What follows belongs to an exercise in optimizing a design on an open flow for small area, a short achievable clock period and few clock cycles per item; a production flow would make more cautious choices.
RTL that was checked went through simulation tests only; none was proved equivalent to the original.
The series may have gaps, and a smaller design here may also do less where the tests do not look.
Function not checked in runs 1 and 4 to 7: the RTL went through the layout flow alone.

==> flow/design.v, too long to show whole: its modules and the start of the top module <==
// module FP16_MAC_pipeline: 1056 lines
module FP16_MAC_pipeline(
    input [15:0]data_k,
    input [15:0]data_x,
    input [15:0]data_b,
    input rst,
    input input_valid,
    input clk,
    input [1:0]opcode,
    output reg [15:0]data_o,
    output reg output_up,
    output reg [1:0]opcode_o
    );
  // ...
==> flow/run.sh <==
#!/bin/bash
# synth_recipe.tcl (not shown) runs the flow's synth.tcl, then flattens the netlist and writes it again
# the make line also repeats each setting of config.mk as NAME=value (left out here)
make -C /OpenROAD-flow-scripts/flow DESIGN_CONFIG=/design/flow/config.mk WORK_HOME=/design/flow/orfs CLKGATE_MAP_FILE= SYNTH_SCRIPT=/design/flow/synth_recipe.tcl finish
==> flow/config.mk <==
export PLATFORM = sky130hd
export DESIGN_NAME = FP16_MAC_pipeline
export DESIGN_NICKNAME = FP16_MAC_pipeline
export VERILOG_FILES = /design/flow/design.v
export SDC_FILE = /design/flow/constraint.sdc
export NUM_CORES = 4
export LEC_CHECK = 0
export CAP_MARGIN = 20
export CORE_MARGIN = 2
export CORE_UTILIZATION = 60
export SETUP_SLACK_MARGIN = 3.5
export SLEW_MARGIN = 20
==> flow/constraint.sdc <==
create_clock -name core_clock -period 6.0 [get_ports {clk}]
set_input_delay 1.2000 -clock core_clock [delete_from_list [all_inputs] [get_ports {clk}]]
set_output_delay 1.2000 -clock core_clock [all_outputs]
set_load 0.01 [all_outputs]
Run 1, the metal 2 layer:
The bar under the picture is 50 µm long.
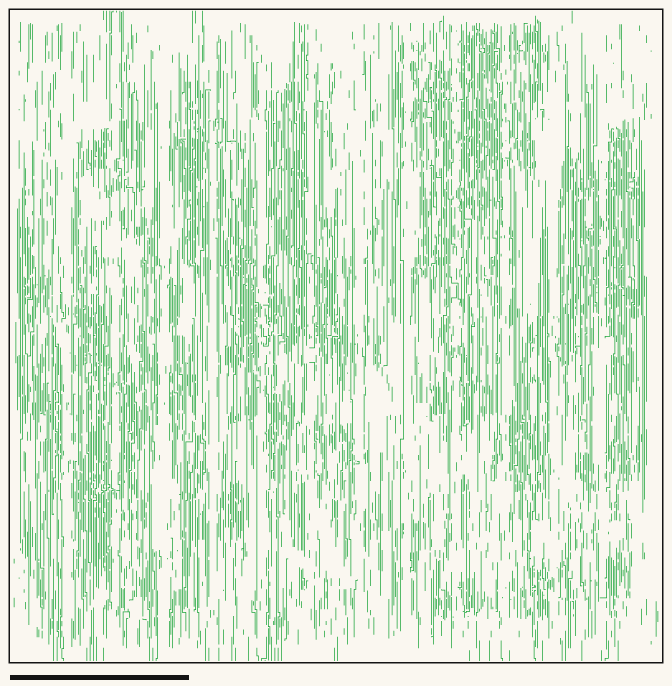
wire length on this layer	25.0 mm
share of all routed wire	52%
main direction	vertical
longest straight run	89.4 µm
met2 global-route usage: 53.43%
Vias: 14,590

Run 1, the routed nets:
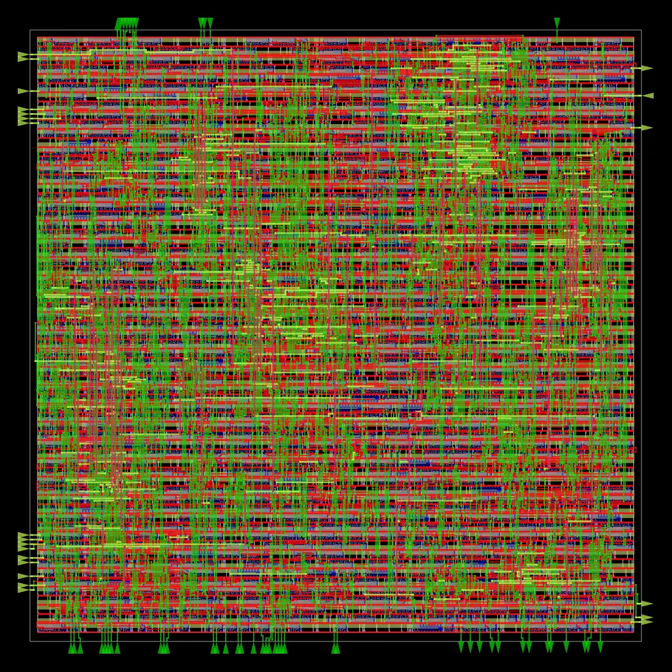
DR WL met2: 25.03 mm
uppermost layer routed: met4
wire per inst: 19.54 µm
final WL: 48.02 mm

Run 1, met4 routing:
The bar under the picture is 50 µm long. Cells faint in the background.
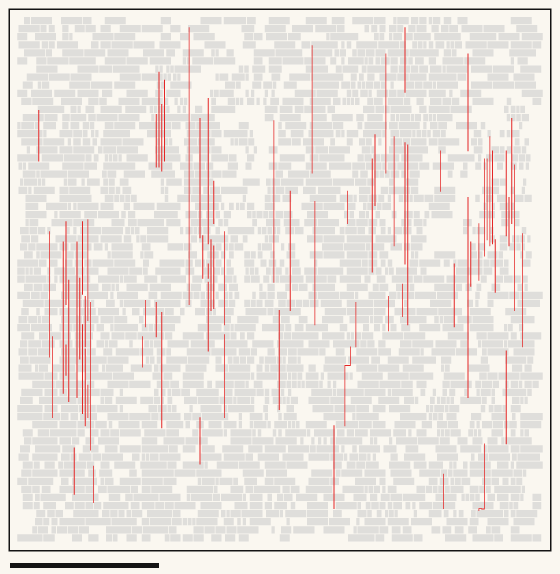
wire length on this layer	2,170 µm
main direction	vertical
nets with wire on the layer	59

==> flow_metrics.py, run 1 <==
metrics = {
    "grt": {
        "grt_max_degree": 36,
        "gr-usage-all-layers_pct": 28.19,
    },
    "synthesis": {
        "ys_ff_latch": 402,
        "async_flop_share_pct": 0,
        "synthFlopType": "dfxtp_1",
        "seq_area_frac_synth_pct": 42.47,
        "ys_warn_count": 1,
        "synth_nets": 2110,
        "syn_inst": 1918,
        "yosysUniqueCellTypes": 87,
        "syn_area_mm2": 0.01895,
        "syn_avg_cell_area_um2": 9.879,
    },
    "critical_path": {
        "critPathCaptureType": "register",
        "arrival_ns": 3.05,
        "cp_cell_sequence": "buf_2, a22oi_1, xnor2_1, fa_1, fa_2, inv_1, fa_2",
        "slowest_stage": "fa_2",
        "critical_path.max_fanout": 7,
        "path_buf_inv": 2,
        "critPathKind": "register to register",
        "required_ns": 6.48,
    },
    "clock_network": {
        "cts_resized": 176,
        "cts_buffers": 41,
        "clk_pin_slew_ns": 0.06,
        "cts_setup_buffers": 42,
        "insertion_delay_ns": 0.54,
        "cts_tree": "done",
        "root_buffer": "clkbuf_16",
    },
    "floorplan": {
        "die_x_um": 181.7,
        "start_util_pct": 60.52,
        "dieArea_mm2": 0.03302,
        "fp.coreArea_mm2": 0.03131,
        "rows": 65,
        "die_h_um": 181.7,
    },
    "timing": {
        "tns_ns": 0,
        "finalCritPeriodShare_pct": 42.79,
        "setup_slack_ns": 3.433,
        "slew_violations": 0,
        "fmax_ghz": 0.3895,
        "finalHoldViolations": 0,
        "finalSetupViolCount": 0,
        "maxSlewHeadroom_pct": 37.64,
        "skew_ns": 0.01881,
    },
    "cells_and_area": {
        "syn_to_final_growth_pct": 21.36,
        "fill_cells": 2214,
        "nets": 2215,
        "final_area_mm2": 0.02300,
        "utilization_pct": 73.44,
        "final_cell_mix": "dfxtp_1, nand2_1, xnor2_1",
    },
    "place": {
        "gp_congestion": 0.9048,
        "place_area_mm2": 0.01983,
        "dp_hpwl_mm": 33.87,
        "io_buffers": 71,
    },
    "outcome": {
        "status": "no timing/DRC/antenna violations",
    },
    "routing": {
        "first_iter_violations": 981,
        "firstDrtPassIters": 5,
        "ant_nets": 0,
        "via_per_inst": 5.938,
    },
    "min_path": {
        "worstHoldPathType": "register to register",
        "hold_depth": 0,
    },
    "flow_run": {
        "max-cap-violations": 0,
    },
}
[run 1: through the flow]
| stage | hold slack, ns | instances |
|---|---|---|
| 2_1_floorplan | 0.3096 | 1918 |
| 3_3_place_gp | 0.3101 | 2290 |
| 3_5_place_dp | 0.3121 | 2290 |
| 4_1_cts | 0.3240 | 2412 |
| 5_1_grt | 0.3295 | 2457 |
| 6_report | 0.3229 | 2457 |
[run 1: kinds of logic after synthesis]
family	after synthesis	synth area share [%]
mux	92	6.491
simple gates	472	12.45
compound gates	423	15.09
fa+ha+maj	139	10.92
xor+xnor	176	8.135
flops	402	42.47
buf+inv	214	4.437
[run 1: routing by layer]
| layer | part of all wire (%) | track usage (%) | vias up | routed length (µm) |
|---|---|---|---|---|
| met5 | 0 | 0 | - | 0 |
| met4 | 4.5 | 11.25 | 0 | 2169 |
| met3 | 4.9 | 3.450 | 167 | 2375 |
| met2 | 52 | 53.43 | 524 | 25030 |
| met1 | 38 | 32.06 | 6941 | 18440 |
| li1 | - | - | 6957 | - |
[run 1: final cells by class]
class                      instances  area [µm²]  area share [%]
clock buffer                      58        1191           5.180
clock inverter                    17       230.2           1.001
inverter                         108       422.9           1.839
multi-input combinational       1307       10930           47.53
sequential                       402        8202           35.67
tap                              402       503.0           2.187
timing repair buffer             163        1516           6.594
[run 1: cell usage after synthesis, drive strengths merged (14+ instances only)]
cell / n / area, µm²
nor2b: 22 / 137.6
inv: 105 / 394.1
o21bai: 14 / 105.1
nand3: 39 / 207.7
and3: 27 / 173.9
a22oi: 61 / 457.9
a21o: 22 / 173.9
nor3: 32 / 165.2
xor2: 68 / 595.6
mux4: 24 / 540.5
a211oi: 35 / 285.3
fa: 44 / 880.8
buf: 19 / 108.9
nor2: 86 / 325.3
xnor2: 108 / 945.9
ha: 95 / 1189
a31oi: 18 / 112.6
clkbuf: 87 / 326.6
or3: 14 / 87.58
nand2: 159 / 604.3
mux2i: 61 / 610.6
a21oi: 114 / 581.8
and2: 22 / 137.6
o21ai: 63 / 315.3
dfxtp: 402 / 8048
nor4: 15 / 108.9
Run 1, M3 wires:
Cells faint in the background.
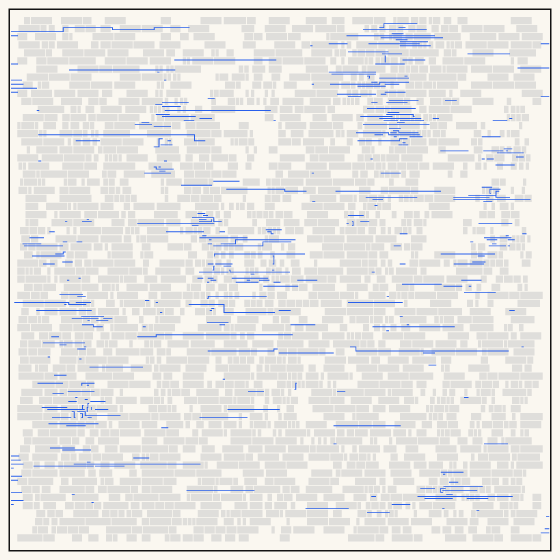

==> inputs of run 2 (changes only) <==
--- a/flow/design.v
+++ b/flow/design.v
@@ -622,5 +622,4 @@
     wire [21:0] p_2;
     assign p_2 = {hs111_r2, fs109_r2, fs107_r2, fs105_r2, fs103_r2, fs101_r2, fs99_r2, fs97_r2, fs95_r2, fs93_r2, fs91_r2, fs89_r2, fs87_r2, fs85_r2, fs83_r2, fs81_r2, fs79_r2, fs77_r2, hs75_r2, bn1_r2, pp0_1_r2, pp0_0_r2} + {fc110_r2, fc108_r2, fc106_r2, fc104_r2, fc102_r2, fc100_r2, fc98_r2, fc96_r2, fc94_r2, fc92_r2, fc90_r2, fc88_r2, fc86_r2, fc84_r2, fc82_r2, fc80_r2, fc78_r2, hc76_r2, hc74_r2, hs73_r2, 1'b0, bn0_r2};
-    wire [6:0] dd_2;
     wire [4:0] ad_2;
     wire dpos_2;
@@ -630,13 +629,13 @@
     wire bB_2;
     wire eB_2;
-    assign dd_2 = e0_r2 - {2'b00, eb_r2};
-    wire [6:0] nd_ctl2 = {2'b00, eb_r2} - e0_r2;
-    assign dpos_2 = ~dd_2[6] & |dd_2[5:0];
-    assign dz_2 = ~|dd_2;
-    assign ad_2 = dd_2[6] ? nd_ctl2[4:0] : dd_2[4:0];
-    assign bA_2 = ~dd_2[6] & (dd_2[5:0] >= 6'd22);
-    assign eA_2 = dd_2 == 7'd21;
-    assign bB_2 = ~nd_ctl2[6] & (nd_ctl2[5:0] >= 6'd23);
-    assign eB_2 = nd_ctl2 == 7'd22;
+    wire signed [6:0] dd_ctl2 = e0_r2 - {2'b00, eb_r2};
+    wire [6:0] nd_ctl2 = -dd_ctl2;
+    assign dpos_2 = dd_ctl2 > 7'sd0;
+    assign dz_2 = dd_ctl2 == 7'sd0;
+    assign ad_2 = dd_ctl2[6] ? nd_ctl2[4:0] : dd_ctl2[4:0];
+    assign bA_2 = dd_ctl2 >= 7'sd22;
+    assign eA_2 = dd_ctl2 == 7'sd21;
+    assign bB_2 = dd_ctl2 <= -7'sd23;
+    assign eB_2 = dd_ctl2 == -7'sd22;
     reg [4:0] ad_r3;
     reg bA_r3;
--- a/flow/config.mk
+++ b/flow/config.mk
@@ -6,4 +6,5 @@
 export NUM_CORES = 4
 export LEC_CHECK = 0
+export ABC_AREA = 1
 export CAP_MARGIN = 20
 export CORE_MARGIN = 2
Run 2, M3 wires:
Cells faint in the background.
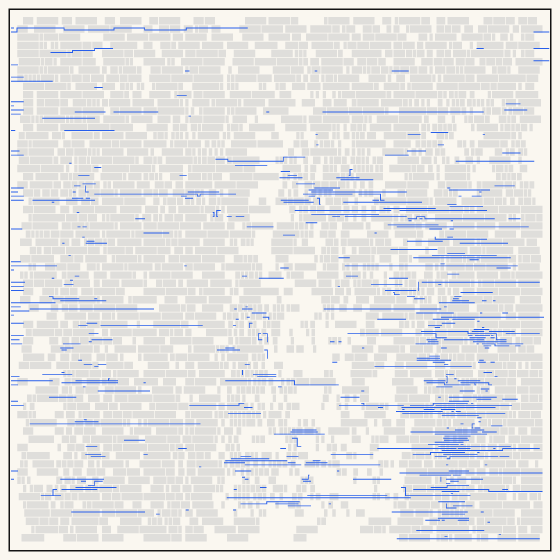
main direction	horizontal
wire length on this layer	3,390 µm
nets with wire on the layer	267
longest straight run	60.7 µm
share of all routed wire	6.2%
met3 Use GR: 5.110%
Vias: 15,920
final WL: 54.83 mm

Run 2, met4 routing:
The bar under the picture is 50 µm long. Cells faint in the background.
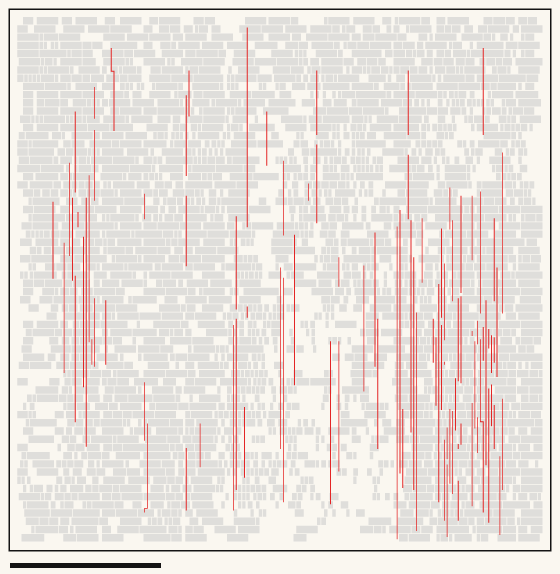
longest straight run	103 µm
main direction	vertical

Run 2, the metal 2 layer:
The bar under the picture is 50 µm long.
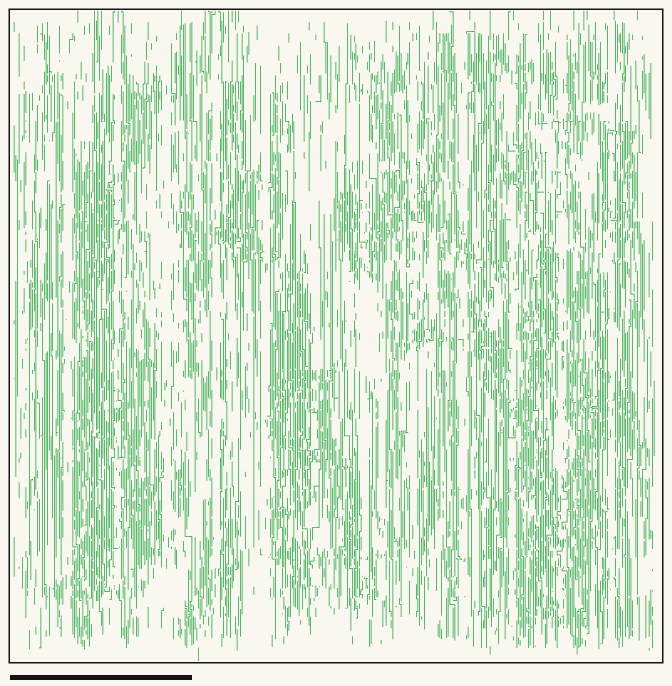
main direction	vertical
nets with wire on the layer	2,219
wire length on this layer	27.5 mm
share of all routed wire	50%
longest straight run	72.9 µm
met2 global-route usage: 55.50%

==> run 2 against run 1 <==
  * Core utilization is 5.6 points higher
  * Critical endpoint is now a_r5[21]$_DFF_P_
==> flow_metrics.py, run 2 <==
metrics = {
    "min_path": {
        "worstHoldPathType": "register to register",
        "hold_depth": 0,
    },
    "critical_path": {
        "required_ns": 6.42,
        "critPathKind": "register to register",
        "r2r.worst_path.cells": 13,
        "critPathCaptureType": "register",
        "critical_path.max_fanout": 5,
        "arrival_ns": 3.27,
    },
    "synthesis": {
        "synthAdderAreaFrac_pct": 11.02,
        "syn_area_mm2": 0.01838,
        "synth_common_cells": "dfxtp_1, nand2_1, inv_1, o21ai_0, xor2_1",
        "synth_top_area_share_pct": 43.79,
        "synth_area_leaders": "dfxtp_1, nand2_1, xor2_1",
        "ys_ff_latch": 402,
        "synth_nets": 2374,
        "muxShareOfSynthArea_pct": 0.9873,
        "ys_warn_count": 1,
        "synthFlopType": "dfxtp_1",
        "synth-simple-area-share_pct": 15.63,
        "syn_avg_cell_area_um2": 8.410,
        "seq_area_frac_synth_pct": 43.79,
        "async_flop_share_pct": 0,
        "synth_xor_area_share_pct": 8.388,
        "yosysUniqueCellTypes": 57,
        "yosysMostFrequentCell": "dfxtp_1",
        "syn_inst": 2185,
        "yosysTopAreaCell": "dfxtp_1",
    },
    "place": {
        "dp_hpwl_mm": 33.48,
        "gp_congestion": 0.9027,
        "io_buffers": 71,
    },
    "clock_network": {
        "cts_tree": "done",
        "root_buffer": "clkbuf_16",
        "cts_resized": 249,
        "clk_pin_slew_ns": 0.06,
        "cts_buffers": 42,
        "cts_setup_buffers": 99,
    },
    "timing": {
        "tns_ns": 0,
        "slew_violations": 0,
        "maxSlewHeadroom_pct": 27.38,
        "finalCritPeriodShare_pct": 47.46,
        "fmax_ghz": 0.3511,
        "finalSetupViolCount": 0,
        "finalHoldViolations": 0,
        "skew_ns": 0.02067,
    },
    "routing": {
        "firstDrtPassIters": 7,
        "via_per_inst": 5.635,
        "ant_nets": 0,
        "first_iter_violations": 1415,
        "drt-wirelength-per-cell_um": 19.41,
    },
    "floorplan": {
        "fp.coreArea_mm2": 0.03035,
        "dieArea_mm2": 0.03204,
        "rows": 64,
        "die_h_um": 179.0,
        "die_x_um": 179.0,
        "start_util_pct": 60.55,
    },
    "cells_and_area": {
        "syn_to_final_growth_pct": 30.54,
        "nets": 2584,
        "utilization_pct": 79.04,
        "final_cell_mix": "nand2_1, dfxtp_1, inv_1",
        "fill_cells": 1858,
    },
    "flow_run": {
        "max-cap-violations": 0,
    },
    "grt": {
        "gr-usage-all-layers_pct": 30.83,
        "grt_max_degree": 29,
    },
    "outcome": {
        "status": "no timing/DRC/antenna violations",
    },
}
Testbench counts for the RTL of run 2, summed over its fixed seeds: cycles 2,112, items 2,048.
-- run 2: cell types whose count changed in the layout (fill, tap and decap cells not counted), sizes merged, moves of 59 or more --
cell,before,now
nand2,160,413
o21ai,63,188
buf,90,162
xnor2,108,17
a22oi,61,2
xor2,68,159
inv,109,263
-- run 2: final cells by class --
| cell class | count | area (µm²) | area share, % |
|---|---|---|---|
| Tap cell | 396 | 495.5 | 2.066 |
| Clock inverter | 24 | 296.5 | 1.236 |
| Timing Repair inverter | 2 | 15.01 | 0.06259 |
| Inverter | 288 | 1229 | 5.122 |
| Multi-Input combinational cell | 1424 | 10500 | 43.77 |
| Sequential cell | 402 | 8144 | 33.95 |
| Timing Repair Buffer | 235 | 2176 | 9.071 |
| Clock buffer | 52 | 1129 | 4.705 |
| Antenna cell | 2 | 5.005 | 0.02086 |
-- run 2: layer usage --
| layer | routed length (µm) | vias up | track usage, % | share of wire (%) |
|---|---|---|---|---|
| met5 | 15 | - | 0 | 0.027 |
| met4 | 2950 | 2 | 14.43 | 5.4 |
| met2 | 27460 | 648 | 55.50 | 50 |
| met3 | 3394 | 215 | 5.110 | 6.2 |
| met1 | 21010 | 7533 | 35.56 | 38 |
| li1 | - | 7521 | - | - |
-- run 2: worst max-delay path, cell delays in order (launching register included) --
cell	delay, ns
dfxtp_1	0.47
nand2_1	0.09
inv_1	0.13
nand3_1	0.26
nor4_4	0.30
nand2_1	0.20
o21ai_2	0.21
nand2_1	0.13
nand2_1	0.11
nand2_2	0.08
nand2_2	0.10
a21oi_2	0.07
xor2_1	0.42
o21bai_4	0.13
-- run 2: metrics by stage --
step / setup WS (ns) / hold slack (ns) / cell area, µm² / std cells
floorplan: 3.508 / 0.3096 / 18430 / 2185
global placement: 2.625 / 0.3097 / 19310 / 2578
detailed placement: 2.596 / 0.3121 / 19310 / 2578
CTS: 3.259 / 0.3217 / 22490 / 2760
global route: 2.831 / 0.3185 / 23980 / 2823
finish: 3.152 / 0.3187 / 23990 / 2825
Run 2, the routed nets:
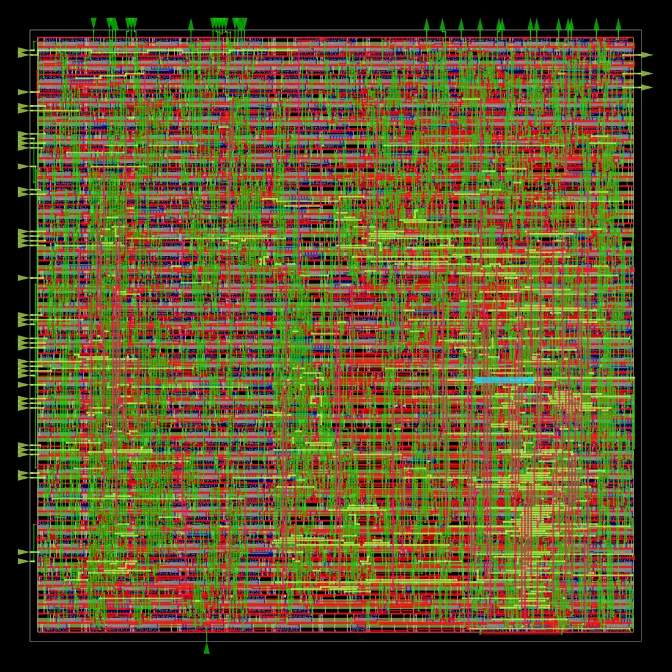

==> inputs of run 3 (changes only) <==
--- a/flow/config.mk
+++ b/flow/config.mk
@@ -6,5 +6,4 @@
 export NUM_CORES = 4
 export LEC_CHECK = 0
-export ABC_AREA = 1
 export CAP_MARGIN = 20
 export CORE_MARGIN = 2
Run 3, the routed nets:
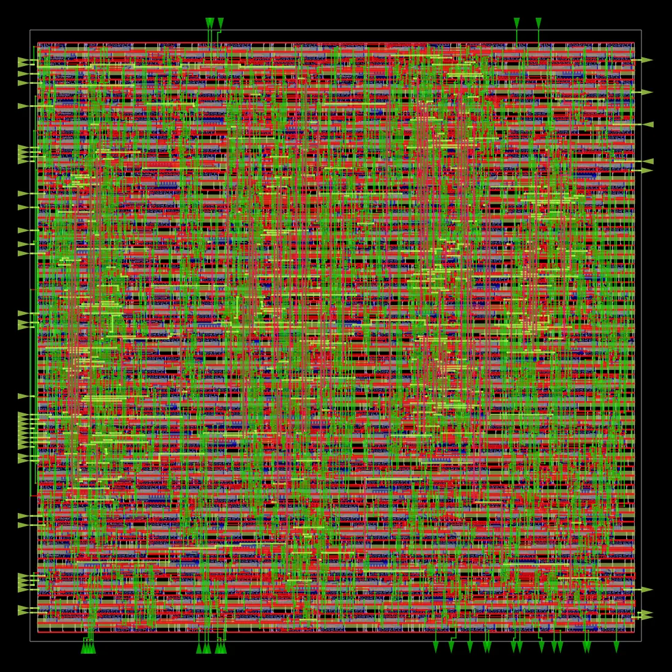
wire per inst: 19.46 µm
Vias: 14,460
final WL: 47.72 mm
Metal-1 WL: 18.04 mm
total track usage: 28.25%

Run 3, the metal 2 layer:
The bar under the picture is 50 µm long.
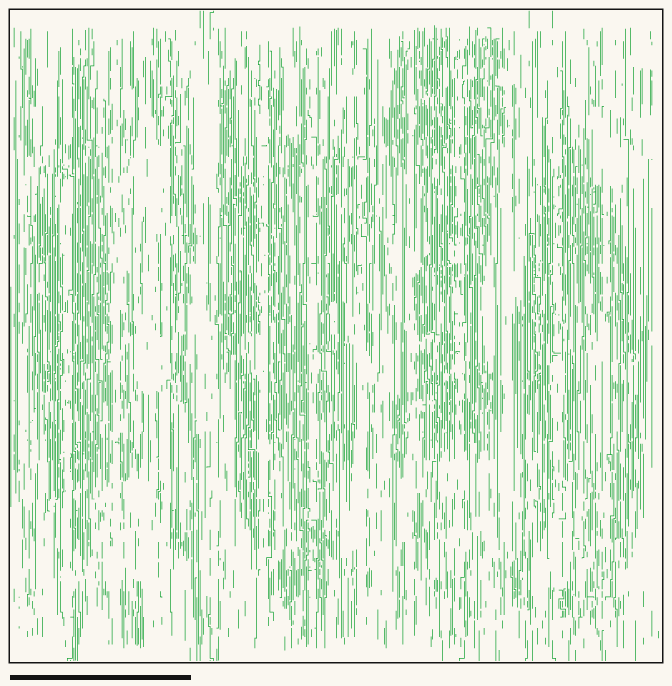
nets with wire on the layer	1,894
share of all routed wire	51%
wire length on this layer	24.5 mm
main direction	vertical
longest straight run	114 µm
met2 global-route usage: 52.79%

Run 3, met4 routing:
The bar under the picture is 50 µm long. Cells faint in the background.
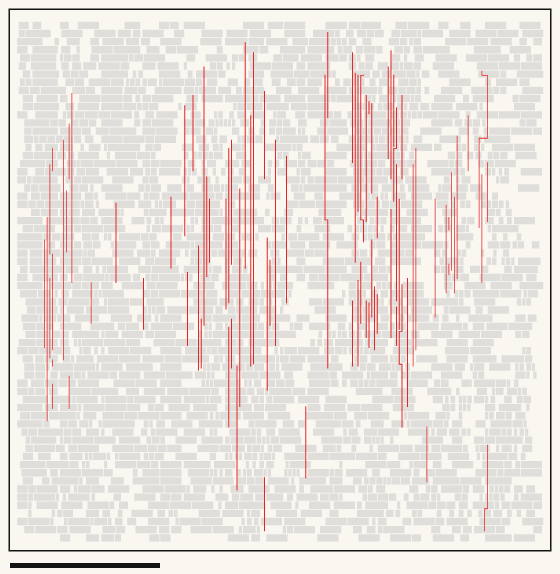
main direction	vertical
longest straight run	104 µm
wire length on this layer	3,060 µm
nets with wire on the layer	74

==> run 3 against run 2 <==
  * First-iteration DRC count is 38% lower
  * Design area is 3.5% lower
  * Global-route usage is 2.6 points lower
  * Largest cell class unchanged
==> flow_metrics.py, run 3 <==
metrics = {
    "floorplan": {
        "die_h_um": 180.6,
        "fp.coreArea_mm2": 0.03067,
        "start_util_pct": 60.99,
        "dieArea_mm2": 0.03260,
        "rows": 64,
        "die_x_um": 180.6,
    },
    "cells_and_area": {
        "fill_cells": 2052,
        "antenna_cells": 0,
        "seq_area_mm2": 0.008175,
        "final_cell_mix": "dfxtp_1, nand2_1, nor2_1",
        "final_area_mm2": 0.02314,
        "syn_to_final_growth_pct": 23.73,
        "nets": 2216,
        "multi_input_area_mm2": 0.01088,
        "final_common_cell": "dfxtp_1",
    },
    "synthesis": {
        "async_flop_share_pct": 0,
        "synth_area_leaders": "dfxtp_1, ha_1, xnor2_1",
        "syn_avg_cell_area_um2": 9.835,
        "ys_ff_latch": 402,
        "ys_warn_count": 1,
        "synth_common_cells": "dfxtp_1, nand2_1, nor2_1, a21oi_1, xnor2_1",
        "yosysTopAreaCell": "dfxtp_1",
        "seq_area_frac_synth_pct": 43.02,
        "syn_inst": 1902,
        "yosysUniqueCellTypes": 90,
        "synthFlopType": "dfxtp_1",
        "synth_nets": 2091,
        "yosysMostFrequentCell": "dfxtp_1",
        "synth_top_area_share_pct": 43.02,
        "syn_area_mm2": 0.01871,
    },
    "critical_path": {
        "critical_path_depth": 11,
        "critPathCaptureType": "register",
        "arrival_ns": 3.27,
        "cpLargestDelayFamily": "compound AO/OA/AOI/OAI gates",
        "reg2reg_slack_ns": 3.16,
        "path_buf_inv": 1,
        "cp_cell_sequence": "a21oi_4, buf_12, mux4_2, and3_4, a311o_1, mux2i_1, nor2_1, a41oi_2, nor2_2, xor2_1, ha_2",
        "critPathMaxStageDelay_ns": 0.51,
        "r2r.worst_path.cells": 11,
        "required_ns": 6.43,
        "slowest_stage": "mux4_2",
        "critical_path.max_fanout": 3,
        "critPathKind": "register to register",
    },
    "routing": {
        "first_iter_violations": 883,
        "ant_nets": 0,
        "drc": 0,
        "firstDrtPassIters": 5,
        "via_per_inst": 5.898,
    },
    "place": {
        "io_buffers": 71,
        "place_area_mm2": 0.01955,
        "dp_hpwl_mm": 32.86,
        "dp_slack_ns": 2.520,
        "gp_congestion": 0.9853,
    },
    "clock_network": {
        "clk_pin_slew_ns": 0.07,
        "cts_tree": "done",
        "htreeDepth": 2,
        "cts_buffers": 42,
        "root_buffer": "clkbuf_16",
        "insertion_delay_ns": 0.54,
        "cts_hold_buf": 0,
        "clkSinkCount": 402,
    },
    "timing": {
        "worstMarginPinSlew_ns": 0.9729,
        "period_needed_ns": 2.837,
        "finalCritPeriodShare_pct": 47.29,
        "fmax_ghz": 0.3524,
        "setup_slack_ns": 3.163,
        "maxSlewHeadroom_pct": 35.14,
        "slew_violations": 0,
        "whs_ns": 0.3183,
        "skew_ns": 0.01620,
        "finalSetupViolCount": 0,
        "tns_ns": 0,
        "finalHoldViolations": 0,
    },
    "outcome": {
        "status": "no timing/DRC/antenna violations",
    },
    "grt": {
        "grt_max_degree": 35,
    },
    "min_path": {
        "worstHoldPathType": "register to register",
        "hold_depth": 0,
    },
    "flow_run": {
        "max-cap-violations": 0,
    },
}
-- run 3: cell count changes in the layout (fill, tap and decap cells not counted), moves of 25 or more --
cell,before,now
o21ai_1,34,7
mux2i_1,17,46
buf_4,129,79
inv_1,232,88
nand2_1,363,155
xnor2_1,14,93
xor2_1,147,72
a22oi_2,0,26
o22ai_1,35,10
a22oi_1,2,38
nor3_1,11,37
o21ai_2,33,4
o21ai_0,118,53
-- run 3: what timing repair did --
item,CTS,global route
setup endpoints to repair,144,117
buffers inserted,61,39
gates resized for setup,207,140
pin swaps,44,66
cloned,6,0
-- run 3: cells by family after synthesis --
| group | synth area share (%) |
|---|---|
| AO/OA/AOI/OAI | 14.85 |
| XOR/XNOR | 8.381 |
| adder cells (fa/ha/maj) | 10.82 |
| buffers and inverters | 4.354 |
| flip-flops | 43.02 |
| multiplexers | 6.140 |
| AND/OR/NAND/NOR | 12.43 |
-- run 3: final cells by class --
cell class / instances / area share (%)
Sequential cell: 402 / 35.32
Tap cell: 396 / 2.141
Inverter: 95 / 1.600
Multi-Input combinational cell: 1301 / 47.00
Clock inverter: 23 / 1.238
Timing Repair Buffer: 185 / 7.715
Clock buffer: 50 / 4.979
-- run 3: metal layers --
metal,global-route usage [%],up-vias,wire (µm)
met2,52.79,526,24490
met4,14.77,0,3061
met3,3.658,194,2127
met5,0,-,0
met1,31.09,6850,18040
li1,-,6891,-
-- run 3: stage by stage --
stage | util (%) | std cells
global placement | 63.75 | 2273
floorplan | - | 1902
CTS | 72.60 | 2413
detailed placement | 63.75 | 2273
finish | 75.46 | 2452
global route | 75.46 | 2452
Run 3, M3 wires:
Cells faint in the background.
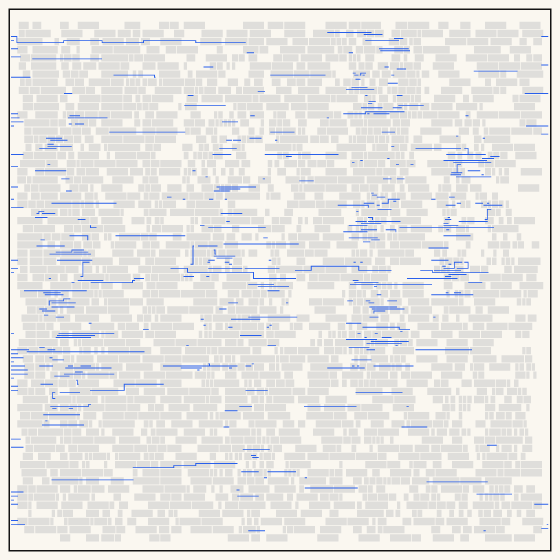

==> inputs of run 4 (changes only) <==
--- a/flow/design.v
+++ b/flow/design.v
@@ -623,6 +623,5 @@
     assign p_2 = {hs111_r2, fs109_r2, fs107_r2, fs105_r2, fs103_r2, fs101_r2, fs99_r2, fs97_r2, fs95_r2, fs93_r2, fs91_r2, fs89_r2, fs87_r2, fs85_r2, fs83_r2, fs81_r2, fs79_r2, fs77_r2, hs75_r2, bn1_r2, pp0_1_r2, pp0_0_r2} + {fc110_r2, fc108_r2, fc106_r2, fc104_r2, fc102_r2, fc100_r2, fc98_r2, fc96_r2, fc94_r2, fc92_r2, fc90_r2, fc88_r2, fc86_r2, fc84_r2, fc82_r2, fc80_r2, fc78_r2, hc76_r2, hc74_r2, hs73_r2, 1'b0, bn0_r2};
     wire [4:0] ad_2;
-    wire dpos_2;
-    wire dz_2;
+    wire ph_2;
     wire bA_2;
     wire eA_2;
@@ -631,6 +630,5 @@
     wire signed [6:0] dd_ctl2 = e0_r2 - {2'b00, eb_r2};
     wire [6:0] nd_ctl2 = -dd_ctl2;
-    assign dpos_2 = dd_ctl2 > 7'sd0;
-    assign dz_2 = dd_ctl2 == 7'sd0;
+    assign ph_2 = ~dd_ctl2[6];
     assign ad_2 = dd_ctl2[6] ? nd_ctl2[4:0] : dd_ctl2[4:0];
     assign bA_2 = dd_ctl2 >= 7'sd22;
@@ -641,6 +639,4 @@
     reg bA_r3;
     reg bB_r3;
-    reg dpos_r3;
-    reg dz_r3;
     reg [6:0] e0_r3;
     reg eA_r3;
@@ -650,4 +646,5 @@
     reg [1:0] op_r3;
     reg [21:0] p_r3;
+    reg ph_r3;
     reg sb_r3;
     reg sp_r3;
@@ -658,6 +655,4 @@
         bA_r3 <= bA_2;
         bB_r3 <= bB_2;
-        dpos_r3 <= dpos_2;
-        dz_r3 <= dz_2;
         e0_r3 <= e0_r2;
         eA_r3 <= eA_2;
@@ -667,4 +662,5 @@
         op_r3 <= op_r2;
         p_r3 <= p_2;
+        ph_r3 <= ph_2;
         sb_r3 <= sb_r2;
         sp_r3 <= sp_r2;
@@ -678,5 +674,5 @@
     wire sh_3;
     wire p21_align3 = p_r3[21];
-    wire ph_align3 = dpos_r3 | (dz_r3 & p21_align3);
+    wire ph_align3 = ph_r3;
     wire [21:0] pp_align3 = {p_r3[21:1], p_r3[0] & ~p21_align3};
     wire big_align3 = ph_align3 ? (bA_r3 | (eA_r3 & p21_align3)) : (bB_r3 | (eB_r3 & ~p21_align3));
Run 4, M3 wires:
Cells faint in the background.
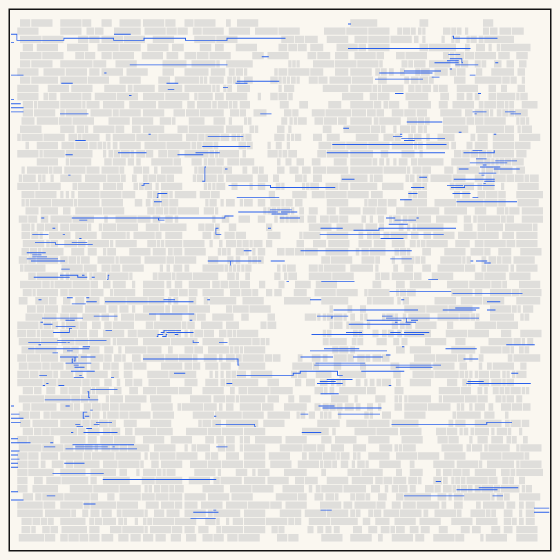
share of all routed wire	4.8%
main direction	horizontal
longest straight run	50.8 µm
nets with wire on the layer	179
Vias: 14,250
met3 Use GR: 3.262%

Run 4, the metal 2 layer:
The bar under the picture is 50 µm long.
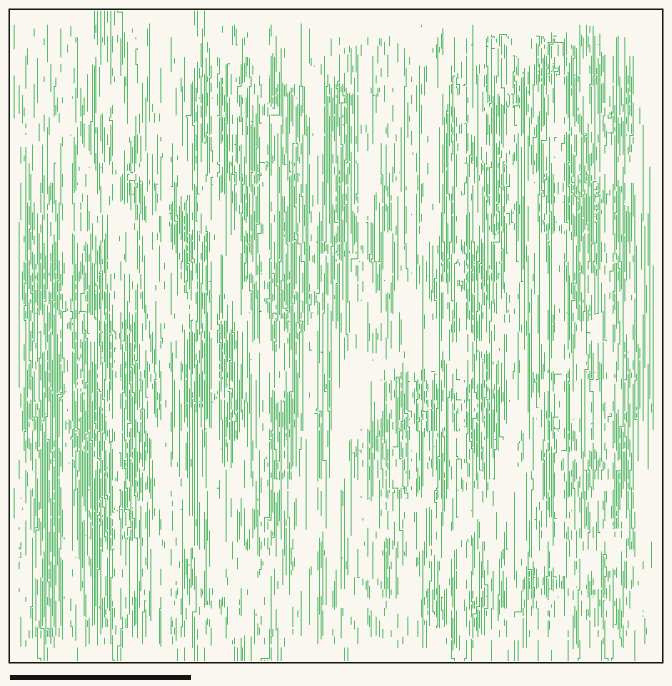
share of all routed wire	50%
wire length on this layer	23.8 mm
final WL: 47.43 mm
met2 global-route usage: 48.72%

==> run 4 against run 3 <==
  * Still clean on timing, DRC and antenna
  * Cell count fell by 1.6%
  * Clock-buffer cell count rose by 2
  * Die area fell by 0.88%
  * Synthesized cell count fell by 2.1%
  * Design area fell by 1.1%
  * Non-clock buffer count fell by 5
  * Setup slack improved by 0.17 ns
  * Via count fell by 1.5%
==> flow_metrics.py, run 4 <==
metrics = {
    "floorplan": {
        "dieArea_mm2": 0.03232,
        "fp.coreArea_mm2": 0.03051,
        "die_h_um": 179.8,
        "die_x_um": 179.8,
        "rows": 64,
    },
    "synthesis": {
        "syn_avg_cell_area_um2": 9.950,
        "synth_nets": 2052,
        "synth_top_family_by_area": "compound AO/OA/AOI/OAI gates",
        "synth-simple-area-share_pct": 11.41,
        "synth_compound_area_share_pct": 14.95,
        "async_flop_share_pct": 0,
        "seq_area_frac_synth_pct": 43.31,
        "syn_area_mm2": 0.01854,
        "yosysTopAreaCell": "dfxtp_1",
        "yosysUniqueCellTypes": 89,
        "synthFlopType": "dfxtp_1",
        "yosysMostFrequentCell": "dfxtp_1",
        "muxShareOfSynthArea_pct": 6.682,
        "synth_top_area_share_pct": 43.31,
        "ys_ff_latch": 401,
        "ys_warn_count": 1,
        "synth_xor_area_share_pct": 8.363,
        "synth_area_leaders": "dfxtp_1, ha_1, xnor2_1",
    },
    "outcome": {
        "status": "no timing/DRC/antenna violations",
    },
    "timing": {
        "worstMarginPinSlew_ns": 0.9238,
        "tns_ns": 0,
        "finalCritPeriodShare_pct": 44.39,
        "fmax_ghz": 0.3754,
        "skew_ns": 0.01405,
        "slew_violations": 0,
        "period_needed_ns": 2.664,
        "finalSetupViolCount": 0,
    },
    "min_path": {
        "hold_depth": 0,
    },
    "routing": {
        "via_per_inst": 5.906,
        "drc": 0,
        "first_iter_violations": 846,
    },
    "clock_network": {
        "cts_buffers": 41,
        "root_buffer": "clkbuf_16",
        "cts_hold_buf": 0,
        "htreeDepth": 2,
        "insertion_delay_ns": 0.53,
        "clk_pin_slew_ns": 0.06,
        "clkSinkCount": 401,
        "cts_tree": "done",
    },
    "critical_path": {
        "r2r.worst_path.cells": 11,
        "required_ns": 6.42,
        "cp_cell_sequence": "a21oi_2, o21bai_1, a221o_2, o31ai_4, a2111oi_4, buf_4, o31ai_4, buf_6, nand2_8, a221o_1, xnor2_1",
        "critPathKind": "register to register",
        "cpLargestDelayFamily": "compound AO/OA/AOI/OAI gates",
        "critical_path_depth": 11,
        "reg2reg_slack_ns": 3.34,
        "arrival_ns": 3.08,
        "critPathMaxStageDelay_ns": 0.40,
        "cp_common_cell": "o31ai_4",
        "critical_path.max_fanout": 10,
        "critPathCaptureType": "register",
    },
    "cells_and_area": {
        "nets": 2174,
        "final_common_cell": "dfxtp_1",
        "finalNonFillerCells": 2412,
        "syn_to_final_growth_pct": 23.52,
        "antenna_cells": 0,
    },
    "place": {
        "dp_hpwl_mm": 31.91,
        "io_buffers": 71,
        "placed_cells": 2231,
    },
    "grt": {
        "grt_max_degree": 43,
    },
    "flow_run": {
        "max-cap-violations": 0,
    },
}
Run 4, met4 routing:
The bar under the picture is 50 µm long. Cells faint in the background.
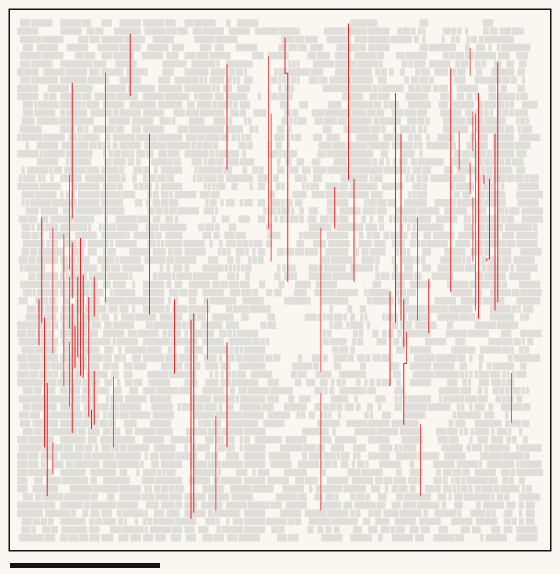
share of all routed wire	4.6%
longest straight run	79.6 µm
main direction	vertical

-- run 4: changes by cell type after synthesis, sizes merged, moves of 8 or more --
cell    delta
nor3      -16
mux2      +15
a31oi     +15
nand2     -18
xor2      -18
o21ai     +12
buf        -8
nor2      -20
xnor2     +16
a211oi    -15
-- run 4: per-layer routing --
layer	vias up	global-route usage [%]	part of all wire [%]
met5	-	0	0
met4	0	11.90	4.6
met3	139	3.262	4.8
met2	464	48.72	50
met1	6863	33.96	40
li1	6780	-	-
-- run 4: timing repair --
action / CTS / global route
endpoints found under the setup margin: 148 / 102
buffers inserted: 42 / 59
gates resized for setup: 171 / 189
endpoints found under the hold margin: 0 / 0
gates cloned: 5 / 1
pin swaps: 53 / 96
-- run 4: stage by stage --
step,cell area [µm²],setup slack (ns),hold slack (ns),utilization [%]
after global routing,22900,3.196,0.3278,75.05
final,22900,3.336,0.3189,75.05
after CTS,21720,3.306,0.3162,71.18
after global placement,19400,2.339,0.3109,63.59
after floorplan,18630,3.504,0.3096,-
after detailed placement,19400,2.284,0.3121,63.59
-- run 4: worst reg2reg max path, delay by kind of cell (launching register included) --
kind                      cells  cell delay [ns]
and+or+nand+nor               1             0.10
buffers and inverters         2             0.34
DFF                           1             0.35
AOI/OAI and AO/OA             7             1.64
xor gates and xnor gates      1             0.13
-- run 4: kinds of logic (layout without fill, tap and decap cells) --
group,Yosys count,after routing
AND/OR/NAND/NOR,432,432
multiplexers,99,99
flip-flops,401,401
adder cells (fa/ha/maj),136,136
AO/OA/AOI/OAI,416,419
buffers and inverters,202,352
XOR/XNOR,177,177
-- run 4: area by class of cell --
cell class / count / area (µm²)
clock inverters: 22 / 231.5
clock buffers: 52 / 1190
flip-flops and latches: 401 / 8169
repair inverters: 1 / 7.507
inverters: 97 / 382.9
fillers: 2103 / 7612
repair buffers: 180 / 1683
well taps: 396 / 495.5
multi-input cells: 1263 / 10740
Run 4, metal 1:
The bar under the picture is 50 µm long. Cells faint in the background.
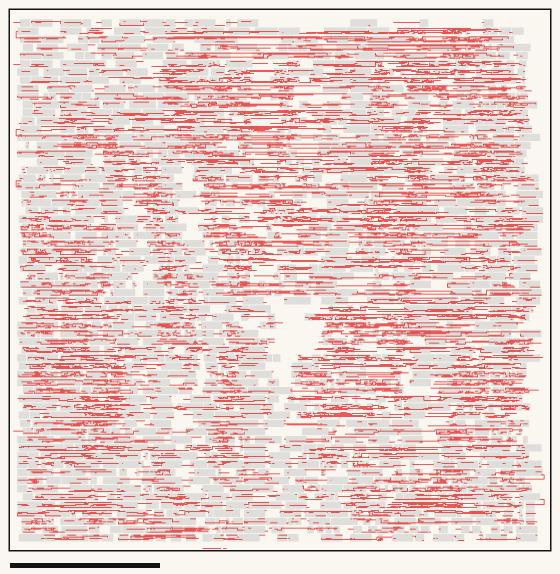

==> inputs of run 5 (changes only) <==
--- a/flow/config.mk
+++ b/flow/config.mk
@@ -9,4 +9,6 @@
 export CORE_MARGIN = 2
 export CORE_UTILIZATION = 60
+export CTS_CLUSTER_DIAMETER = 80
+export CTS_CLUSTER_SIZE = 30
 export SETUP_SLACK_MARGIN = 3.5
 export SLEW_MARGIN = 20
Run 5, metal 1:
The bar under the picture is 50 µm long. Cells faint in the background.
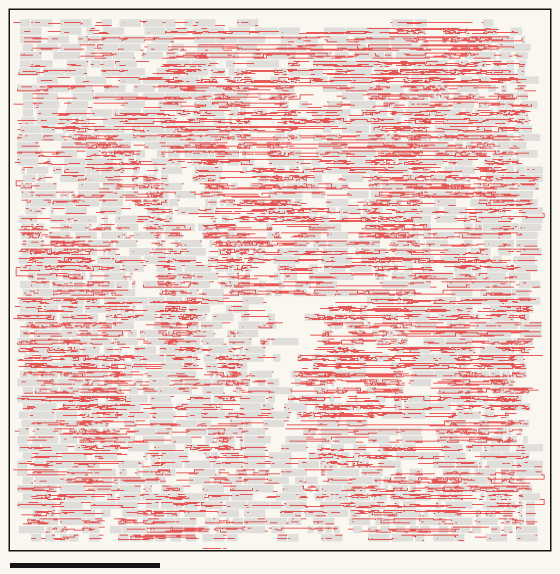
longest straight run	62.6 µm
wire length on this layer	18,800 µm
nets with wire on the layer	2,048
Vias: 14,030
met1 usage: 33.82%

Run 5, met4 routing:
The bar under the picture is 50 µm long. Cells faint in the background.
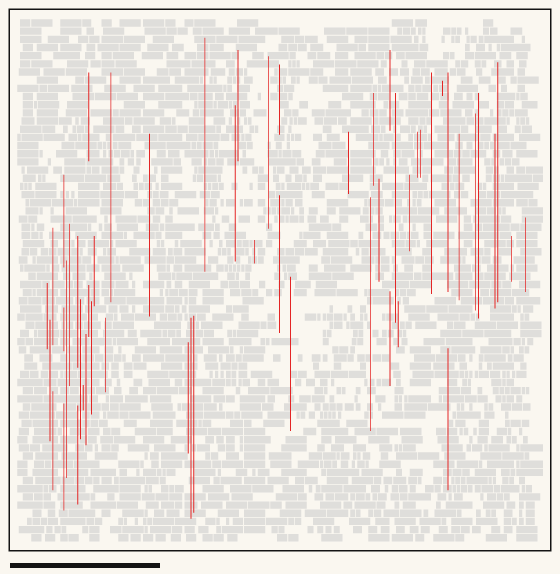
longest straight run	79.6 µm
nets with wire on the layer	44
main direction	vertical
final WL: 46.21 mm

Run 5, the routed nets:
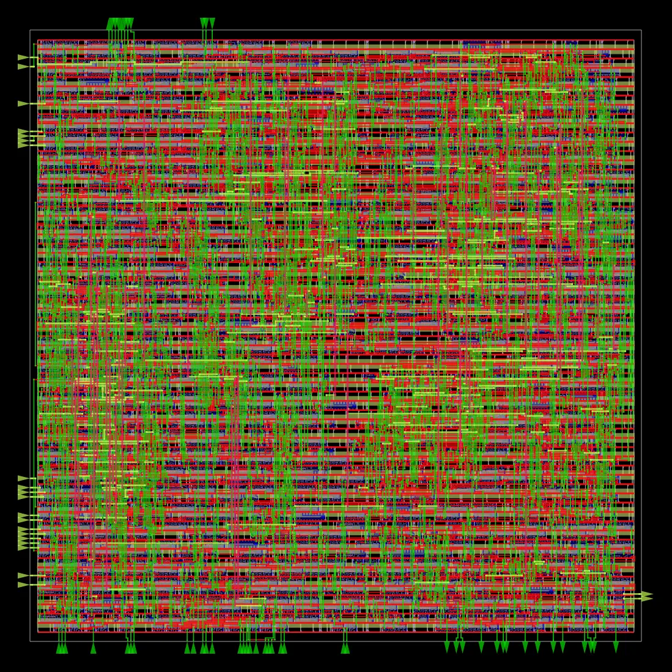
wire per inst: 19.51 µm
met3 WL: 2.207 mm
Metal-1 WL: 18.77 mm
total track usage: 27.19%

==> run 5 against run 4 <==
  * Design area fell by 2.4%
  * Register-to-register slack worse by 0.10 ns
  * Non-clock buffer count shrank 1
==> flow_metrics.py, run 5 <==
metrics = {
    "outcome": {
        "status": "no timing/DRC/antenna violations",
    },
    "critical_path": {
        "r2r.worst_path.cells": 13,
        "critical_path.max_fanout": 5,
        "arrival_ns": 3.26,
        "critical_path_depth": 13,
        "reg2reg_slack_ns": 3.23,
        "required_ns": 6.49,
        "cp_cell_sequence": "a211oi_4, o21bai_2, and3_4, o31ai_4, a2111oi_4, buf_4, o31ai_4, buf_6, buf_12, buf_12, nand2_8, a311o_1, nor2_1",
        "cpLargestDelayFamily": "compound AO/OA/AOI/OAI gates",
        "critPathKind": "register to register",
        "path_buf_inv": 4,
    },
    "cells_and_area": {
        "fill_cells": 2165,
        "final_cell_mix": "dfxtp_1, nand2_1, xnor2_1",
        "finalNonFillerCells": 2368,
        "final_area_mm2": 0.02235,
        "utilization_pct": 73.27,
        "syn_to_final_growth_pct": 20.59,
        "antenna_cells": 0,
    },
    "floorplan": {
        "rows": 64,
        "die_h_um": 179.8,
        "dieArea_mm2": 0.03232,
        "start_util_pct": 60.76,
        "fp.coreArea_mm2": 0.03051,
    },
    "synthesis": {
        "ys_warn_count": 1,
        "synth_common_cells": "dfxtp_1, nand2_1, xnor2_1, a21oi_1, nor2_1",
        "syn_inst": 1863,
        "yosysUniqueCellTypes": 89,
        "syn_avg_cell_area_um2": 9.950,
        "seq_area_frac_synth_pct": 43.31,
        "yosysTopAreaCell": "dfxtp_1",
        "syn_area_mm2": 0.01854,
        "synth_area_leaders": "dfxtp_1, ha_1, xnor2_1",
        "synth_nets": 2052,
        "synth_top_area_share_pct": 43.31,
        "synthFlopType": "dfxtp_1",
        "async_flop_share_pct": 0,
    },
    "timing": {
        "finalSetupViolCount": 0,
        "finalCritPeriodShare_pct": 46.11,
        "maxSlewHeadroom_pct": 28.92,
        "period_needed_ns": 2.767,
        "finalHoldViolations": 0,
        "fmax_ghz": 0.3615,
        "worstMarginPinSlew_ns": 1.062,
        "skew_ns": 0.02710,
        "tns_ns": 0,
        "slew_violations": 0,
    },
    "grt": {
        "grt_max_degree": 43,
    },
    "clock_network": {
        "cts_hold_buf": 0,
        "cts_buffers": 20,
        "htreeDepth": 1,
        "root_buffer": "clkbuf_16",
        "clkSinkCount": 401,
        "clk_pin_slew_ns": 0.11,
        "cts_tree": "done",
    },
    "routing": {
        "drc": 0,
        "firstDrtPassIters": 5,
        "ant_nets": 0,
    },
    "place": {
        "placed_cells": 2231,
        "gp_congestion": 0.8975,
        "dp_hpwl_mm": 31.91,
        "io_buffers": 71,
    },
    "min_path": {
        "hold_depth": 0,
        "worstHoldPathType": "register to register",
    },
    "flow_run": {
        "max-cap-violations": 0,
    },
}
==> run 5: per-layer routing <==
layer | part of all wire [%] | global-route usage [%] | vias to the layer above
li1 | - | - | 6718
met3 | 4.8 | 3.383 | 120
met4 | 4.8 | 12.65 | 0
met5 | 0 | 0 | -
met1 | 41 | 33.82 | 6752
met2 | 50 | 47.10 | 436
==> run 5: final cells by class <==
cell class / count / area, µm² / share of cell area (%)
multi-input cells: 1263 / 10870 / 48.63
flip-flops and latches: 401 / 8195 / 36.66
repair buffers: 179 / 1698 / 7.596
clock buffers: 22 / 529.3 / 2.368
well taps: 396 / 495.5 / 2.217
inverters: 97 / 382.9 / 1.713
clock inverters: 9 / 175.2 / 0.7837
repair inverters: 1 / 7.507 / 0.03359
==> run 5: what timing repair did <==
item | in CTS | in global routing
pin swaps | 51 | 100
resized for setup | 190 | 216
endpoints found under the setup margin | 146 | 105
cloned | 5 | 1
setup buffers | 56 | 44
==> run 5: kinds of logic (layout without fill, tap and decap cells) <==
kind of cell	after synthesis	count (layout)	synth area share (%)
flip-flops	401	401	43.31
adder cells (fa/ha/maj)	136	136	10.92
XOR/XNOR	177	177	8.363
AO/OA/AOI/OAI	416	418	14.95
multiplexers	99	99	6.682
buffers and inverters	202	308	4.360
AND/OR/NAND/NOR	432	433	11.41
==> run 5: through the flow <==
step / worst slack, ns / hold slack [ns]
6_report: 3.233 / 0.3074
2_1_floorplan: 3.504 / 0.3096
3_5_place_dp: 2.284 / 0.3121
5_1_grt: 3.144 / 0.3142
4_1_cts: 3.272 / 0.3087
3_3_place_gp: 2.339 / 0.3109
Run 5, the metal 2 layer:
The bar under the picture is 50 µm long.
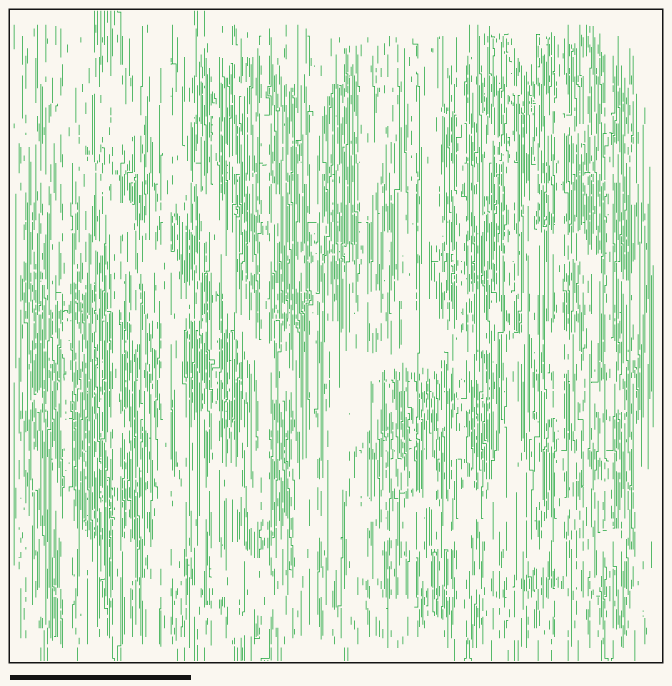

==> inputs of run 6 (changes only) <==
--- a/flow/design.v
+++ b/flow/design.v
@@ -27,5 +27,4 @@
     wire [4:0] ex_0;
     wire [4:0] eb_0;
-    wire sub_0;
     wire sp_0;
     wire sb_0;
@@ -41,5 +40,4 @@
     assign sp_0 = k_0[15] ^ x_0[15];
     assign sb_0 = b_0[15];
-    assign sub_0 = k_0[15] ^ x_0[15] ^ b_0[15];
     wire bo0_0;
     wire bt0_0;
@@ -104,5 +102,4 @@
     reg sb_r1;
     reg sp_r1;
-    reg sub_r1;
     reg v_r1;
     always @(posedge clk) begin
@@ -133,5 +130,4 @@
         sb_r1 <= sb_0;
         sp_r1 <= sp_0;
-        sub_r1 <= sub_0;
         v_r1 <= v_0 & ~rst;
     end
@@ -565,5 +561,4 @@
     reg sb_r2;
     reg sp_r2;
-    reg sub_r2;
     reg v_r2;
     always @(posedge clk) begin
@@ -617,5 +612,4 @@
         sb_r2 <= sb_r1;
         sp_r2 <= sp_r1;
-        sub_r2 <= sub_r1;
         v_r2 <= v_r1 & ~rst;
     end
@@ -649,5 +643,4 @@
     reg sb_r3;
     reg sp_r3;
-    reg sub_r3;
     reg v_r3;
     always @(posedge clk) begin
@@ -665,5 +658,4 @@
         sb_r3 <= sb_r2;
         sp_r3 <= sp_r2;
-        sub_r3 <= sub_r2;
         v_r3 <= v_r2 & ~rst;
     end
@@ -673,4 +665,6 @@
     wire zs_3;
     wire sh_3;
+    wire sub_3;
+    assign sub_3 = sp_r3 ^ sb_r3;
     wire p21_align3 = p_r3[21];
     wire ph_align3 = ph_r3;
@@ -681,5 +675,5 @@
     wire [32:0] lo1_align3 = lo0_align3 >> ad_r3;
     assign zs_3 = ph_align3 & p21_align3;
-    wire [32:0] lx_align3 = {1'b0, (big_align3 ? 32'd0 : {lo1_align3[31:1], lo1_align3[0] & ~zs_3})} ^ {33{sub_r3}};
+    wire [32:0] lx_align3 = {1'b0, (big_align3 ? 32'd0 : {lo1_align3[31:1], lo1_align3[0] & ~zs_3})} ^ {33{sub_3}};
     wire [32:0] hx_align3 = {hi_align3, 11'd0};
     assign pv_3 = hx_align3 ^ lx_align3;
@@ -701,5 +695,5 @@
         pv_r4 <= pv_3;
         sh_r4 <= sh_3;
-        sub_r4 <= sub_r3;
+        sub_r4 <= sub_3;
         v_r4 <= v_r3 & ~rst;
         zs_r4 <= zs_3;
--- a/flow/config.mk
+++ b/flow/config.mk
@@ -9,6 +9,5 @@
 export CORE_MARGIN = 2
 export CORE_UTILIZATION = 60
-export CTS_CLUSTER_DIAMETER = 80
-export CTS_CLUSTER_SIZE = 30
+export PLACE_DENSITY = 0.75
 export SETUP_SLACK_MARGIN = 3.5
 export SLEW_MARGIN = 20
Run 6, the metal 2 layer:
The bar under the picture is 50 µm long.
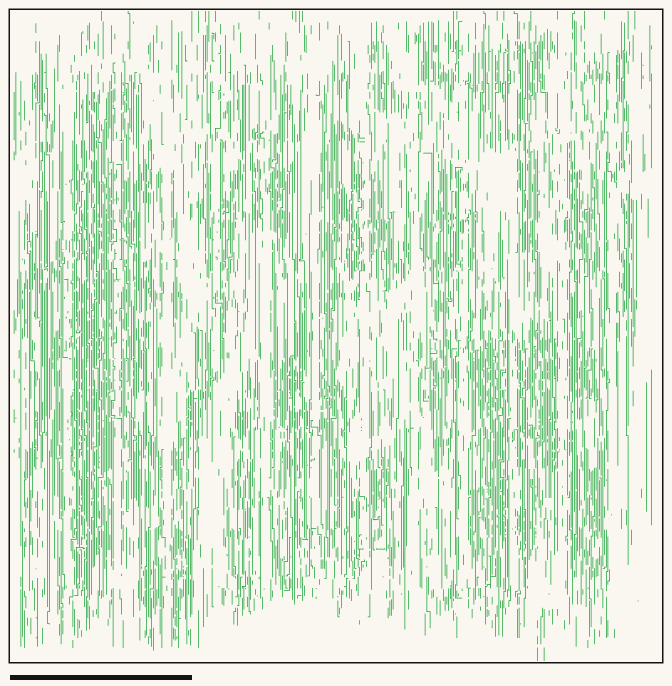
main direction	vertical
share of all routed wire	49%
wire length on this layer	23.8 mm
longest straight run	90.1 µm
nets with wire on the layer	1,860
final WL: 48.21 mm
Vias: 14,310

Run 6, metal 1:
The bar under the picture is 50 µm long. Cells faint in the background.
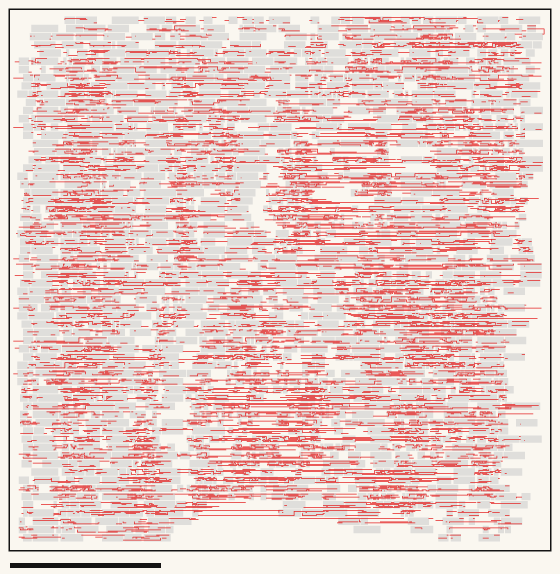
nets with wire on the layer	2,047
share of all routed wire	39%
wire length on this layer	19,000 µm
main direction	horizontal
longest straight run	57.0 µm
met1 usage: 34.67%

==> run 6 against run 5 <==
  * Worst hold slack gained 0.014 ns
  * Clock skew decreased by 0.0086 ns
  * Still clean
  * Sequential share of layout area shrank 0.94 points
  * Die area is 1.0% lower
  * Critical path type unchanged
  * Via count is 2.0% higher
  * Highest routed layer unchanged
==> flow_metrics.py, run 6 <==
metrics = {
    "clock_network": {
        "clkSinkCount": 398,
        "htreeDepth": 2,
        "cts_hold_buf": 0,
        "cts_buffers": 42,
        "clk_pin_slew_ns": 0.06,
        "cts_tree": "done",
        "root_buffer": "clkbuf_16",
        "insertion_delay_ns": 0.54,
    },
    "critical_path": {
        "critPathKind": "register to register",
        "r2r.worst_path.cells": 11,
        "critPathMaxStageDelay_ns": 0.43,
        "cp_cell_sequence": "nand4_1, or3_4, nor4_4, nor3_2, a31o_4, buf_6, a21oi_4, buf_6, nand2_2, a31oi_2, xnor2_1",
        "path_buf_inv": 2,
        "critical_path.max_fanout": 5,
        "arrival_ns": 3.08,
        "cpLargestDelayFamily": "simple AND/OR/NAND/NOR gates",
        "required_ns": 6.44,
    },
    "cells_and_area": {
        "final_cell_mix": "dfxtp_1, xnor2_1, nand2_1",
        "finalNonFillerCells": 2394,
        "fill_cells": 2013,
        "nets": 2157,
        "final_area_mm2": 0.02278,
    },
    "place": {
        "place_area_mm2": 0.01927,
        "gp_congestion": 0.8991,
        "dp_hpwl_mm": 31.25,
        "io_buffers": 71,
    },
    "grt": {
        "grt_max_degree": 47,
    },
    "synthesis": {
        "synth_area_leaders": "dfxtp_1, ha_1, xnor2_1",
        "syn_area_mm2": 0.01834,
        "synth_top_area_share_pct": 43.45,
        "yosysMostFrequentCell": "dfxtp_1",
        "syn_avg_cell_area_um2": 9.843,
        "ys_ff_latch": 398,
        "synth_common_cells": "dfxtp_1, xnor2_1, nor2_1, nand2_1, inv_1",
        "async_flop_share_pct": 0,
        "synthFlopType": "dfxtp_1",
        "yosysUniqueCellTypes": 83,
        "seq_area_frac_synth_pct": 43.45,
        "yosysTopAreaCell": "dfxtp_1",
    },
    "routing": {
        "drc": 0,
        "ant_nets": 0,
        "firstDrtPassIters": 5,
    },
    "floorplan": {
        "fp.coreArea_mm2": 0.03035,
        "die_x_um": 178.8,
        "die_h_um": 178.8,
    },
    "min_path": {
        "worstHoldPathType": "register to register",
        "hold_depth": 0,
    },
    "timing": {
        "skew_ns": 0.01849,
        "finalHoldViolations": 0,
        "whs_ns": 0.3218,
        "finalSetupViolCount": 0,
        "worstMarginPinSlew_ns": 0.8011,
        "period_needed_ns": 2.641,
    },
    "outcome": {
        "status": "no timing/DRC/antenna violations",
    },
    "flow_run": {
        "max-cap-violations": 0,
    },
}
Run 6, the routed nets:
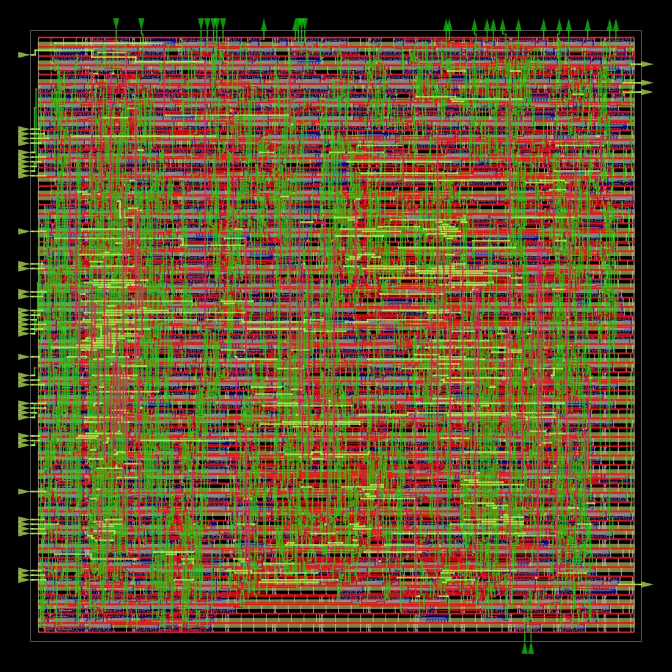
total track usage: 27.94%
DR WL met2: 23.81 mm
wire per inst: 20.14 µm
met3 WL: 2.764 mm
Metal-1 WL: 18.96 mm

-- run 6: changes by cell type after synthesis, moves of 6 or more --
cell,before,now
a211oi_1,20,13
a21oi_1,104,91
a31oi_1,27,21
and2_1,26,19
inv_1,92,105
nand2_1,141,119
nor2_1,96,125
nor3_1,30,37
nor4_1,13,19
o21ai_0,74,80
o21ai_1,3,15
o21bai_1,11,5
xnor2_1,119,130
xor2_1,58,46
-- run 6: through the flow --
stage | setup slack [ns]
floorplan | 3.504
global placement | 2.868
detailed placement | 2.820
CTS | 3.305
global route | 3.202
finish | 3.359
-- run 6: worst register-to-register path: stages, from the launching register on --
cell and delay, ns:
dfxtp_4 0.37, nand4_1 0.14, or3_4 0.43, nor4_4 0.37, nor3_2 0.11, a31o_4 0.26, buf_6 0.12, a21oi_4 0.20
buf_6 0.14, nand2_2 0.04, a31oi_2 0.18, xnor2_1 0.18
-- run 6: area by class of cell --
type / instances / area [µm²] / share of cell area [%]
clock buffer: 56 / 1174 / 5.152
tap: 396 / 495.5 / 2.175
clock inverter: 17 / 262.8 / 1.153
antenna: 1 / 2.502 / 0.01099
timing repair inverter: 1 / 5.005 / 0.02197
timing repair buffer: 155 / 1421 / 6.240
sequential: 398 / 8138 / 35.72
multi-input combinational: 1258 / 10850 / 47.62
inverter: 112 / 434.2 / 1.906
-- run 6: repair_timing --
action                     in CTS  in global routing
resized for setup             158                228
setup endpoints to repair     150                103
cloned                          4                  2
setup buffers                  36                 41
pin swaps                      47                 85
-- run 6: cells by family after synthesis --
group / synth area share [%]
AO/OA/AOI/OAI: 14.27
XOR/XNOR: 8.406
multiplexers: 6.639
AND/OR/NAND/NOR: 11.77
adder cells (fa/ha/maj): 11.04
flip-flops: 43.45
buffers and inverters: 4.428
-- run 6: routing by layer --
layer  routed length (µm)  vias up  track usage, %
li1                     -     6719               -
met3                 2764      189           3.584
met2                23810      592           48.19
met5                    0        -               0
met4                 2685        0           13.18
met1                18960     6810           34.67
Run 6, met4 routing:
The bar under the picture is 50 µm long. Cells faint in the background.
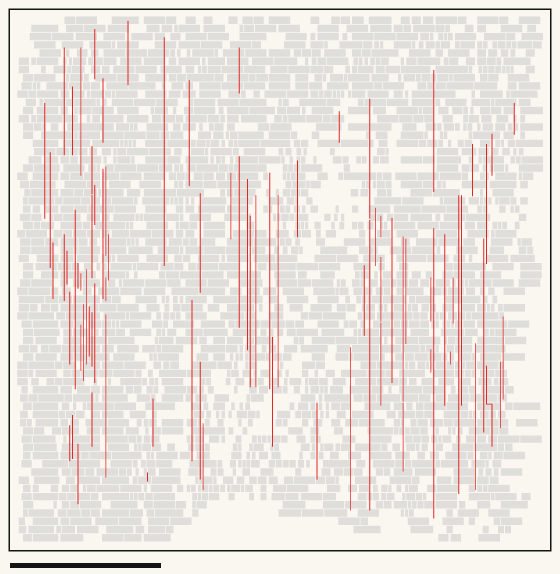

## Run 7: large edit since run 6, in outline
flow/design.v: 1045 -> 954 lines; modules unchanged: 0
  FP16_MAC_pipeline: edited, 1045 -> 954 lines
Run 7, met4 routing:
The bar under the picture is 50 µm long. Cells faint in the background.
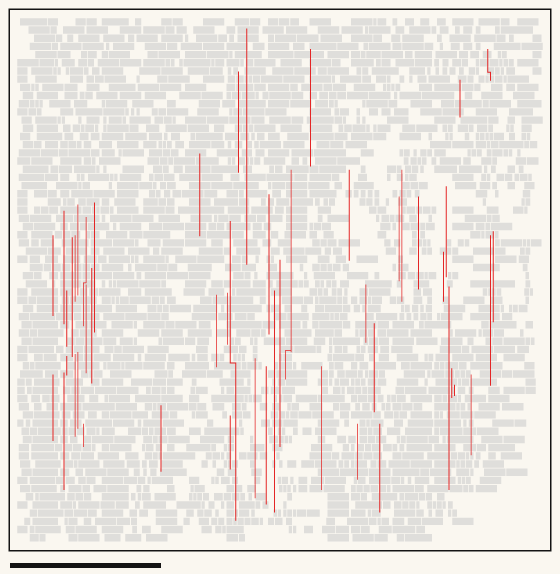
wire length on this layer	1,670 µm
main direction	vertical
final WL: 44.75 mm
Vias: 13,750

Run 7, metal 1:
The bar under the picture is 50 µm long. Cells faint in the background.
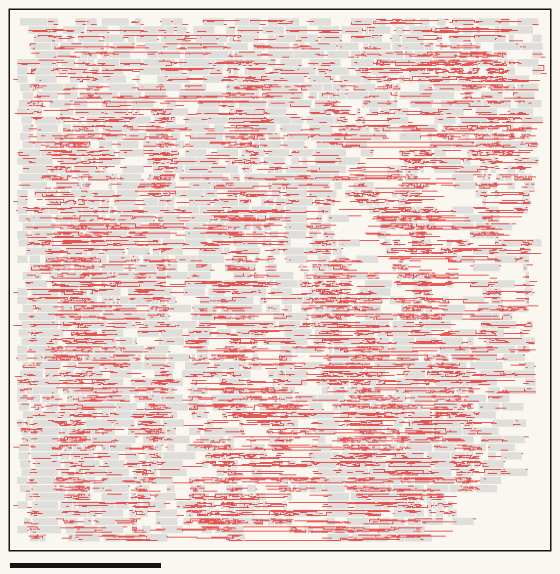
wire length on this layer	17,400 µm
longest straight run	50.6 µm
nets with wire on the layer	2,018
main direction	horizontal
met1 usage: 30.57%

Run 7, the metal 2 layer:
The bar under the picture is 50 µm long.
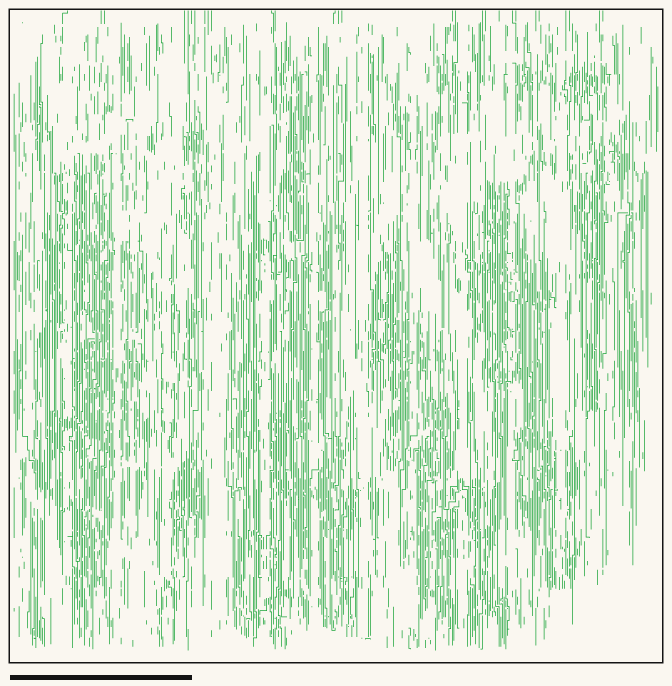
wire length on this layer	23.6 mm
longest straight run	92.5 µm
met2 global-route usage: 50.11%

==> run 7 against run 6 <==
  * Still clean on timing, DRC and antenna
  * Synthesized cell count decreased by 1.9%
  * First-iteration DRC count decreased by 31%
  * Maximum frequency grew 2.9%
  * Critical endpoint is now fs93_r2$_DFF_P_
  * Largest cell class unchanged
==> flow_metrics.py, run 7 <==
metrics = {
    "synthesis": {
        "yosysUniqueCellTypes": 85,
        "synth_nets": 2025,
        "yosysTopAreaCell": "dfxtp_1",
        "syn_area_mm2": 0.01845,
        "synth_area_leaders": "dfxtp_1, ha_1, xnor2_1",
        "async_flop_share_pct": 0,
        "synthFlopType": "dfxtp_1",
        "yosysMostFrequentCell": "dfxtp_1",
        "syn_avg_cell_area_um2": 10.09,
        "seq_area_frac_synth_pct": 43.18,
        "ys_warn_count": 1,
        "synth_top_area_share_pct": 43.18,
        "syn_inst": 1828,
        "ys_ff_latch": 398,
        "synth_common_cells": "dfxtp_1, nand2_1, a21oi_1, xnor2_1, ha_1",
    },
    "outcome": {
        "status": "no timing/DRC/antenna violations",
    },
    "routing": {
        "drt-wirelength-per-cell_um": 18.92,
        "firstDrtPassIters": 7,
        "drc": 0,
        "first_iter_violations": 721,
        "via_per_inst": 5.814,
        "ant_nets": 0,
    },
    "cells_and_area": {
        "final_cell_mix": "dfxtp_1, nand2_1, xnor2_1",
        "final_common_cell": "dfxtp_1",
        "utilization_pct": 73.52,
        "syn_to_final_growth_pct": 21.24,
        "nets": 2133,
    },
    "critical_path": {
        "slowest_stage": "fa_1",
        "critPathMaxStageDelay_ns": 0.54,
        "cpLargestDelayFamily": "adder cells",
        "r2r.worst_path.cells": 6,
        "required_ns": 6.41,
        "critPathCaptureType": "register",
        "critical_path.max_fanout": 12,
        "cp_cell_sequence": "a22oi_1, xor2_1, fa_1, fa_1, inv_1, fa_1",
        "reg2reg_slack_ns": 3.43,
        "path_buf_inv": 1,
        "cp_common_cell": "fa_1",
        "critPathKind": "register to register",
        "arrival_ns": 2.98,
        "critical_path_depth": 6,
    },
    "place": {
        "dp_hpwl_mm": 30.85,
        "io_buffers": 71,
        "gp_congestion": 0.9225,
        "dp_slack_ns": 2.765,
    },
    "clock_network": {
        "clockBufferDepth": 3,
        "cts_tree": "done",
        "clk_pin_slew_ns": 0.06,
        "htreeDepth": 2,
        "insertion_delay_ns": 0.54,
        "root_buffer": "clkbuf_16",
        "clkSinkCount": 398,
        "cts_buffers": 40,
    },
    "timing": {
        "rsz0062_at_grt": "yes",
        "setup_slack_ns": 3.435,
        "finalHoldViolations": 0,
        "finalSetupViolCount": 0,
        "whs_ns": 0.3234,
        "skew_ns": 0.009194,
        "worstMarginPinSlew_ns": 0.8694,
        "finalCritPeriodShare_pct": 42.75,
        "slew_violations": 0,
        "period_needed_ns": 2.565,
        "tns_ns": 0,
        "fmax_ghz": 0.3898,
        "maxSlewHeadroom_pct": 42.04,
    },
    "flow_run": {
        "max-cap-violations": 0,
    },
    "floorplan": {
        "rows": 64,
        "dieArea_mm2": 0.03217,
        "die_x_um": 179.4,
        "start_util_pct": 60.64,
        "fp.coreArea_mm2": 0.03043,
        "die_h_um": 179.4,
        "io_pins": 72,
    },
    "min_path": {
        "worstHoldPathType": "register to register",
        "hold_depth": 0,
    },
    "grt": {
        "gr-usage-all-layers_pct": 26.59,
        "grt_pass1_vias": 13120,
        "grt_max_degree": 46,
    },
}
==> run 7: cell types whose count changed after synthesis, moves of 9 or more <==
cell | before | now
a21oi_1 | 91 | 111
clkbuf_1 | 80 | 69
inv_1 | 105 | 85
mux2_2 | 27 | 37
nor2_1 | 125 | 100
nor4_1 | 19 | 10
o211ai_1 | 6 | 15
o21ai_0 | 80 | 67
o21ai_1 | 15 | 4
xnor2_1 | 130 | 109
xor2_1 | 46 | 63
==> run 7: area by class of cell <==
cell class / instances / area [µm²]
diodes: 1 / 2.502
clock buffers: 51 / 1112
clock inverters: 23 / 319.1
fillers: 2106 / 8058
inverters: 89 / 347.8
multi-input cells: 1244 / 10440
flip-flops and latches: 398 / 8090
well taps: 396 / 495.5
repair buffers: 163 / 1563
==> run 7: repair_timing <==
| item | in CTS | in global routing |
|---|---|---|
| pin swaps | 17 | 62 |
| buffers inserted | 30 | 50 |
| gates cloned | 5 | 1 |
| gates resized for setup | 104 | 136 |
| endpoints found under the setup margin | 151 | 105 |
| hold buffers | 0 | 0 |
==> run 7: layer usage <==
| metal | vias up | GRT usage [%] | part of all wire [%] |
|---|---|---|---|
| met4 | 0 | 9.543 | 3.7 |
| met3 | 119 | 3.650 | 4.8 |
| met2 | 485 | 50.11 | 53 |
| met1 | 6539 | 30.57 | 39 |
| met5 | - | 0 | 0 |
| li1 | 6608 | - | - |
==> run 7: stage by stage <==
step,instance area [µm²],std cells
2_1_floorplan,18520,1828
3_3_place_gp,19340,2204
4_1_cts,21390,2313
3_5_place_dp,19340,2204
5_1_grt,22370,2364
6_report,22370,2365
==> run 7: logic make-up (layout without fill, tap and decap cells) <==
kind of cell / Yosys count / count (layout) / synth area share [%]
AND/OR/NAND/NOR: 413 / 414 / 11.15
AO/OA/AOI/OAI: 398 / 399 / 14.25
flip-flops: 398 / 398 / 43.18
buffers and inverters: 188 / 326 / 4.102
XOR/XNOR: 172 / 172 / 8.164
adder cells (fa/ha/maj): 144 / 144 / 11.51
multiplexers: 115 / 115 / 7.642
other: 0 / 1 / 0
Run 7, M3 wires:
Cells faint in the background.
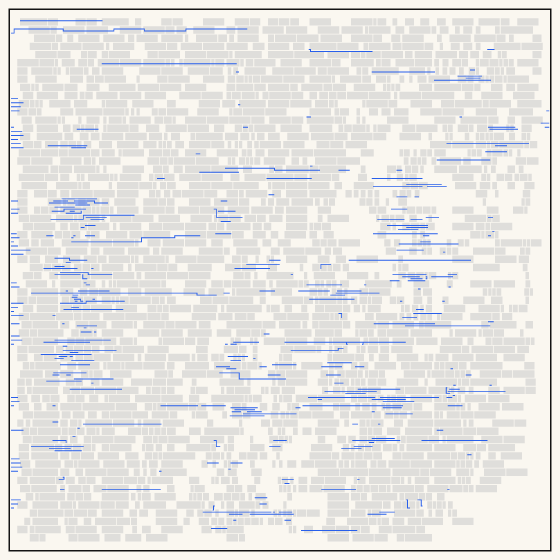

==> inputs of run 8 (changes only) <==
--- a/flow/design.v
+++ b/flow/design.v
@@ -618,23 +618,18 @@
     wire [4:0] ad_2;
     wire ph_2;
-    wire bA_2;
-    wire eA_2;
-    wire bB_2;
-    wire eB_2;
+    wire bX_2;
+    wire eX_2;
+    wire [6:0] eh_2;
     wire signed [6:0] dd_ctl2 = e0_r2 - {2'b00, eb_r2};
     wire [6:0] nd_ctl2 = -dd_ctl2;
     assign ph_2 = ~dd_ctl2[6];
     assign ad_2 = dd_ctl2[6] ? nd_ctl2[4:0] : dd_ctl2[4:0];
-    assign bA_2 = dd_ctl2 >= 7'sd22;
-    assign eA_2 = dd_ctl2 == 7'sd21;
-    assign bB_2 = dd_ctl2 <= -7'sd23;
-    assign eB_2 = dd_ctl2 == -7'sd22;
+    assign bX_2 = ph_2 ? (dd_ctl2 >= 7'sd22) : (dd_ctl2 <= -7'sd23);
+    assign eX_2 = ph_2 ? (dd_ctl2 == 7'sd21) : (dd_ctl2 == -7'sd22);
+    assign eh_2 = ph_2 ? e0_r2 : {2'b00, eb_r2};
     reg [4:0] ad_r3;
-    reg bA_r3;
-    reg bB_r3;
-    reg [6:0] e0_r3;
-    reg eA_r3;
-    reg eB_r3;
-    reg [4:0] eb_r3;
+    reg bX_r3;
+    reg eX_r3;
+    reg [6:0] eh_r3;
     reg [10:0] mb_r3;
     reg [1:0] op_r3;
@@ -646,10 +641,7 @@
     always @(posedge clk) begin
         ad_r3 <= ad_2;
-        bA_r3 <= bA_2;
-        bB_r3 <= bB_2;
-        e0_r3 <= e0_r2;
-        eA_r3 <= eA_2;
-        eB_r3 <= eB_2;
-        eb_r3 <= eb_r2;
+        bX_r3 <= bX_2;
+        eX_r3 <= eX_2;
+        eh_r3 <= eh_2;
         mb_r3 <= mb_r2;
         op_r3 <= op_r2;
@@ -662,5 +654,4 @@
     wire [32:0] pv_3;
     wire [21:0] gv_3;
-    wire [6:0] eh_3;
     wire zs_3;
     wire sh_3;
@@ -670,5 +661,5 @@
     wire ph_align3 = ph_r3;
     wire [21:0] pp_align3 = {p_r3[21:1], p_r3[0] & ~p21_align3};
-    wire big_align3 = ph_align3 ? (bA_r3 | (eA_r3 & p21_align3)) : (bB_r3 | (eB_r3 & ~p21_align3));
+    wire big_align3 = bX_r3 | (eX_r3 & (ph_align3 ~^ p21_align3));
     wire [21:0] hi_align3 = ph_align3 ? pp_align3 : {1'b0, mb_r3, 10'd0};
     wire [32:0] lo0_align3 = ph_align3 ? {1'b0, mb_r3, 21'd0} : {pp_align3, 11'd0};
@@ -679,5 +670,4 @@
     assign pv_3 = hx_align3 ^ lx_align3;
     assign gv_3 = hi_align3 & lx_align3[32:11];
-    assign eh_3 = ph_align3 ? e0_r3 : {2'b00, eb_r3};
     assign sh_3 = ph_align3 ? sp_r3 : sb_r3;
     reg [6:0] eh_r4;
@@ -690,5 +680,5 @@
     reg zs_r4;
     always @(posedge clk) begin
-        eh_r4 <= eh_3;
+        eh_r4 <= eh_r3;
         gv_r4 <= gv_3;
         op_r4 <= op_r3;
--- a/flow/config.mk
+++ b/flow/config.mk
@@ -9,4 +9,6 @@
 export CORE_MARGIN = 2
 export CORE_UTILIZATION = 60
+export CTS_CLUSTER_DIAMETER = 80
+export CTS_CLUSTER_SIZE = 30
 export PLACE_DENSITY = 0.75
 export SETUP_SLACK_MARGIN = 3.5
Run 8, M3 wires:
Cells faint in the background.
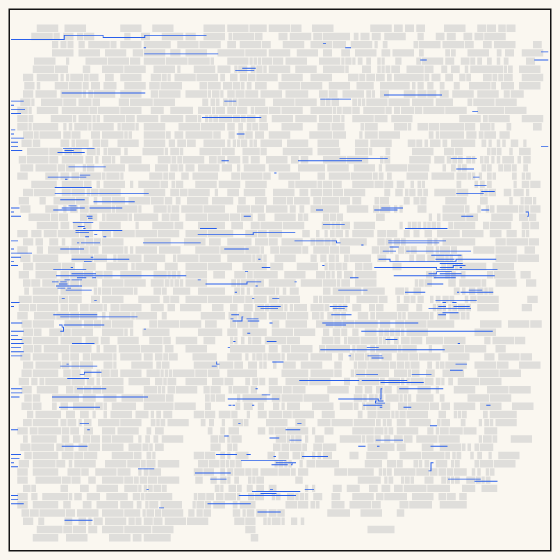
main direction	horizontal
wire length on this layer	1,830 µm
nets with wire on the layer	183
longest straight run	43.2 µm
share of all routed wire	4.4%
met3 Use GR: 2.481%
final WL: 41.74 mm

Run 8, the routed nets:
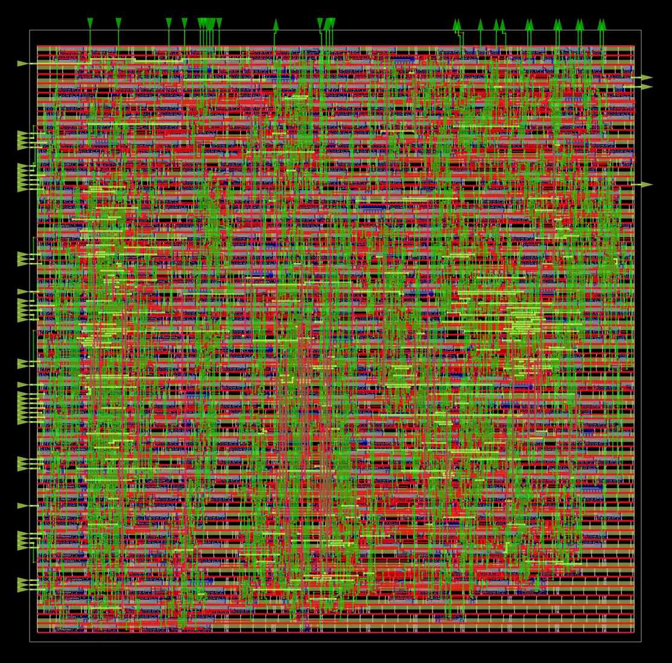
Metal-1 WL: 16.87 mm
DR WL met2: 21.31 mm

Run 8, the metal 2 layer:
The bar under the picture is 50 µm long.
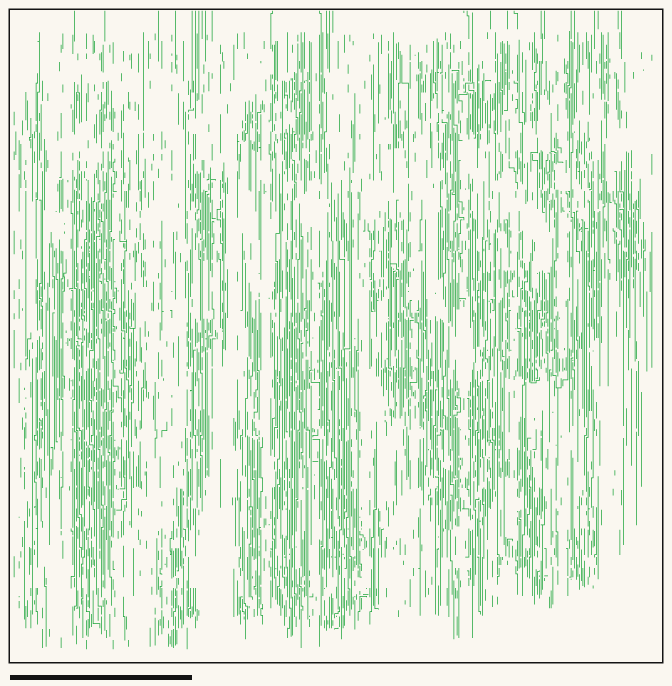
longest straight run	70.0 µm
main direction	vertical
nets with wire on the layer	1,784
share of all routed wire	51%
wire length on this layer	21.3 mm
met2 global-route usage: 46.16%
Vias: 13,540

==> run 8 against run 7 <==
  * Critical path type unchanged
  * Cell count decreased by 2.1%
  * Global-route usage decreased by 1.6 points
  * Maximum frequency decreased by 0.31%
  * Largest cell class unchanged
  * Sequential share of layout area increased by 1.3 points
  * Register-to-register slack about the same
  * Core utilization decreased by 2.4 points
  * Routed wire length decreased by 6.7%
  * Critical endpoint is now eX_r3$_DFF_P_
==> flow_metrics.py, run 8 <==
metrics = {
    "outcome": {
        "status": "no timing/DRC/antenna violations",
    },
    "routing": {
        "firstDrtPassIters": 7,
        "ant_nets": 0,
        "first_iter_violations": 959,
        "drt-wirelength-per-cell_um": 18.02,
        "drc": 0,
    },
    "floorplan": {
        "start_util_pct": 61.33,
        "die_x_um": 178.8,
        "dieArea_mm2": 0.03195,
        "fp.coreArea_mm2": 0.02987,
        "rows": 63,
        "die_h_um": 178.8,
        "io_pins": 72,
    },
    "timing": {
        "maxSlewHeadroom_pct": 52.89,
        "period_needed_ns": 2.573,
        "rsz0062_at_grt": "yes",
        "finalSetupViolCount": 0,
        "fmax_ghz": 0.3886,
        "finalHoldViolations": 0,
        "setup_slack_ns": 3.427,
        "slew_violations": 0,
        "finalCritPeriodShare_pct": 42.89,
        "skew_ns": 0.02404,
    },
    "synthesis": {
        "syn_avg_cell_area_um2": 9.883,
        "yosysUniqueCellTypes": 76,
        "ys_warn_count": 1,
        "syn_inst": 1854,
        "yosysMostFrequentCell": "dfxtp_1",
        "synth_common_cells": "dfxtp_1, nand2_1, nor2_1, a21oi_1, xnor2_1",
        "synthFlopType": "dfxtp_1",
    },
    "clock_network": {
        "clockBufferDepth": 3,
        "htreeDepth": 1,
        "cts_buffers": 18,
        "insertion_delay_ns": 0.54,
        "cts_tree": "done",
        "cts_hold_buf": 0,
        "clk_pin_slew_ns": 0.11,
    },
    "place": {
        "dp_hpwl_mm": 29.36,
        "gp_congestion": 0.9959,
    },
    "flow_run": {
        "max-cap-violations": 0,
    },
    "cells_and_area": {
        "nets": 2120,
        "final_cell_mix": "dfxtp_1, nand2_1, nor2_1",
        "syn_to_final_growth_pct": 16.03,
    },
    "grt": {
        "grt_max_degree": 50,
        "gr-usage-all-layers_pct": 24.94,
    },
    "critical_path": {
        "r2r.worst_path.cells": 13,
        "critPathKind": "register to register",
        "required_ns": 6.44,
        "arrival_ns": 3.02,
    },
    "min_path": {
        "hold_depth": 0,
        "worstHoldPathType": "register to register",
    },
}
Testbench counts for the RTL of run 8, summed over its fixed seeds: cycles 2,112, items 2,048.
run 8: cell types whose count changed after synthesis, moves of 7 or more:
cell,change
clkbuf_1,+10
a31oi_1,-8
dfxtp_1,-7
inv_1,+12
nor2_1,+13
o21ai_0,+12
run 8: final cells by class:
cell class | instances | area (µm²) | share of cell area [%]
clock buffers | 19 | 475.5 | 2.236
flip-flops and latches | 391 | 7956 | 37.43
multi-input cells | 1266 | 10460 | 49.22
repair buffers | 141 | 1351 | 6.356
clock inverters | 8 | 126.4 | 0.5944
inverters | 101 | 397.9 | 1.872
well taps | 390 | 488.0 | 2.295
run 8: repair_timing:
item                       in CTS  in global routing
gates cloned                    5                  4
setup buffers                  15                 45
pin swaps                      16                 50
gates resized for setup       120                146
setup endpoints to repair     144                109
run 8: logic make-up after synthesis:
| kind of cell | count (synthesis) | share of synthesized area [%] |
|---|---|---|
| and+or+nand+nor | 432 | 11.47 |
| buffers and inverters | 203 | 4.370 |
| xor gates and xnor gates | 175 | 8.365 |
| AOI/OAI and AO/OA | 392 | 13.92 |
| muxes | 113 | 7.293 |
| adders and majority gates | 148 | 11.87 |
| DFF | 391 | 42.72 |
run 8: metrics by stage:
stage | hold slack (ns) | util, % | instances | cell area (µm²)
4_1_cts | 0.3216 | 68.04 | 2267 | 20330
5_1_grt | 0.3311 | 71.16 | 2316 | 21260
3_3_place_gp | 0.3097 | 64.25 | 2220 | 19190
3_5_place_dp | 0.3121 | 64.25 | 2220 | 19190
6_report | 0.3137 | 71.16 | 2316 | 21260
2_1_floorplan | 0.3096 | - | 1854 | 18400
run 8: critical path: stages, from the launching register on:
cell and delay (ns):
dfxtp_2 0.33, inv_2 0.06, ha_4 0.13, inv_2 0.03
fa_2 0.34, a21o_1 0.17, a21oi_2 0.16, o21ai_2 0.11
xnor2_2 0.22, buf_6 0.14, inv_4 0.03, ha_4 0.22
or3_1 0.35, o41ai_2 0.19
run 8: layer usage:
layer  GRT usage (%)  up-vias  part of all wire (%)
li1                -     6564                     -
met3           2.481      113                   4.4
met2           46.16      420                    51
met5               0        -                     0
met4           8.774        0                   4.1
met1           30.03     6446                    40
Run 8, met4 routing:
The bar under the picture is 50 µm long. Cells faint in the background.
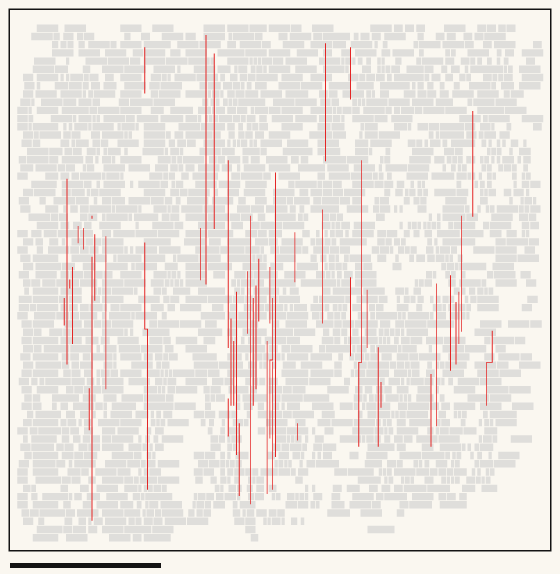

==> inputs of run 9 (changes only) <==
--- a/flow/config.mk
+++ b/flow/config.mk
@@ -14,2 +14,3 @@
 export SETUP_SLACK_MARGIN = 3.5
 export SLEW_MARGIN = 20
+export TNS_END_PERCENT = 20
Run 9, met4 routing:
The bar under the picture is 50 µm long. Cells faint in the background.
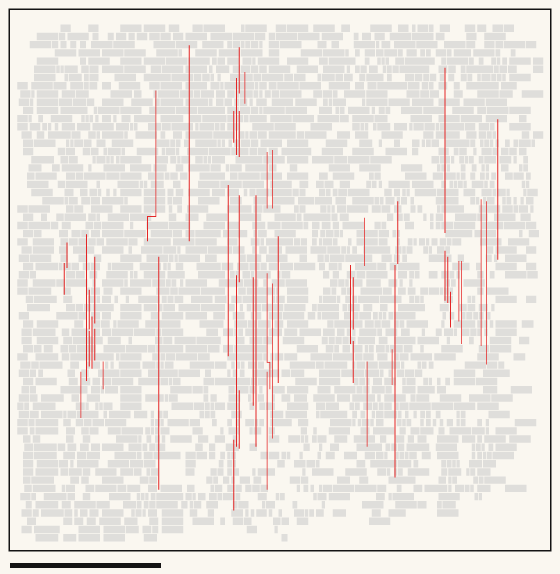
wire length on this layer	1,450 µm
share of all routed wire	3.4%
nets with wire on the layer	44
main direction	vertical
longest straight run	83.0 µm
Vias: 13,490
final WL: 42.20 mm

Run 9, the routed nets:
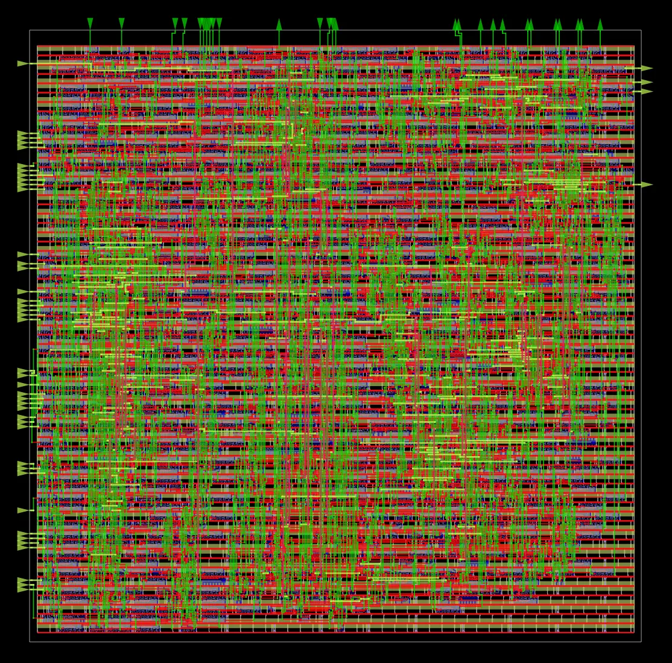
Metal-1 WL: 16.89 mm
wire per inst: 18.36 µm
total track usage: 25.57%
DR WL met2: 21.89 mm

Run 9, M3 wires:
Cells faint in the background.
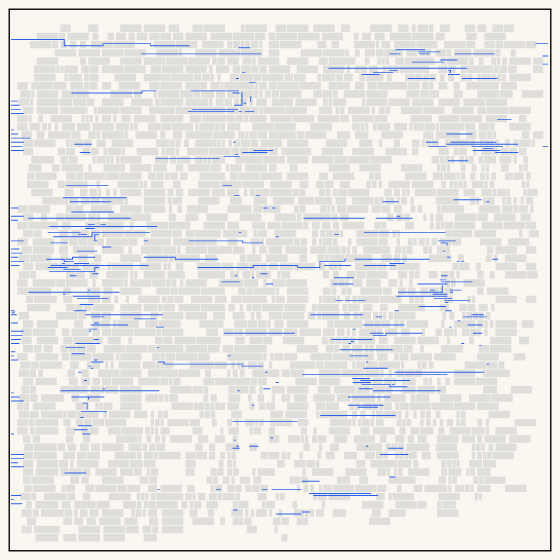
longest straight run	47.8 µm
wire length on this layer	1,970 µm
met3 Use GR: 2.566%

==> run 9 against run 8 <==
  * Area after synthesis stayed put
  * Core utilization is 1.5 points lower
  * Register-to-register slack worse by 0.14 ns
  * Still clean on timing, DRC and antenna
  * Cell count is 0.73% lower
  * Flip-flop and latch count stayed put
  * Routed wire length is 1.1% higher
==> flow_metrics.py, run 9 <==
metrics = {
    "place": {
        "dp_hpwl_mm": 29.95,
        "gp_congestion": 0.9764,
        "placed_cells": 2220,
    },
    "timing": {
        "period_needed_ns": 2.709,
        "finalSetupViolCount": 0,
        "finalCritPeriodShare_pct": 45.14,
        "finalHoldViolations": 0,
        "slew_violations": 0,
        "skew_ns": 0.01975,
        "fmax_ghz": 0.3692,
        "worstMarginPinSlew_ns": 0.7893,
        "tns_ns": 0,
        "rsz0062_at_grt": "yes",
    },
    "synthesis": {
        "synth_common_cells": "dfxtp_1, nand2_1, nor2_1, a21oi_1, xnor2_1",
        "synthAdderAreaFrac_pct": 11.87,
        "yosysMostFrequentCell": "dfxtp_1",
        "syn_inst": 1854,
        "ys_warn_count": 1,
        "synth-simple-area-share_pct": 11.47,
        "synth_xor_area_share_pct": 8.365,
        "syn_avg_cell_area_um2": 9.883,
        "seq_area_frac_synth_pct": 42.72,
        "synthFlopType": "dfxtp_1",
        "yosysUniqueCellTypes": 76,
        "synth_top_area_share_pct": 42.72,
        "async_flop_share_pct": 0,
        "synth_top_family_by_area": "compound AO/OA/AOI/OAI gates",
        "muxShareOfSynthArea_pct": 7.293,
        "ys_ff_latch": 391,
        "synth_area_leaders": "dfxtp_1, ha_1, xnor2_1",
        "syn_area_mm2": 0.01832,
        "synth_compound_area_share_pct": 13.92,
    },
    "critical_path": {
        "slowest_stage": "fa_2",
        "reg2reg_slack_ns": 3.29,
        "r2r.worst_path.cells": 13,
        "critPathKind": "register to register",
        "critPathCaptureType": "register",
        "cp_common_cell": "inv_2",
        "critical_path.max_fanout": 2,
        "cp_cell_sequence": "inv_2, ha_4, inv_2, fa_2, a21o_1, a21oi_2, o21ai_2, xnor2_2, buf_6, inv_2, ha_4, or3_1, o41ai_2",
        "arrival_ns": 3.14,
    },
    "floorplan": {
        "dieArea_mm2": 0.03195,
        "start_util_pct": 61.33,
        "die_x_um": 178.8,
        "io_pins": 72,
        "rows": 63,
        "fp.coreArea_mm2": 0.02987,
    },
    "cells_and_area": {
        "final_cell_mix": "dfxtp_1, nand2_1, nor2_1",
        "nets": 2103,
        "final_common_cell": "dfxtp_1",
        "fill_cells": 2228,
        "syn_to_final_growth_pct": 13.57,
    },
    "flow_run": {
        "max-cap-violations": 0,
    },
    "min_path": {
        "hold_depth": 0,
        "worstHoldPathType": "register to register",
    },
    "grt": {
        "grt_max_degree": 50,
        "grt-ovfl-total": 0,
    },
    "clock_network": {
        "cts_buffers": 19,
        "insertion_delay_ns": 0.53,
        "clockBufferDepth": 3,
        "cts_tree": "done",
        "clk_pin_slew_ns": 0.11,
        "htreeDepth": 1,
        "root_buffer": "clkbuf_16",
        "clkSinkCount": 391,
    },
    "routing": {
        "first_iter_violations": 922,
        "drc": 0,
        "ant_nets": 0,
        "firstDrtPassIters": 6,
        "via_per_inst": 5.867,
    },
    "outcome": {
        "status": "no timing/DRC/antenna violations",
    },
}
-- run 9: cell counts after synthesis --
Identical to the previous run, type by type.
-- run 9: through the flow --
step           setup slack (ns)  util, %  cell area [µm²]  hold slack [ns]
3_5_place_dp              2.672    64.25            19190           0.3121
3_3_place_gp              2.740    64.25            19190           0.3095
6_report                  3.291    69.65            20810           0.3281
2_1_floorplan             3.230        -            18390           0.3096
4_1_cts                   3.339    68.07            20340           0.3231
5_1_grt                   3.187    69.65            20810           0.3401
-- run 9: critical path: cells and delay by family, from the launching register on --
kind / cells / cell delay (ns)
AND/OR/NAND/NOR: 1 / 0.35
buffers and inverters: 4 / 0.27
XOR/XNOR: 1 / 0.22
flip-flops: 1 / 0.34
adder cells (fa/ha/maj): 3 / 0.73
AO/OA/AOI/OAI: 4 / 0.69
-- run 9: area by class of cell --
type,instances,area [µm²],area share [%]
clock buffers,20,489.2,2.351
inverters,101,392.9,1.888
well taps,390,488.0,2.345
repair buffers,124,1222,5.875
multi-input cells,1265,10200,49.00
flip-flops and latches,391,7889,37.91
clock inverters,8,131.4,0.6314
-- run 9: repair_timing --
action | CTS | global route
pin swaps | 21 | 31
endpoints found under the hold margin | 0 | 0
resized for setup | 76 | 67
setup endpoints to repair | 149 | 133
buffers inserted | 22 | 20
gates cloned | 6 | 3
-- run 9: cells by family (layout without fill, tap and decap cells) --
logic type	Yosys count	in the layout
AO/OA/AOI/OAI	392	393
XOR/XNOR	175	175
adder cells (fa/ha/maj)	148	148
buffers and inverters	203	253
flip-flops	391	391
multiplexers	113	113
AND/OR/NAND/NOR	432	436
-- run 9: routing by layer --
| metal | global-route usage [%] | part of all wire [%] | vias up |
|---|---|---|---|
| li1 | - | - | 6518 |
| met1 | 29.84 | 40 | 6435 |
| met2 | 48.54 | 52 | 431 |
| met5 | 0 | 0 | - |
| met4 | 8.740 | 3.4 | 0 |
| met3 | 2.566 | 4.7 | 105 |
Run 9, metal 1:
The bar under the picture is 50 µm long. Cells faint in the background.
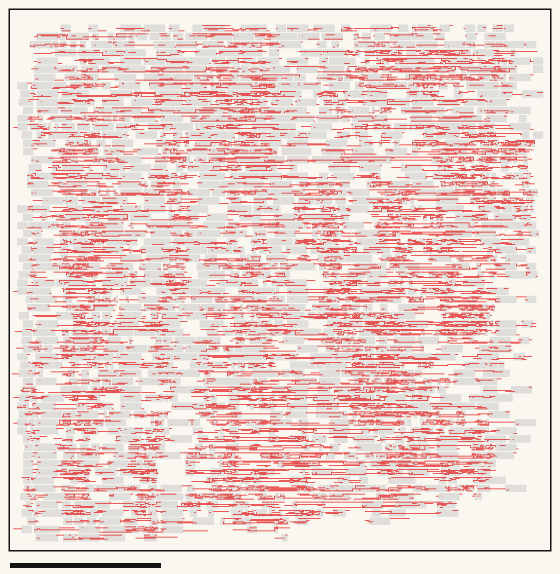

==> inputs of run 10 (changes only) <==
--- a/flow/config.mk
+++ b/flow/config.mk
@@ -12,5 +12,4 @@
 export CTS_CLUSTER_SIZE = 30
 export PLACE_DENSITY = 0.75
-export SETUP_SLACK_MARGIN = 3.5
+export SETUP_SLACK_MARGIN = 3.1
 export SLEW_MARGIN = 20
-export TNS_END_PERCENT = 20
Run 10, metal 1:
The bar under the picture is 50 µm long. Cells faint in the background.
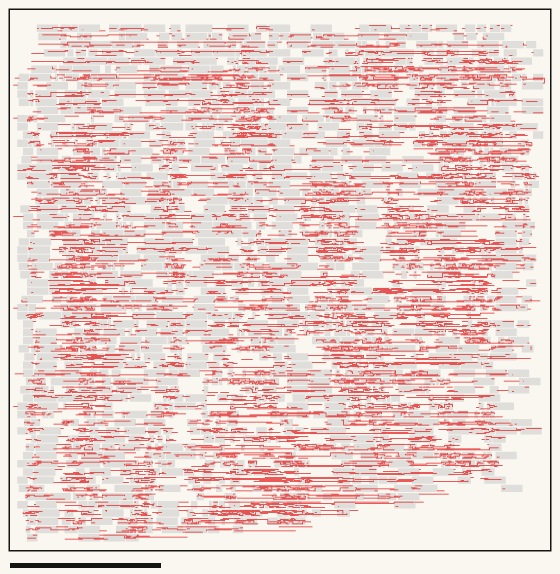
wire length on this layer	16,100 µm
share of all routed wire	41%
main direction	horizontal
longest straight run	43.2 µm
Vias: 12,970
met1 usage: 29.39%
final WL: 38.82 mm

Run 10, the metal 2 layer:
The bar under the picture is 50 µm long.
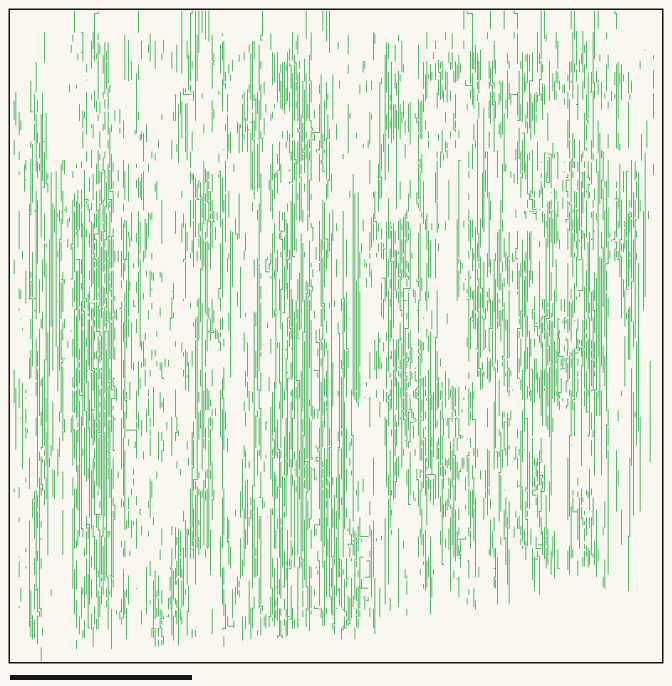
main direction	vertical
wire length on this layer	19,800 µm
met2 global-route usage: 45.30%

Run 10, M3 wires:
Cells faint in the background.
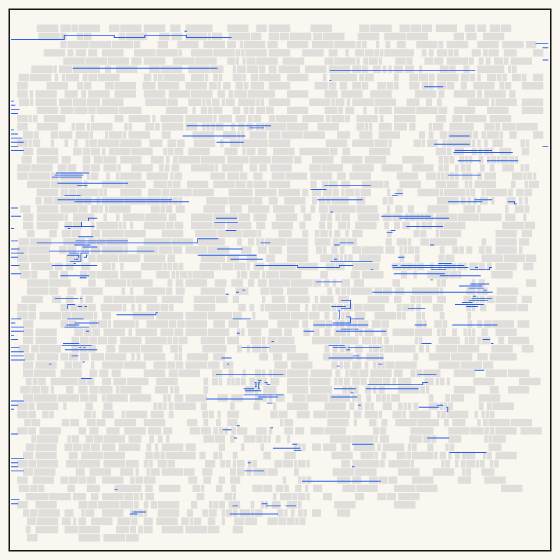
longest straight run	53.1 µm
main direction	horizontal
share of all routed wire	4.3%
nets with wire on the layer	158
wire length on this layer	1,660 µm
met3 Use GR: 2.757%

==> run 10 against run 9 <==
  * Still clean
  * Clock-buffer cell count stayed put
  * Worst hold slack better by 0.0068 ns
  * Flip-flop and latch count unchanged
==> flow_metrics.py, run 10 <==
metrics = {
    "min_path": {
        "worstHoldPathType": "register to register",
        "hold_depth": 0,
    },
    "place": {
        "io_buffers": 71,
        "dp_hpwl_mm": 29.67,
        "gp_congestion": 0.9395,
        "place_area_mm2": 0.01918,
    },
    "clock_network": {
        "clk_pin_slew_ns": 0.10,
        "clkSinkCount": 391,
        "htreeDepth": 1,
        "cts_buffers": 19,
        "cts_tree": "done",
        "root_buffer": "clkbuf_16",
        "insertion_delay_ns": 0.54,
    },
    "flow_run": {
        "max-cap-violations": 0,
    },
    "timing": {
        "slew_violations": 0,
        "finalSetupViolCount": 0,
        "rsz0062_at_grt": "yes",
        "period_needed_ns": 2.838,
        "fmax_ghz": 0.3523,
        "finalHoldViolations": 0,
        "worstMarginPinSlew_ns": 0.9956,
        "maxSlewHeadroom_pct": 33.53,
        "finalCritPeriodShare_pct": 47.31,
    },
    "critical_path": {
        "critPathCaptureType": "register",
        "reg2reg_slack_ns": 3.16,
        "critPathKind": "register to register",
        "critical_path.max_fanout": 2,
        "slowest_stage": "dfxtp_1",
        "arrival_ns": 3.29,
        "cp_cell_sequence": "ha_4, inv_2, fa_2, a21o_1, a21oi_2, o21ai_2, xnor2_2, buf_6, inv_2, ha_4, or3_4, o41ai_2",
        "required_ns": 6.45,
    },
    "cells_and_area": {
        "antenna_cells": 0,
        "seq_area_mm2": 0.007836,
        "final_cell_mix": "dfxtp_1, nand2_1, nor2_1",
        "syn_to_final_growth_pct": 9.328,
        "final_area_mm2": 0.02003,
    },
    "synthesis": {
        "yosysUniqueCellTypes": 76,
        "synth_common_cells": "dfxtp_1, nand2_1, nor2_1, a21oi_1, xnor2_1",
        "ys_ff_latch": 391,
        "seq_area_frac_synth_pct": 42.72,
        "syn_avg_cell_area_um2": 9.883,
        "synth_top_area_share_pct": 42.72,
        "yosysTopAreaCell": "dfxtp_1",
        "yosysMostFrequentCell": "dfxtp_1",
        "ys_warn_count": 1,
        "async_flop_share_pct": 0,
        "syn_area_mm2": 0.01832,
        "synthFlopType": "dfxtp_1",
    },
    "floorplan": {
        "io_pins": 72,
        "die_x_um": 178.8,
        "rows": 63,
        "fp.coreArea_mm2": 0.02987,
        "start_util_pct": 61.33,
    },
    "grt": {
        "gr-usage-all-layers_pct": 24.35,
        "grt_pass1_vias": 12710,
        "grt-ovfl-total": 0,
    },
    "routing": {
        "first_iter_violations": 753,
    },
    "outcome": {
        "status": "no timing/DRC/antenna violations",
    },
}
[run 10: cell counts after synthesis]
Identical to the previous run, type by type.
[run 10: final cells by class]
| type | count | share of cell area [%] |
|---|---|---|
| multi-input cells | 1261 | 49.20 |
| flip-flops and latches | 391 | 39.12 |
| repair buffers | 90 | 4.360 |
| well taps | 390 | 2.436 |
| clock buffers | 20 | 2.392 |
| inverters | 101 | 1.911 |
| clock inverters | 10 | 0.5809 |
[run 10: worst max-delay path, delay by kind of cell (launching register included)]
kind | cells | cell delay [ns]
flip-flops | 1 | 0.39
XOR/XNOR | 1 | 0.18
adder cells (fa/ha/maj) | 3 | 0.77
buffers and inverters | 3 | 0.21
AND/OR/NAND/NOR | 1 | 0.36
AO/OA/AOI/OAI | 4 | 0.83
[run 10: logic make-up after synthesis]
kind of cell,Yosys count,share of synthesized area (%)
buf+inv,203,4.370
simple gates,432,11.47
xor+xnor,175,8.365
fa+ha+maj,148,11.87
mux,113,7.293
flops,391,42.72
compound gates,392,13.92
[run 10: metrics by stage]
stage	worst slack [ns]	hold slack (ns)	cells	util (%)
2_1_floorplan	3.022	0.3096	1854	-
3_3_place_gp	2.907	0.3098	2221	64.20
3_5_place_dp	2.851	0.3121	2221	64.20
4_1_cts	3.087	0.3362	2253	66.42
5_1_grt	3.076	0.3417	2263	67.05
6_report	3.162	0.3349	2263	67.05
[run 10: per-layer routing]
layer	part of all wire [%]	track usage [%]
met5	0	0
met4	3.2	7.351
met1	41	29.39
met2	51	45.30
met3	4.3	2.757
[run 10: repair_timing]
action,4_1_cts,5_1_grt
pin swaps,1,12
cloned,1,1
endpoints found under the setup margin,60,55
resized for setup,13,27
endpoints found under the hold margin,0,0
setup buffers,1,9
Run 10, met4 routing:
The bar under the picture is 50 µm long. Cells faint in the background.
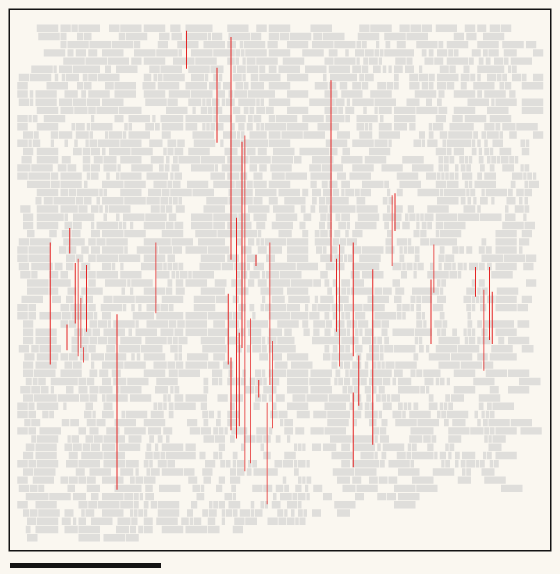

==> inputs of run 11 (changes only) <==
--- a/flow/config.mk
+++ b/flow/config.mk
@@ -12,4 +12,4 @@
 export CTS_CLUSTER_SIZE = 30
 export PLACE_DENSITY = 0.75
-export SETUP_SLACK_MARGIN = 3.1
+export SETUP_SLACK_MARGIN = 3.3
 export SLEW_MARGIN = 20
Run 11, met4 routing:
The bar under the picture is 50 µm long. Cells faint in the background.
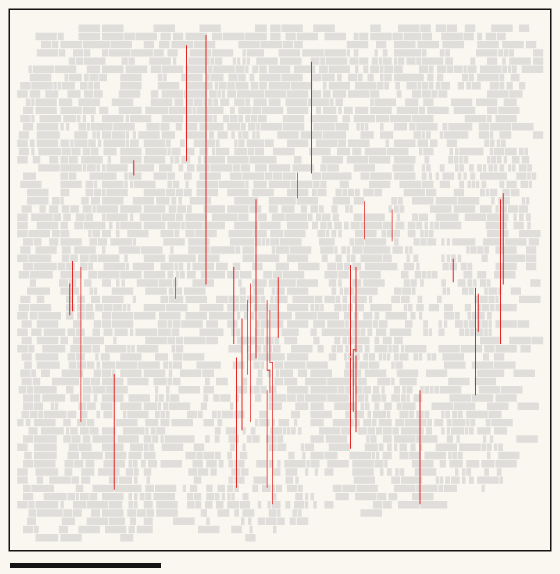
main direction	vertical
share of all routed wire	2.5%
longest straight run	82.3 µm
nets with wire on the layer	25
wire length on this layer	994 µm
final WL: 39.53 mm
Vias: 13,020

Run 11, M3 wires:
Cells faint in the background.
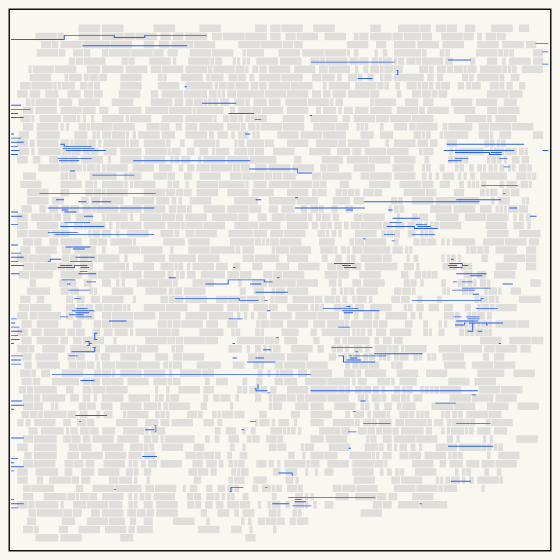
wire length on this layer	1,510 µm
share of all routed wire	3.8%
nets with wire on the layer	162
met3 Use GR: 2.481%

Run 11, metal 1:
The bar under the picture is 50 µm long. Cells faint in the background.
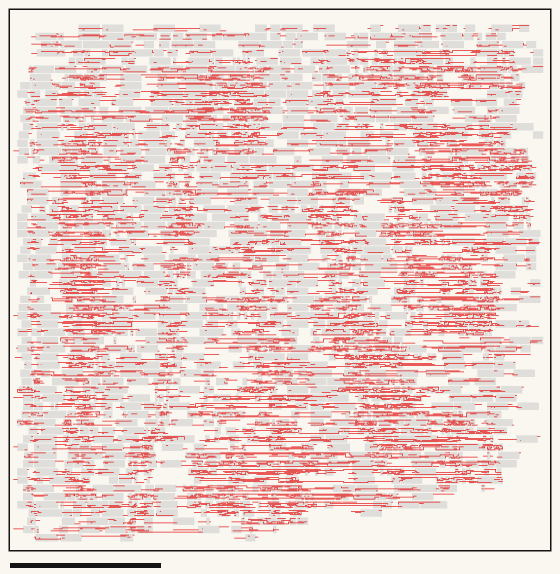
wire length on this layer	16,500 µm
share of all routed wire	42%
main direction	horizontal
met1 usage: 30.14%

==> run 11 against run 10 <==
  * Clock-buffer cell count shrank 1
  * Core utilization grew 0.38 points
  * Routed wire length grew 1.8%
  * Sequential share of layout area is essentially flat
  * Design area grew 0.57%
  * Critical path type unchanged
  * Critical endpoint is now p_r3[16]$_DFF_P_
  * Largest cell class unchanged
==> flow_metrics.py, run 11 <==
metrics = {
    "place": {
        "gp_congestion": 0.9625,
        "dp_slack_ns": 2.875,
        "io_buffers": 71,
        "dp_hpwl_mm": 29.68,
    },
    "clock_network": {
        "htreeDepth": 1,
        "cts_hold_buf": 0,
        "clockBufferDepth": 3,
        "cts_tree": "done",
        "cts_buffers": 17,
        "root_buffer": "clkbuf_16",
        "clk_pin_slew_ns": 0.10,
        "clkSinkCount": 391,
        "insertion_delay_ns": 0.53,
    },
    "outcome": {
        "status": "no timing/DRC/antenna violations",
    },
    "floorplan": {
        "dieArea_mm2": 0.03195,
        "start_util_pct": 61.33,
        "io_pins": 72,
        "die_h_um": 178.8,
        "die_x_um": 178.8,
        "rows": 63,
        "fp.coreArea_mm2": 0.02987,
    },
    "grt": {
        "grt_pass1_wl_mm": 63.67,
        "grt-ovfl-total": 0,
        "grt_pass1_vias": 12620,
        "gr-usage-all-layers_pct": 24.84,
        "grt_max_degree": 50,
        "antenna_found_initial": 0,
    },
    "timing": {
        "whs_ns": 0.3302,
        "slew_violations": 0,
        "period_needed_ns": 2.629,
        "tns_ns": 0,
        "finalCritPeriodShare_pct": 43.82,
        "finalHoldViolations": 0,
        "skew_ns": 0.01167,
        "rsz0062_at_grt": "yes",
        "worstMarginPinSlew_ns": 0.6808,
        "fmax_ghz": 0.3803,
        "maxSlewHeadroom_pct": 54.04,
        "setup_slack_ns": 3.371,
        "finalSetupViolCount": 0,
    },
    "cells_and_area": {
        "antenna_cells": 0,
        "final_common_cell": "dfxtp_1",
        "fill_cells": 2325,
        "final_cell_mix": "dfxtp_1, nand2_1, nor2_1",
        "layout-drive-gt1-share_pct": 9.786,
        "syn_to_final_growth_pct": 9.950,
        "nets": 2066,
        "utilization_pct": 67.43,
    },
    "routing": {
        "firstDrtPassIters": 7,
        "drt-wirelength-per-cell_um": 17.49,
        "drc": 0,
        "first_iter_violations": 785,
        "ant_nets": 0,
        "via_per_inst": 5.760,
    },
    "critical_path": {
        "critPathMaxStageDelay_ns": 0.46,
        "slowest_stage": "o41a_1",
        "critical_path_depth": 11,
        "required_ns": 6.46,
        "cp_common_cell": "ha_2",
        "arrival_ns": 3.09,
        "cpLargestDelayFamily": "compound AO/OA/AOI/OAI gates",
        "critical_path.max_fanout": 4,
        "cp_cell_sequence": "ha_2, ha_2, a21oi_2, o21ai_2, o41a_1, o41ai_4, buf_4, o31ai_2, o21a_1, nor2_1, xnor2_1",
        "r2r.worst_path.cells": 11,
        "path_buf_inv": 1,
        "reg2reg_slack_ns": 3.37,
        "start_kind": "register",
        "critPathKind": "register to register",
        "critPathCaptureType": "register",
    },
    "synthesis": {
        "syn_area_mm2": 0.01832,
        "async_flop_share_pct": 0,
        "seq_area_frac_synth_pct": 42.72,
        "yosysUniqueCellTypes": 76,
        "synth_area_leaders": "dfxtp_1, ha_1, xnor2_1",
        "ys_ff_latch": 391,
        "synth_edf_count": 0,
        "synth_top_area_share_pct": 42.72,
        "ys_warn_count": 1,
        "syn_avg_cell_area_um2": 9.883,
        "synthFlopType": "dfxtp_1",
        "yosysMostFrequentCell": "dfxtp_1",
        "syn_inst": 1854,
        "synth_nets": 2055,
        "yosysTopAreaCell": "dfxtp_1",
        "synth_common_cells": "dfxtp_1, nand2_1, nor2_1, a21oi_1, xnor2_1",
    },
    "flow_run": {
        "max-cap-violations": 0,
    },
    "min_path": {
        "hold_depth": 0,
        "worstHoldPathType": "register to register",
    },
}
run 11: through the flow:
stage,cell area (µm²),cells
floorplan,18350,1854
global placement,19180,2220
detailed placement,19180,2220
CTS,19960,2256
global route,20150,2260
finish,20150,2260
run 11: per-layer routing:
| metal | track usage (%) | part of all wire [%] |
|---|---|---|
| met4 | 7.317 | 2.5 |
| met3 | 2.481 | 3.8 |
| met5 | 0 | 0 |
| met1 | 30.14 | 42 |
| met2 | 46.35 | 52 |
run 11: timing repair:
action / CTS / global route
setup buffers: 9 / 3
cloned: 3 / 1
pin swaps: 19 / 12
setup endpoints to repair: 110 / 96
gates resized for setup: 44 / 47
run 11: layout make-up:
| type | instances | area, µm² | area share, % |
|---|---|---|---|
| clock buffer | 19 | 442.9 | 2.199 |
| clock inverter | 5 | 66.31 | 0.3292 |
| inverter | 101 | 386.6 | 1.919 |
| multi-input combinational | 1262 | 9958 | 49.43 |
| sequential | 391 | 7875 | 39.09 |
| tap | 390 | 488.0 | 2.422 |
| timing repair buffer | 92 | 928.4 | 4.608 |
run 11: kinds of logic after synthesis:
family,Yosys count,share of synthesized area [%]
AND/OR/NAND/NOR,432,11.47
AO/OA/AOI/OAI,392,13.92
flip-flops,391,42.72
buffers and inverters,203,4.370
XOR/XNOR,175,8.365
adder cells (fa/ha/maj),148,11.87
multiplexers,113,7.293
run 11: worst register-to-register path, cell delays in order (launching register included):
cell     delay (ns)
dfxtp_1        0.32
ha_2           0.19
ha_2           0.19
a21oi_2        0.17
o21ai_2        0.10
o41a_1         0.46
o41ai_4        0.36
buf_4          0.23
o31ai_2        0.11
o21a_1         0.20
nor2_1         0.13
xnor2_1        0.12

==> gallery <==
Metal 1.
The bar under the picture is 50 µm long. Cells faint in the background.
picture 1
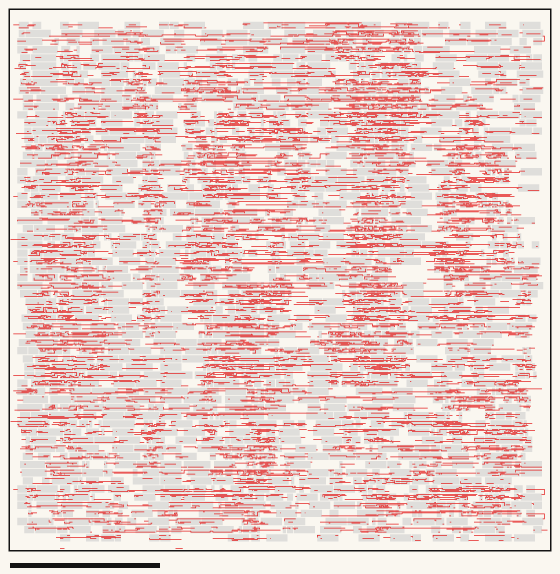
picture 2
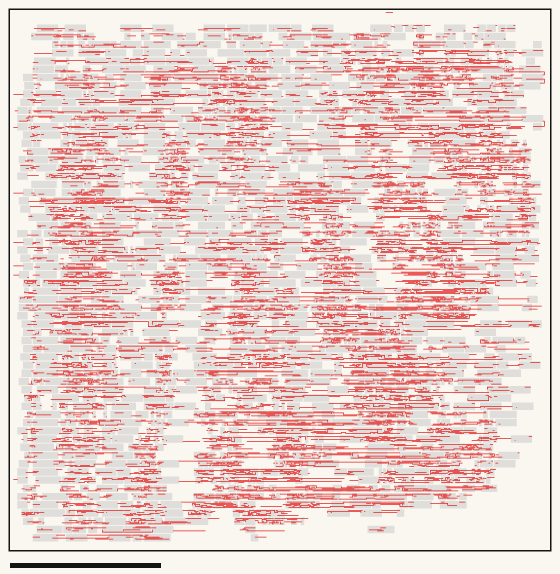
picture 3
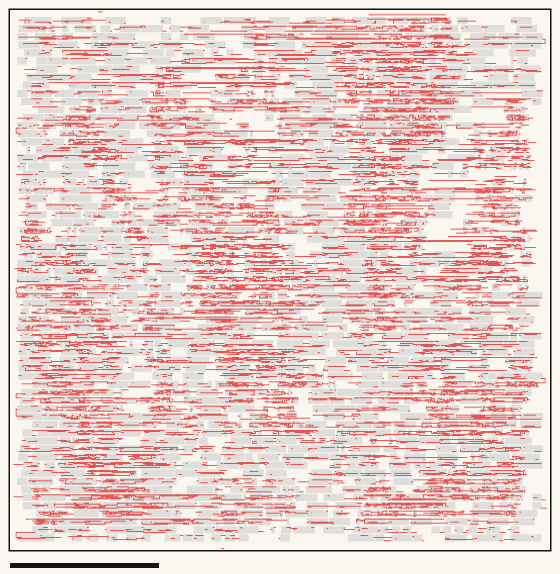
picture 4
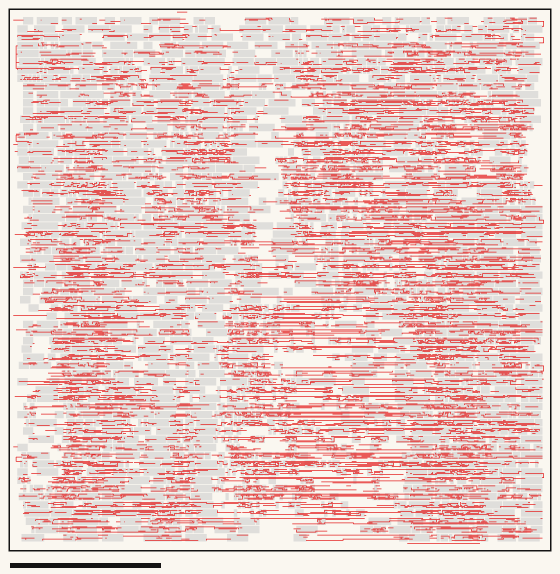
Run 3 is picture 1.
Run 8 is picture 2.
Run 1 is picture 3.
Run 2 is picture 4.

Key to picture 2:
wire length on this layer	16,900 µm
nets with wire on the layer	1,986
longest straight run	41.4 µm

[separate check: timing with driven ports]
The results above use ideal ports. As a check the final layouts listed here were re-extracted and re-timed, cells and wires unchanged.
Step 1 assumes that a clkbuf_16 drives the clock port and a buf_2 every other input.
Step 2 adds t to the input delays and takes it off the output delays; t is the mean of the earliest and latest rising clock arrival at the registers after step 1. Input paths then give back, and output paths get back, about the clock's delay inside the block.
Three values: ideal, step 1, step 2; two values: the first two.
run | t (ns) | slack for setup (ns) | latest minus earliest clock arrival (ns) | worst register clock-pin slew, ns
run 1 | 0.589 | 3.433 / 3.433 / 2.939 | 0.021 / 0.021 | 0.06 / 0.06
run 2 | 0.595 | 3.152 / 3.152 / 3.152 | 0.022 / 0.021 | 0.07 / 0.07
run 3 | 0.590 | 3.163 / 3.163 / 3.045 | 0.017 / 0.018 | 0.07 / 0.07
run 4 | 0.581 | 3.336 / 3.336 / 3.035 | 0.019 / 0.020 | 0.06 / 0.06
run 5 | 0.590 | 3.233 / 3.233 / 3.047 | 0.030 / 0.030 | 0.11 / 0.11
run 6 | 0.583 | 3.359 / 3.359 / 3.055 | 0.019 / 0.019 | 0.07 / 0.07
run 7 | 0.585 | 3.435 / 3.435 / 3.086 | 0.009 / 0.010 | 0.06 / 0.06
run 8 | 0.573 | 3.427 / 3.427 / 3.059 | 0.027 / 0.027 | 0.11 / 0.11
run 9 | 0.568 | 3.291 / 3.291 / 2.967 | 0.021 / 0.020 | 0.11 / 0.11
run 10 | 0.582 | 3.162 / 3.162 / 3.077 | 0.030 / 0.030 | 0.11 / 0.11
run 11 | 0.579 | 3.371 / 3.354 / 3.091 | 0.018 / 0.018 | 0.11 / 0.11
After both steps every run listed still meets setup and hold. For run 1, which loses most, drivers alone change the setup slack by 0.000 ns; drivers and shift together by -0.494 ns.
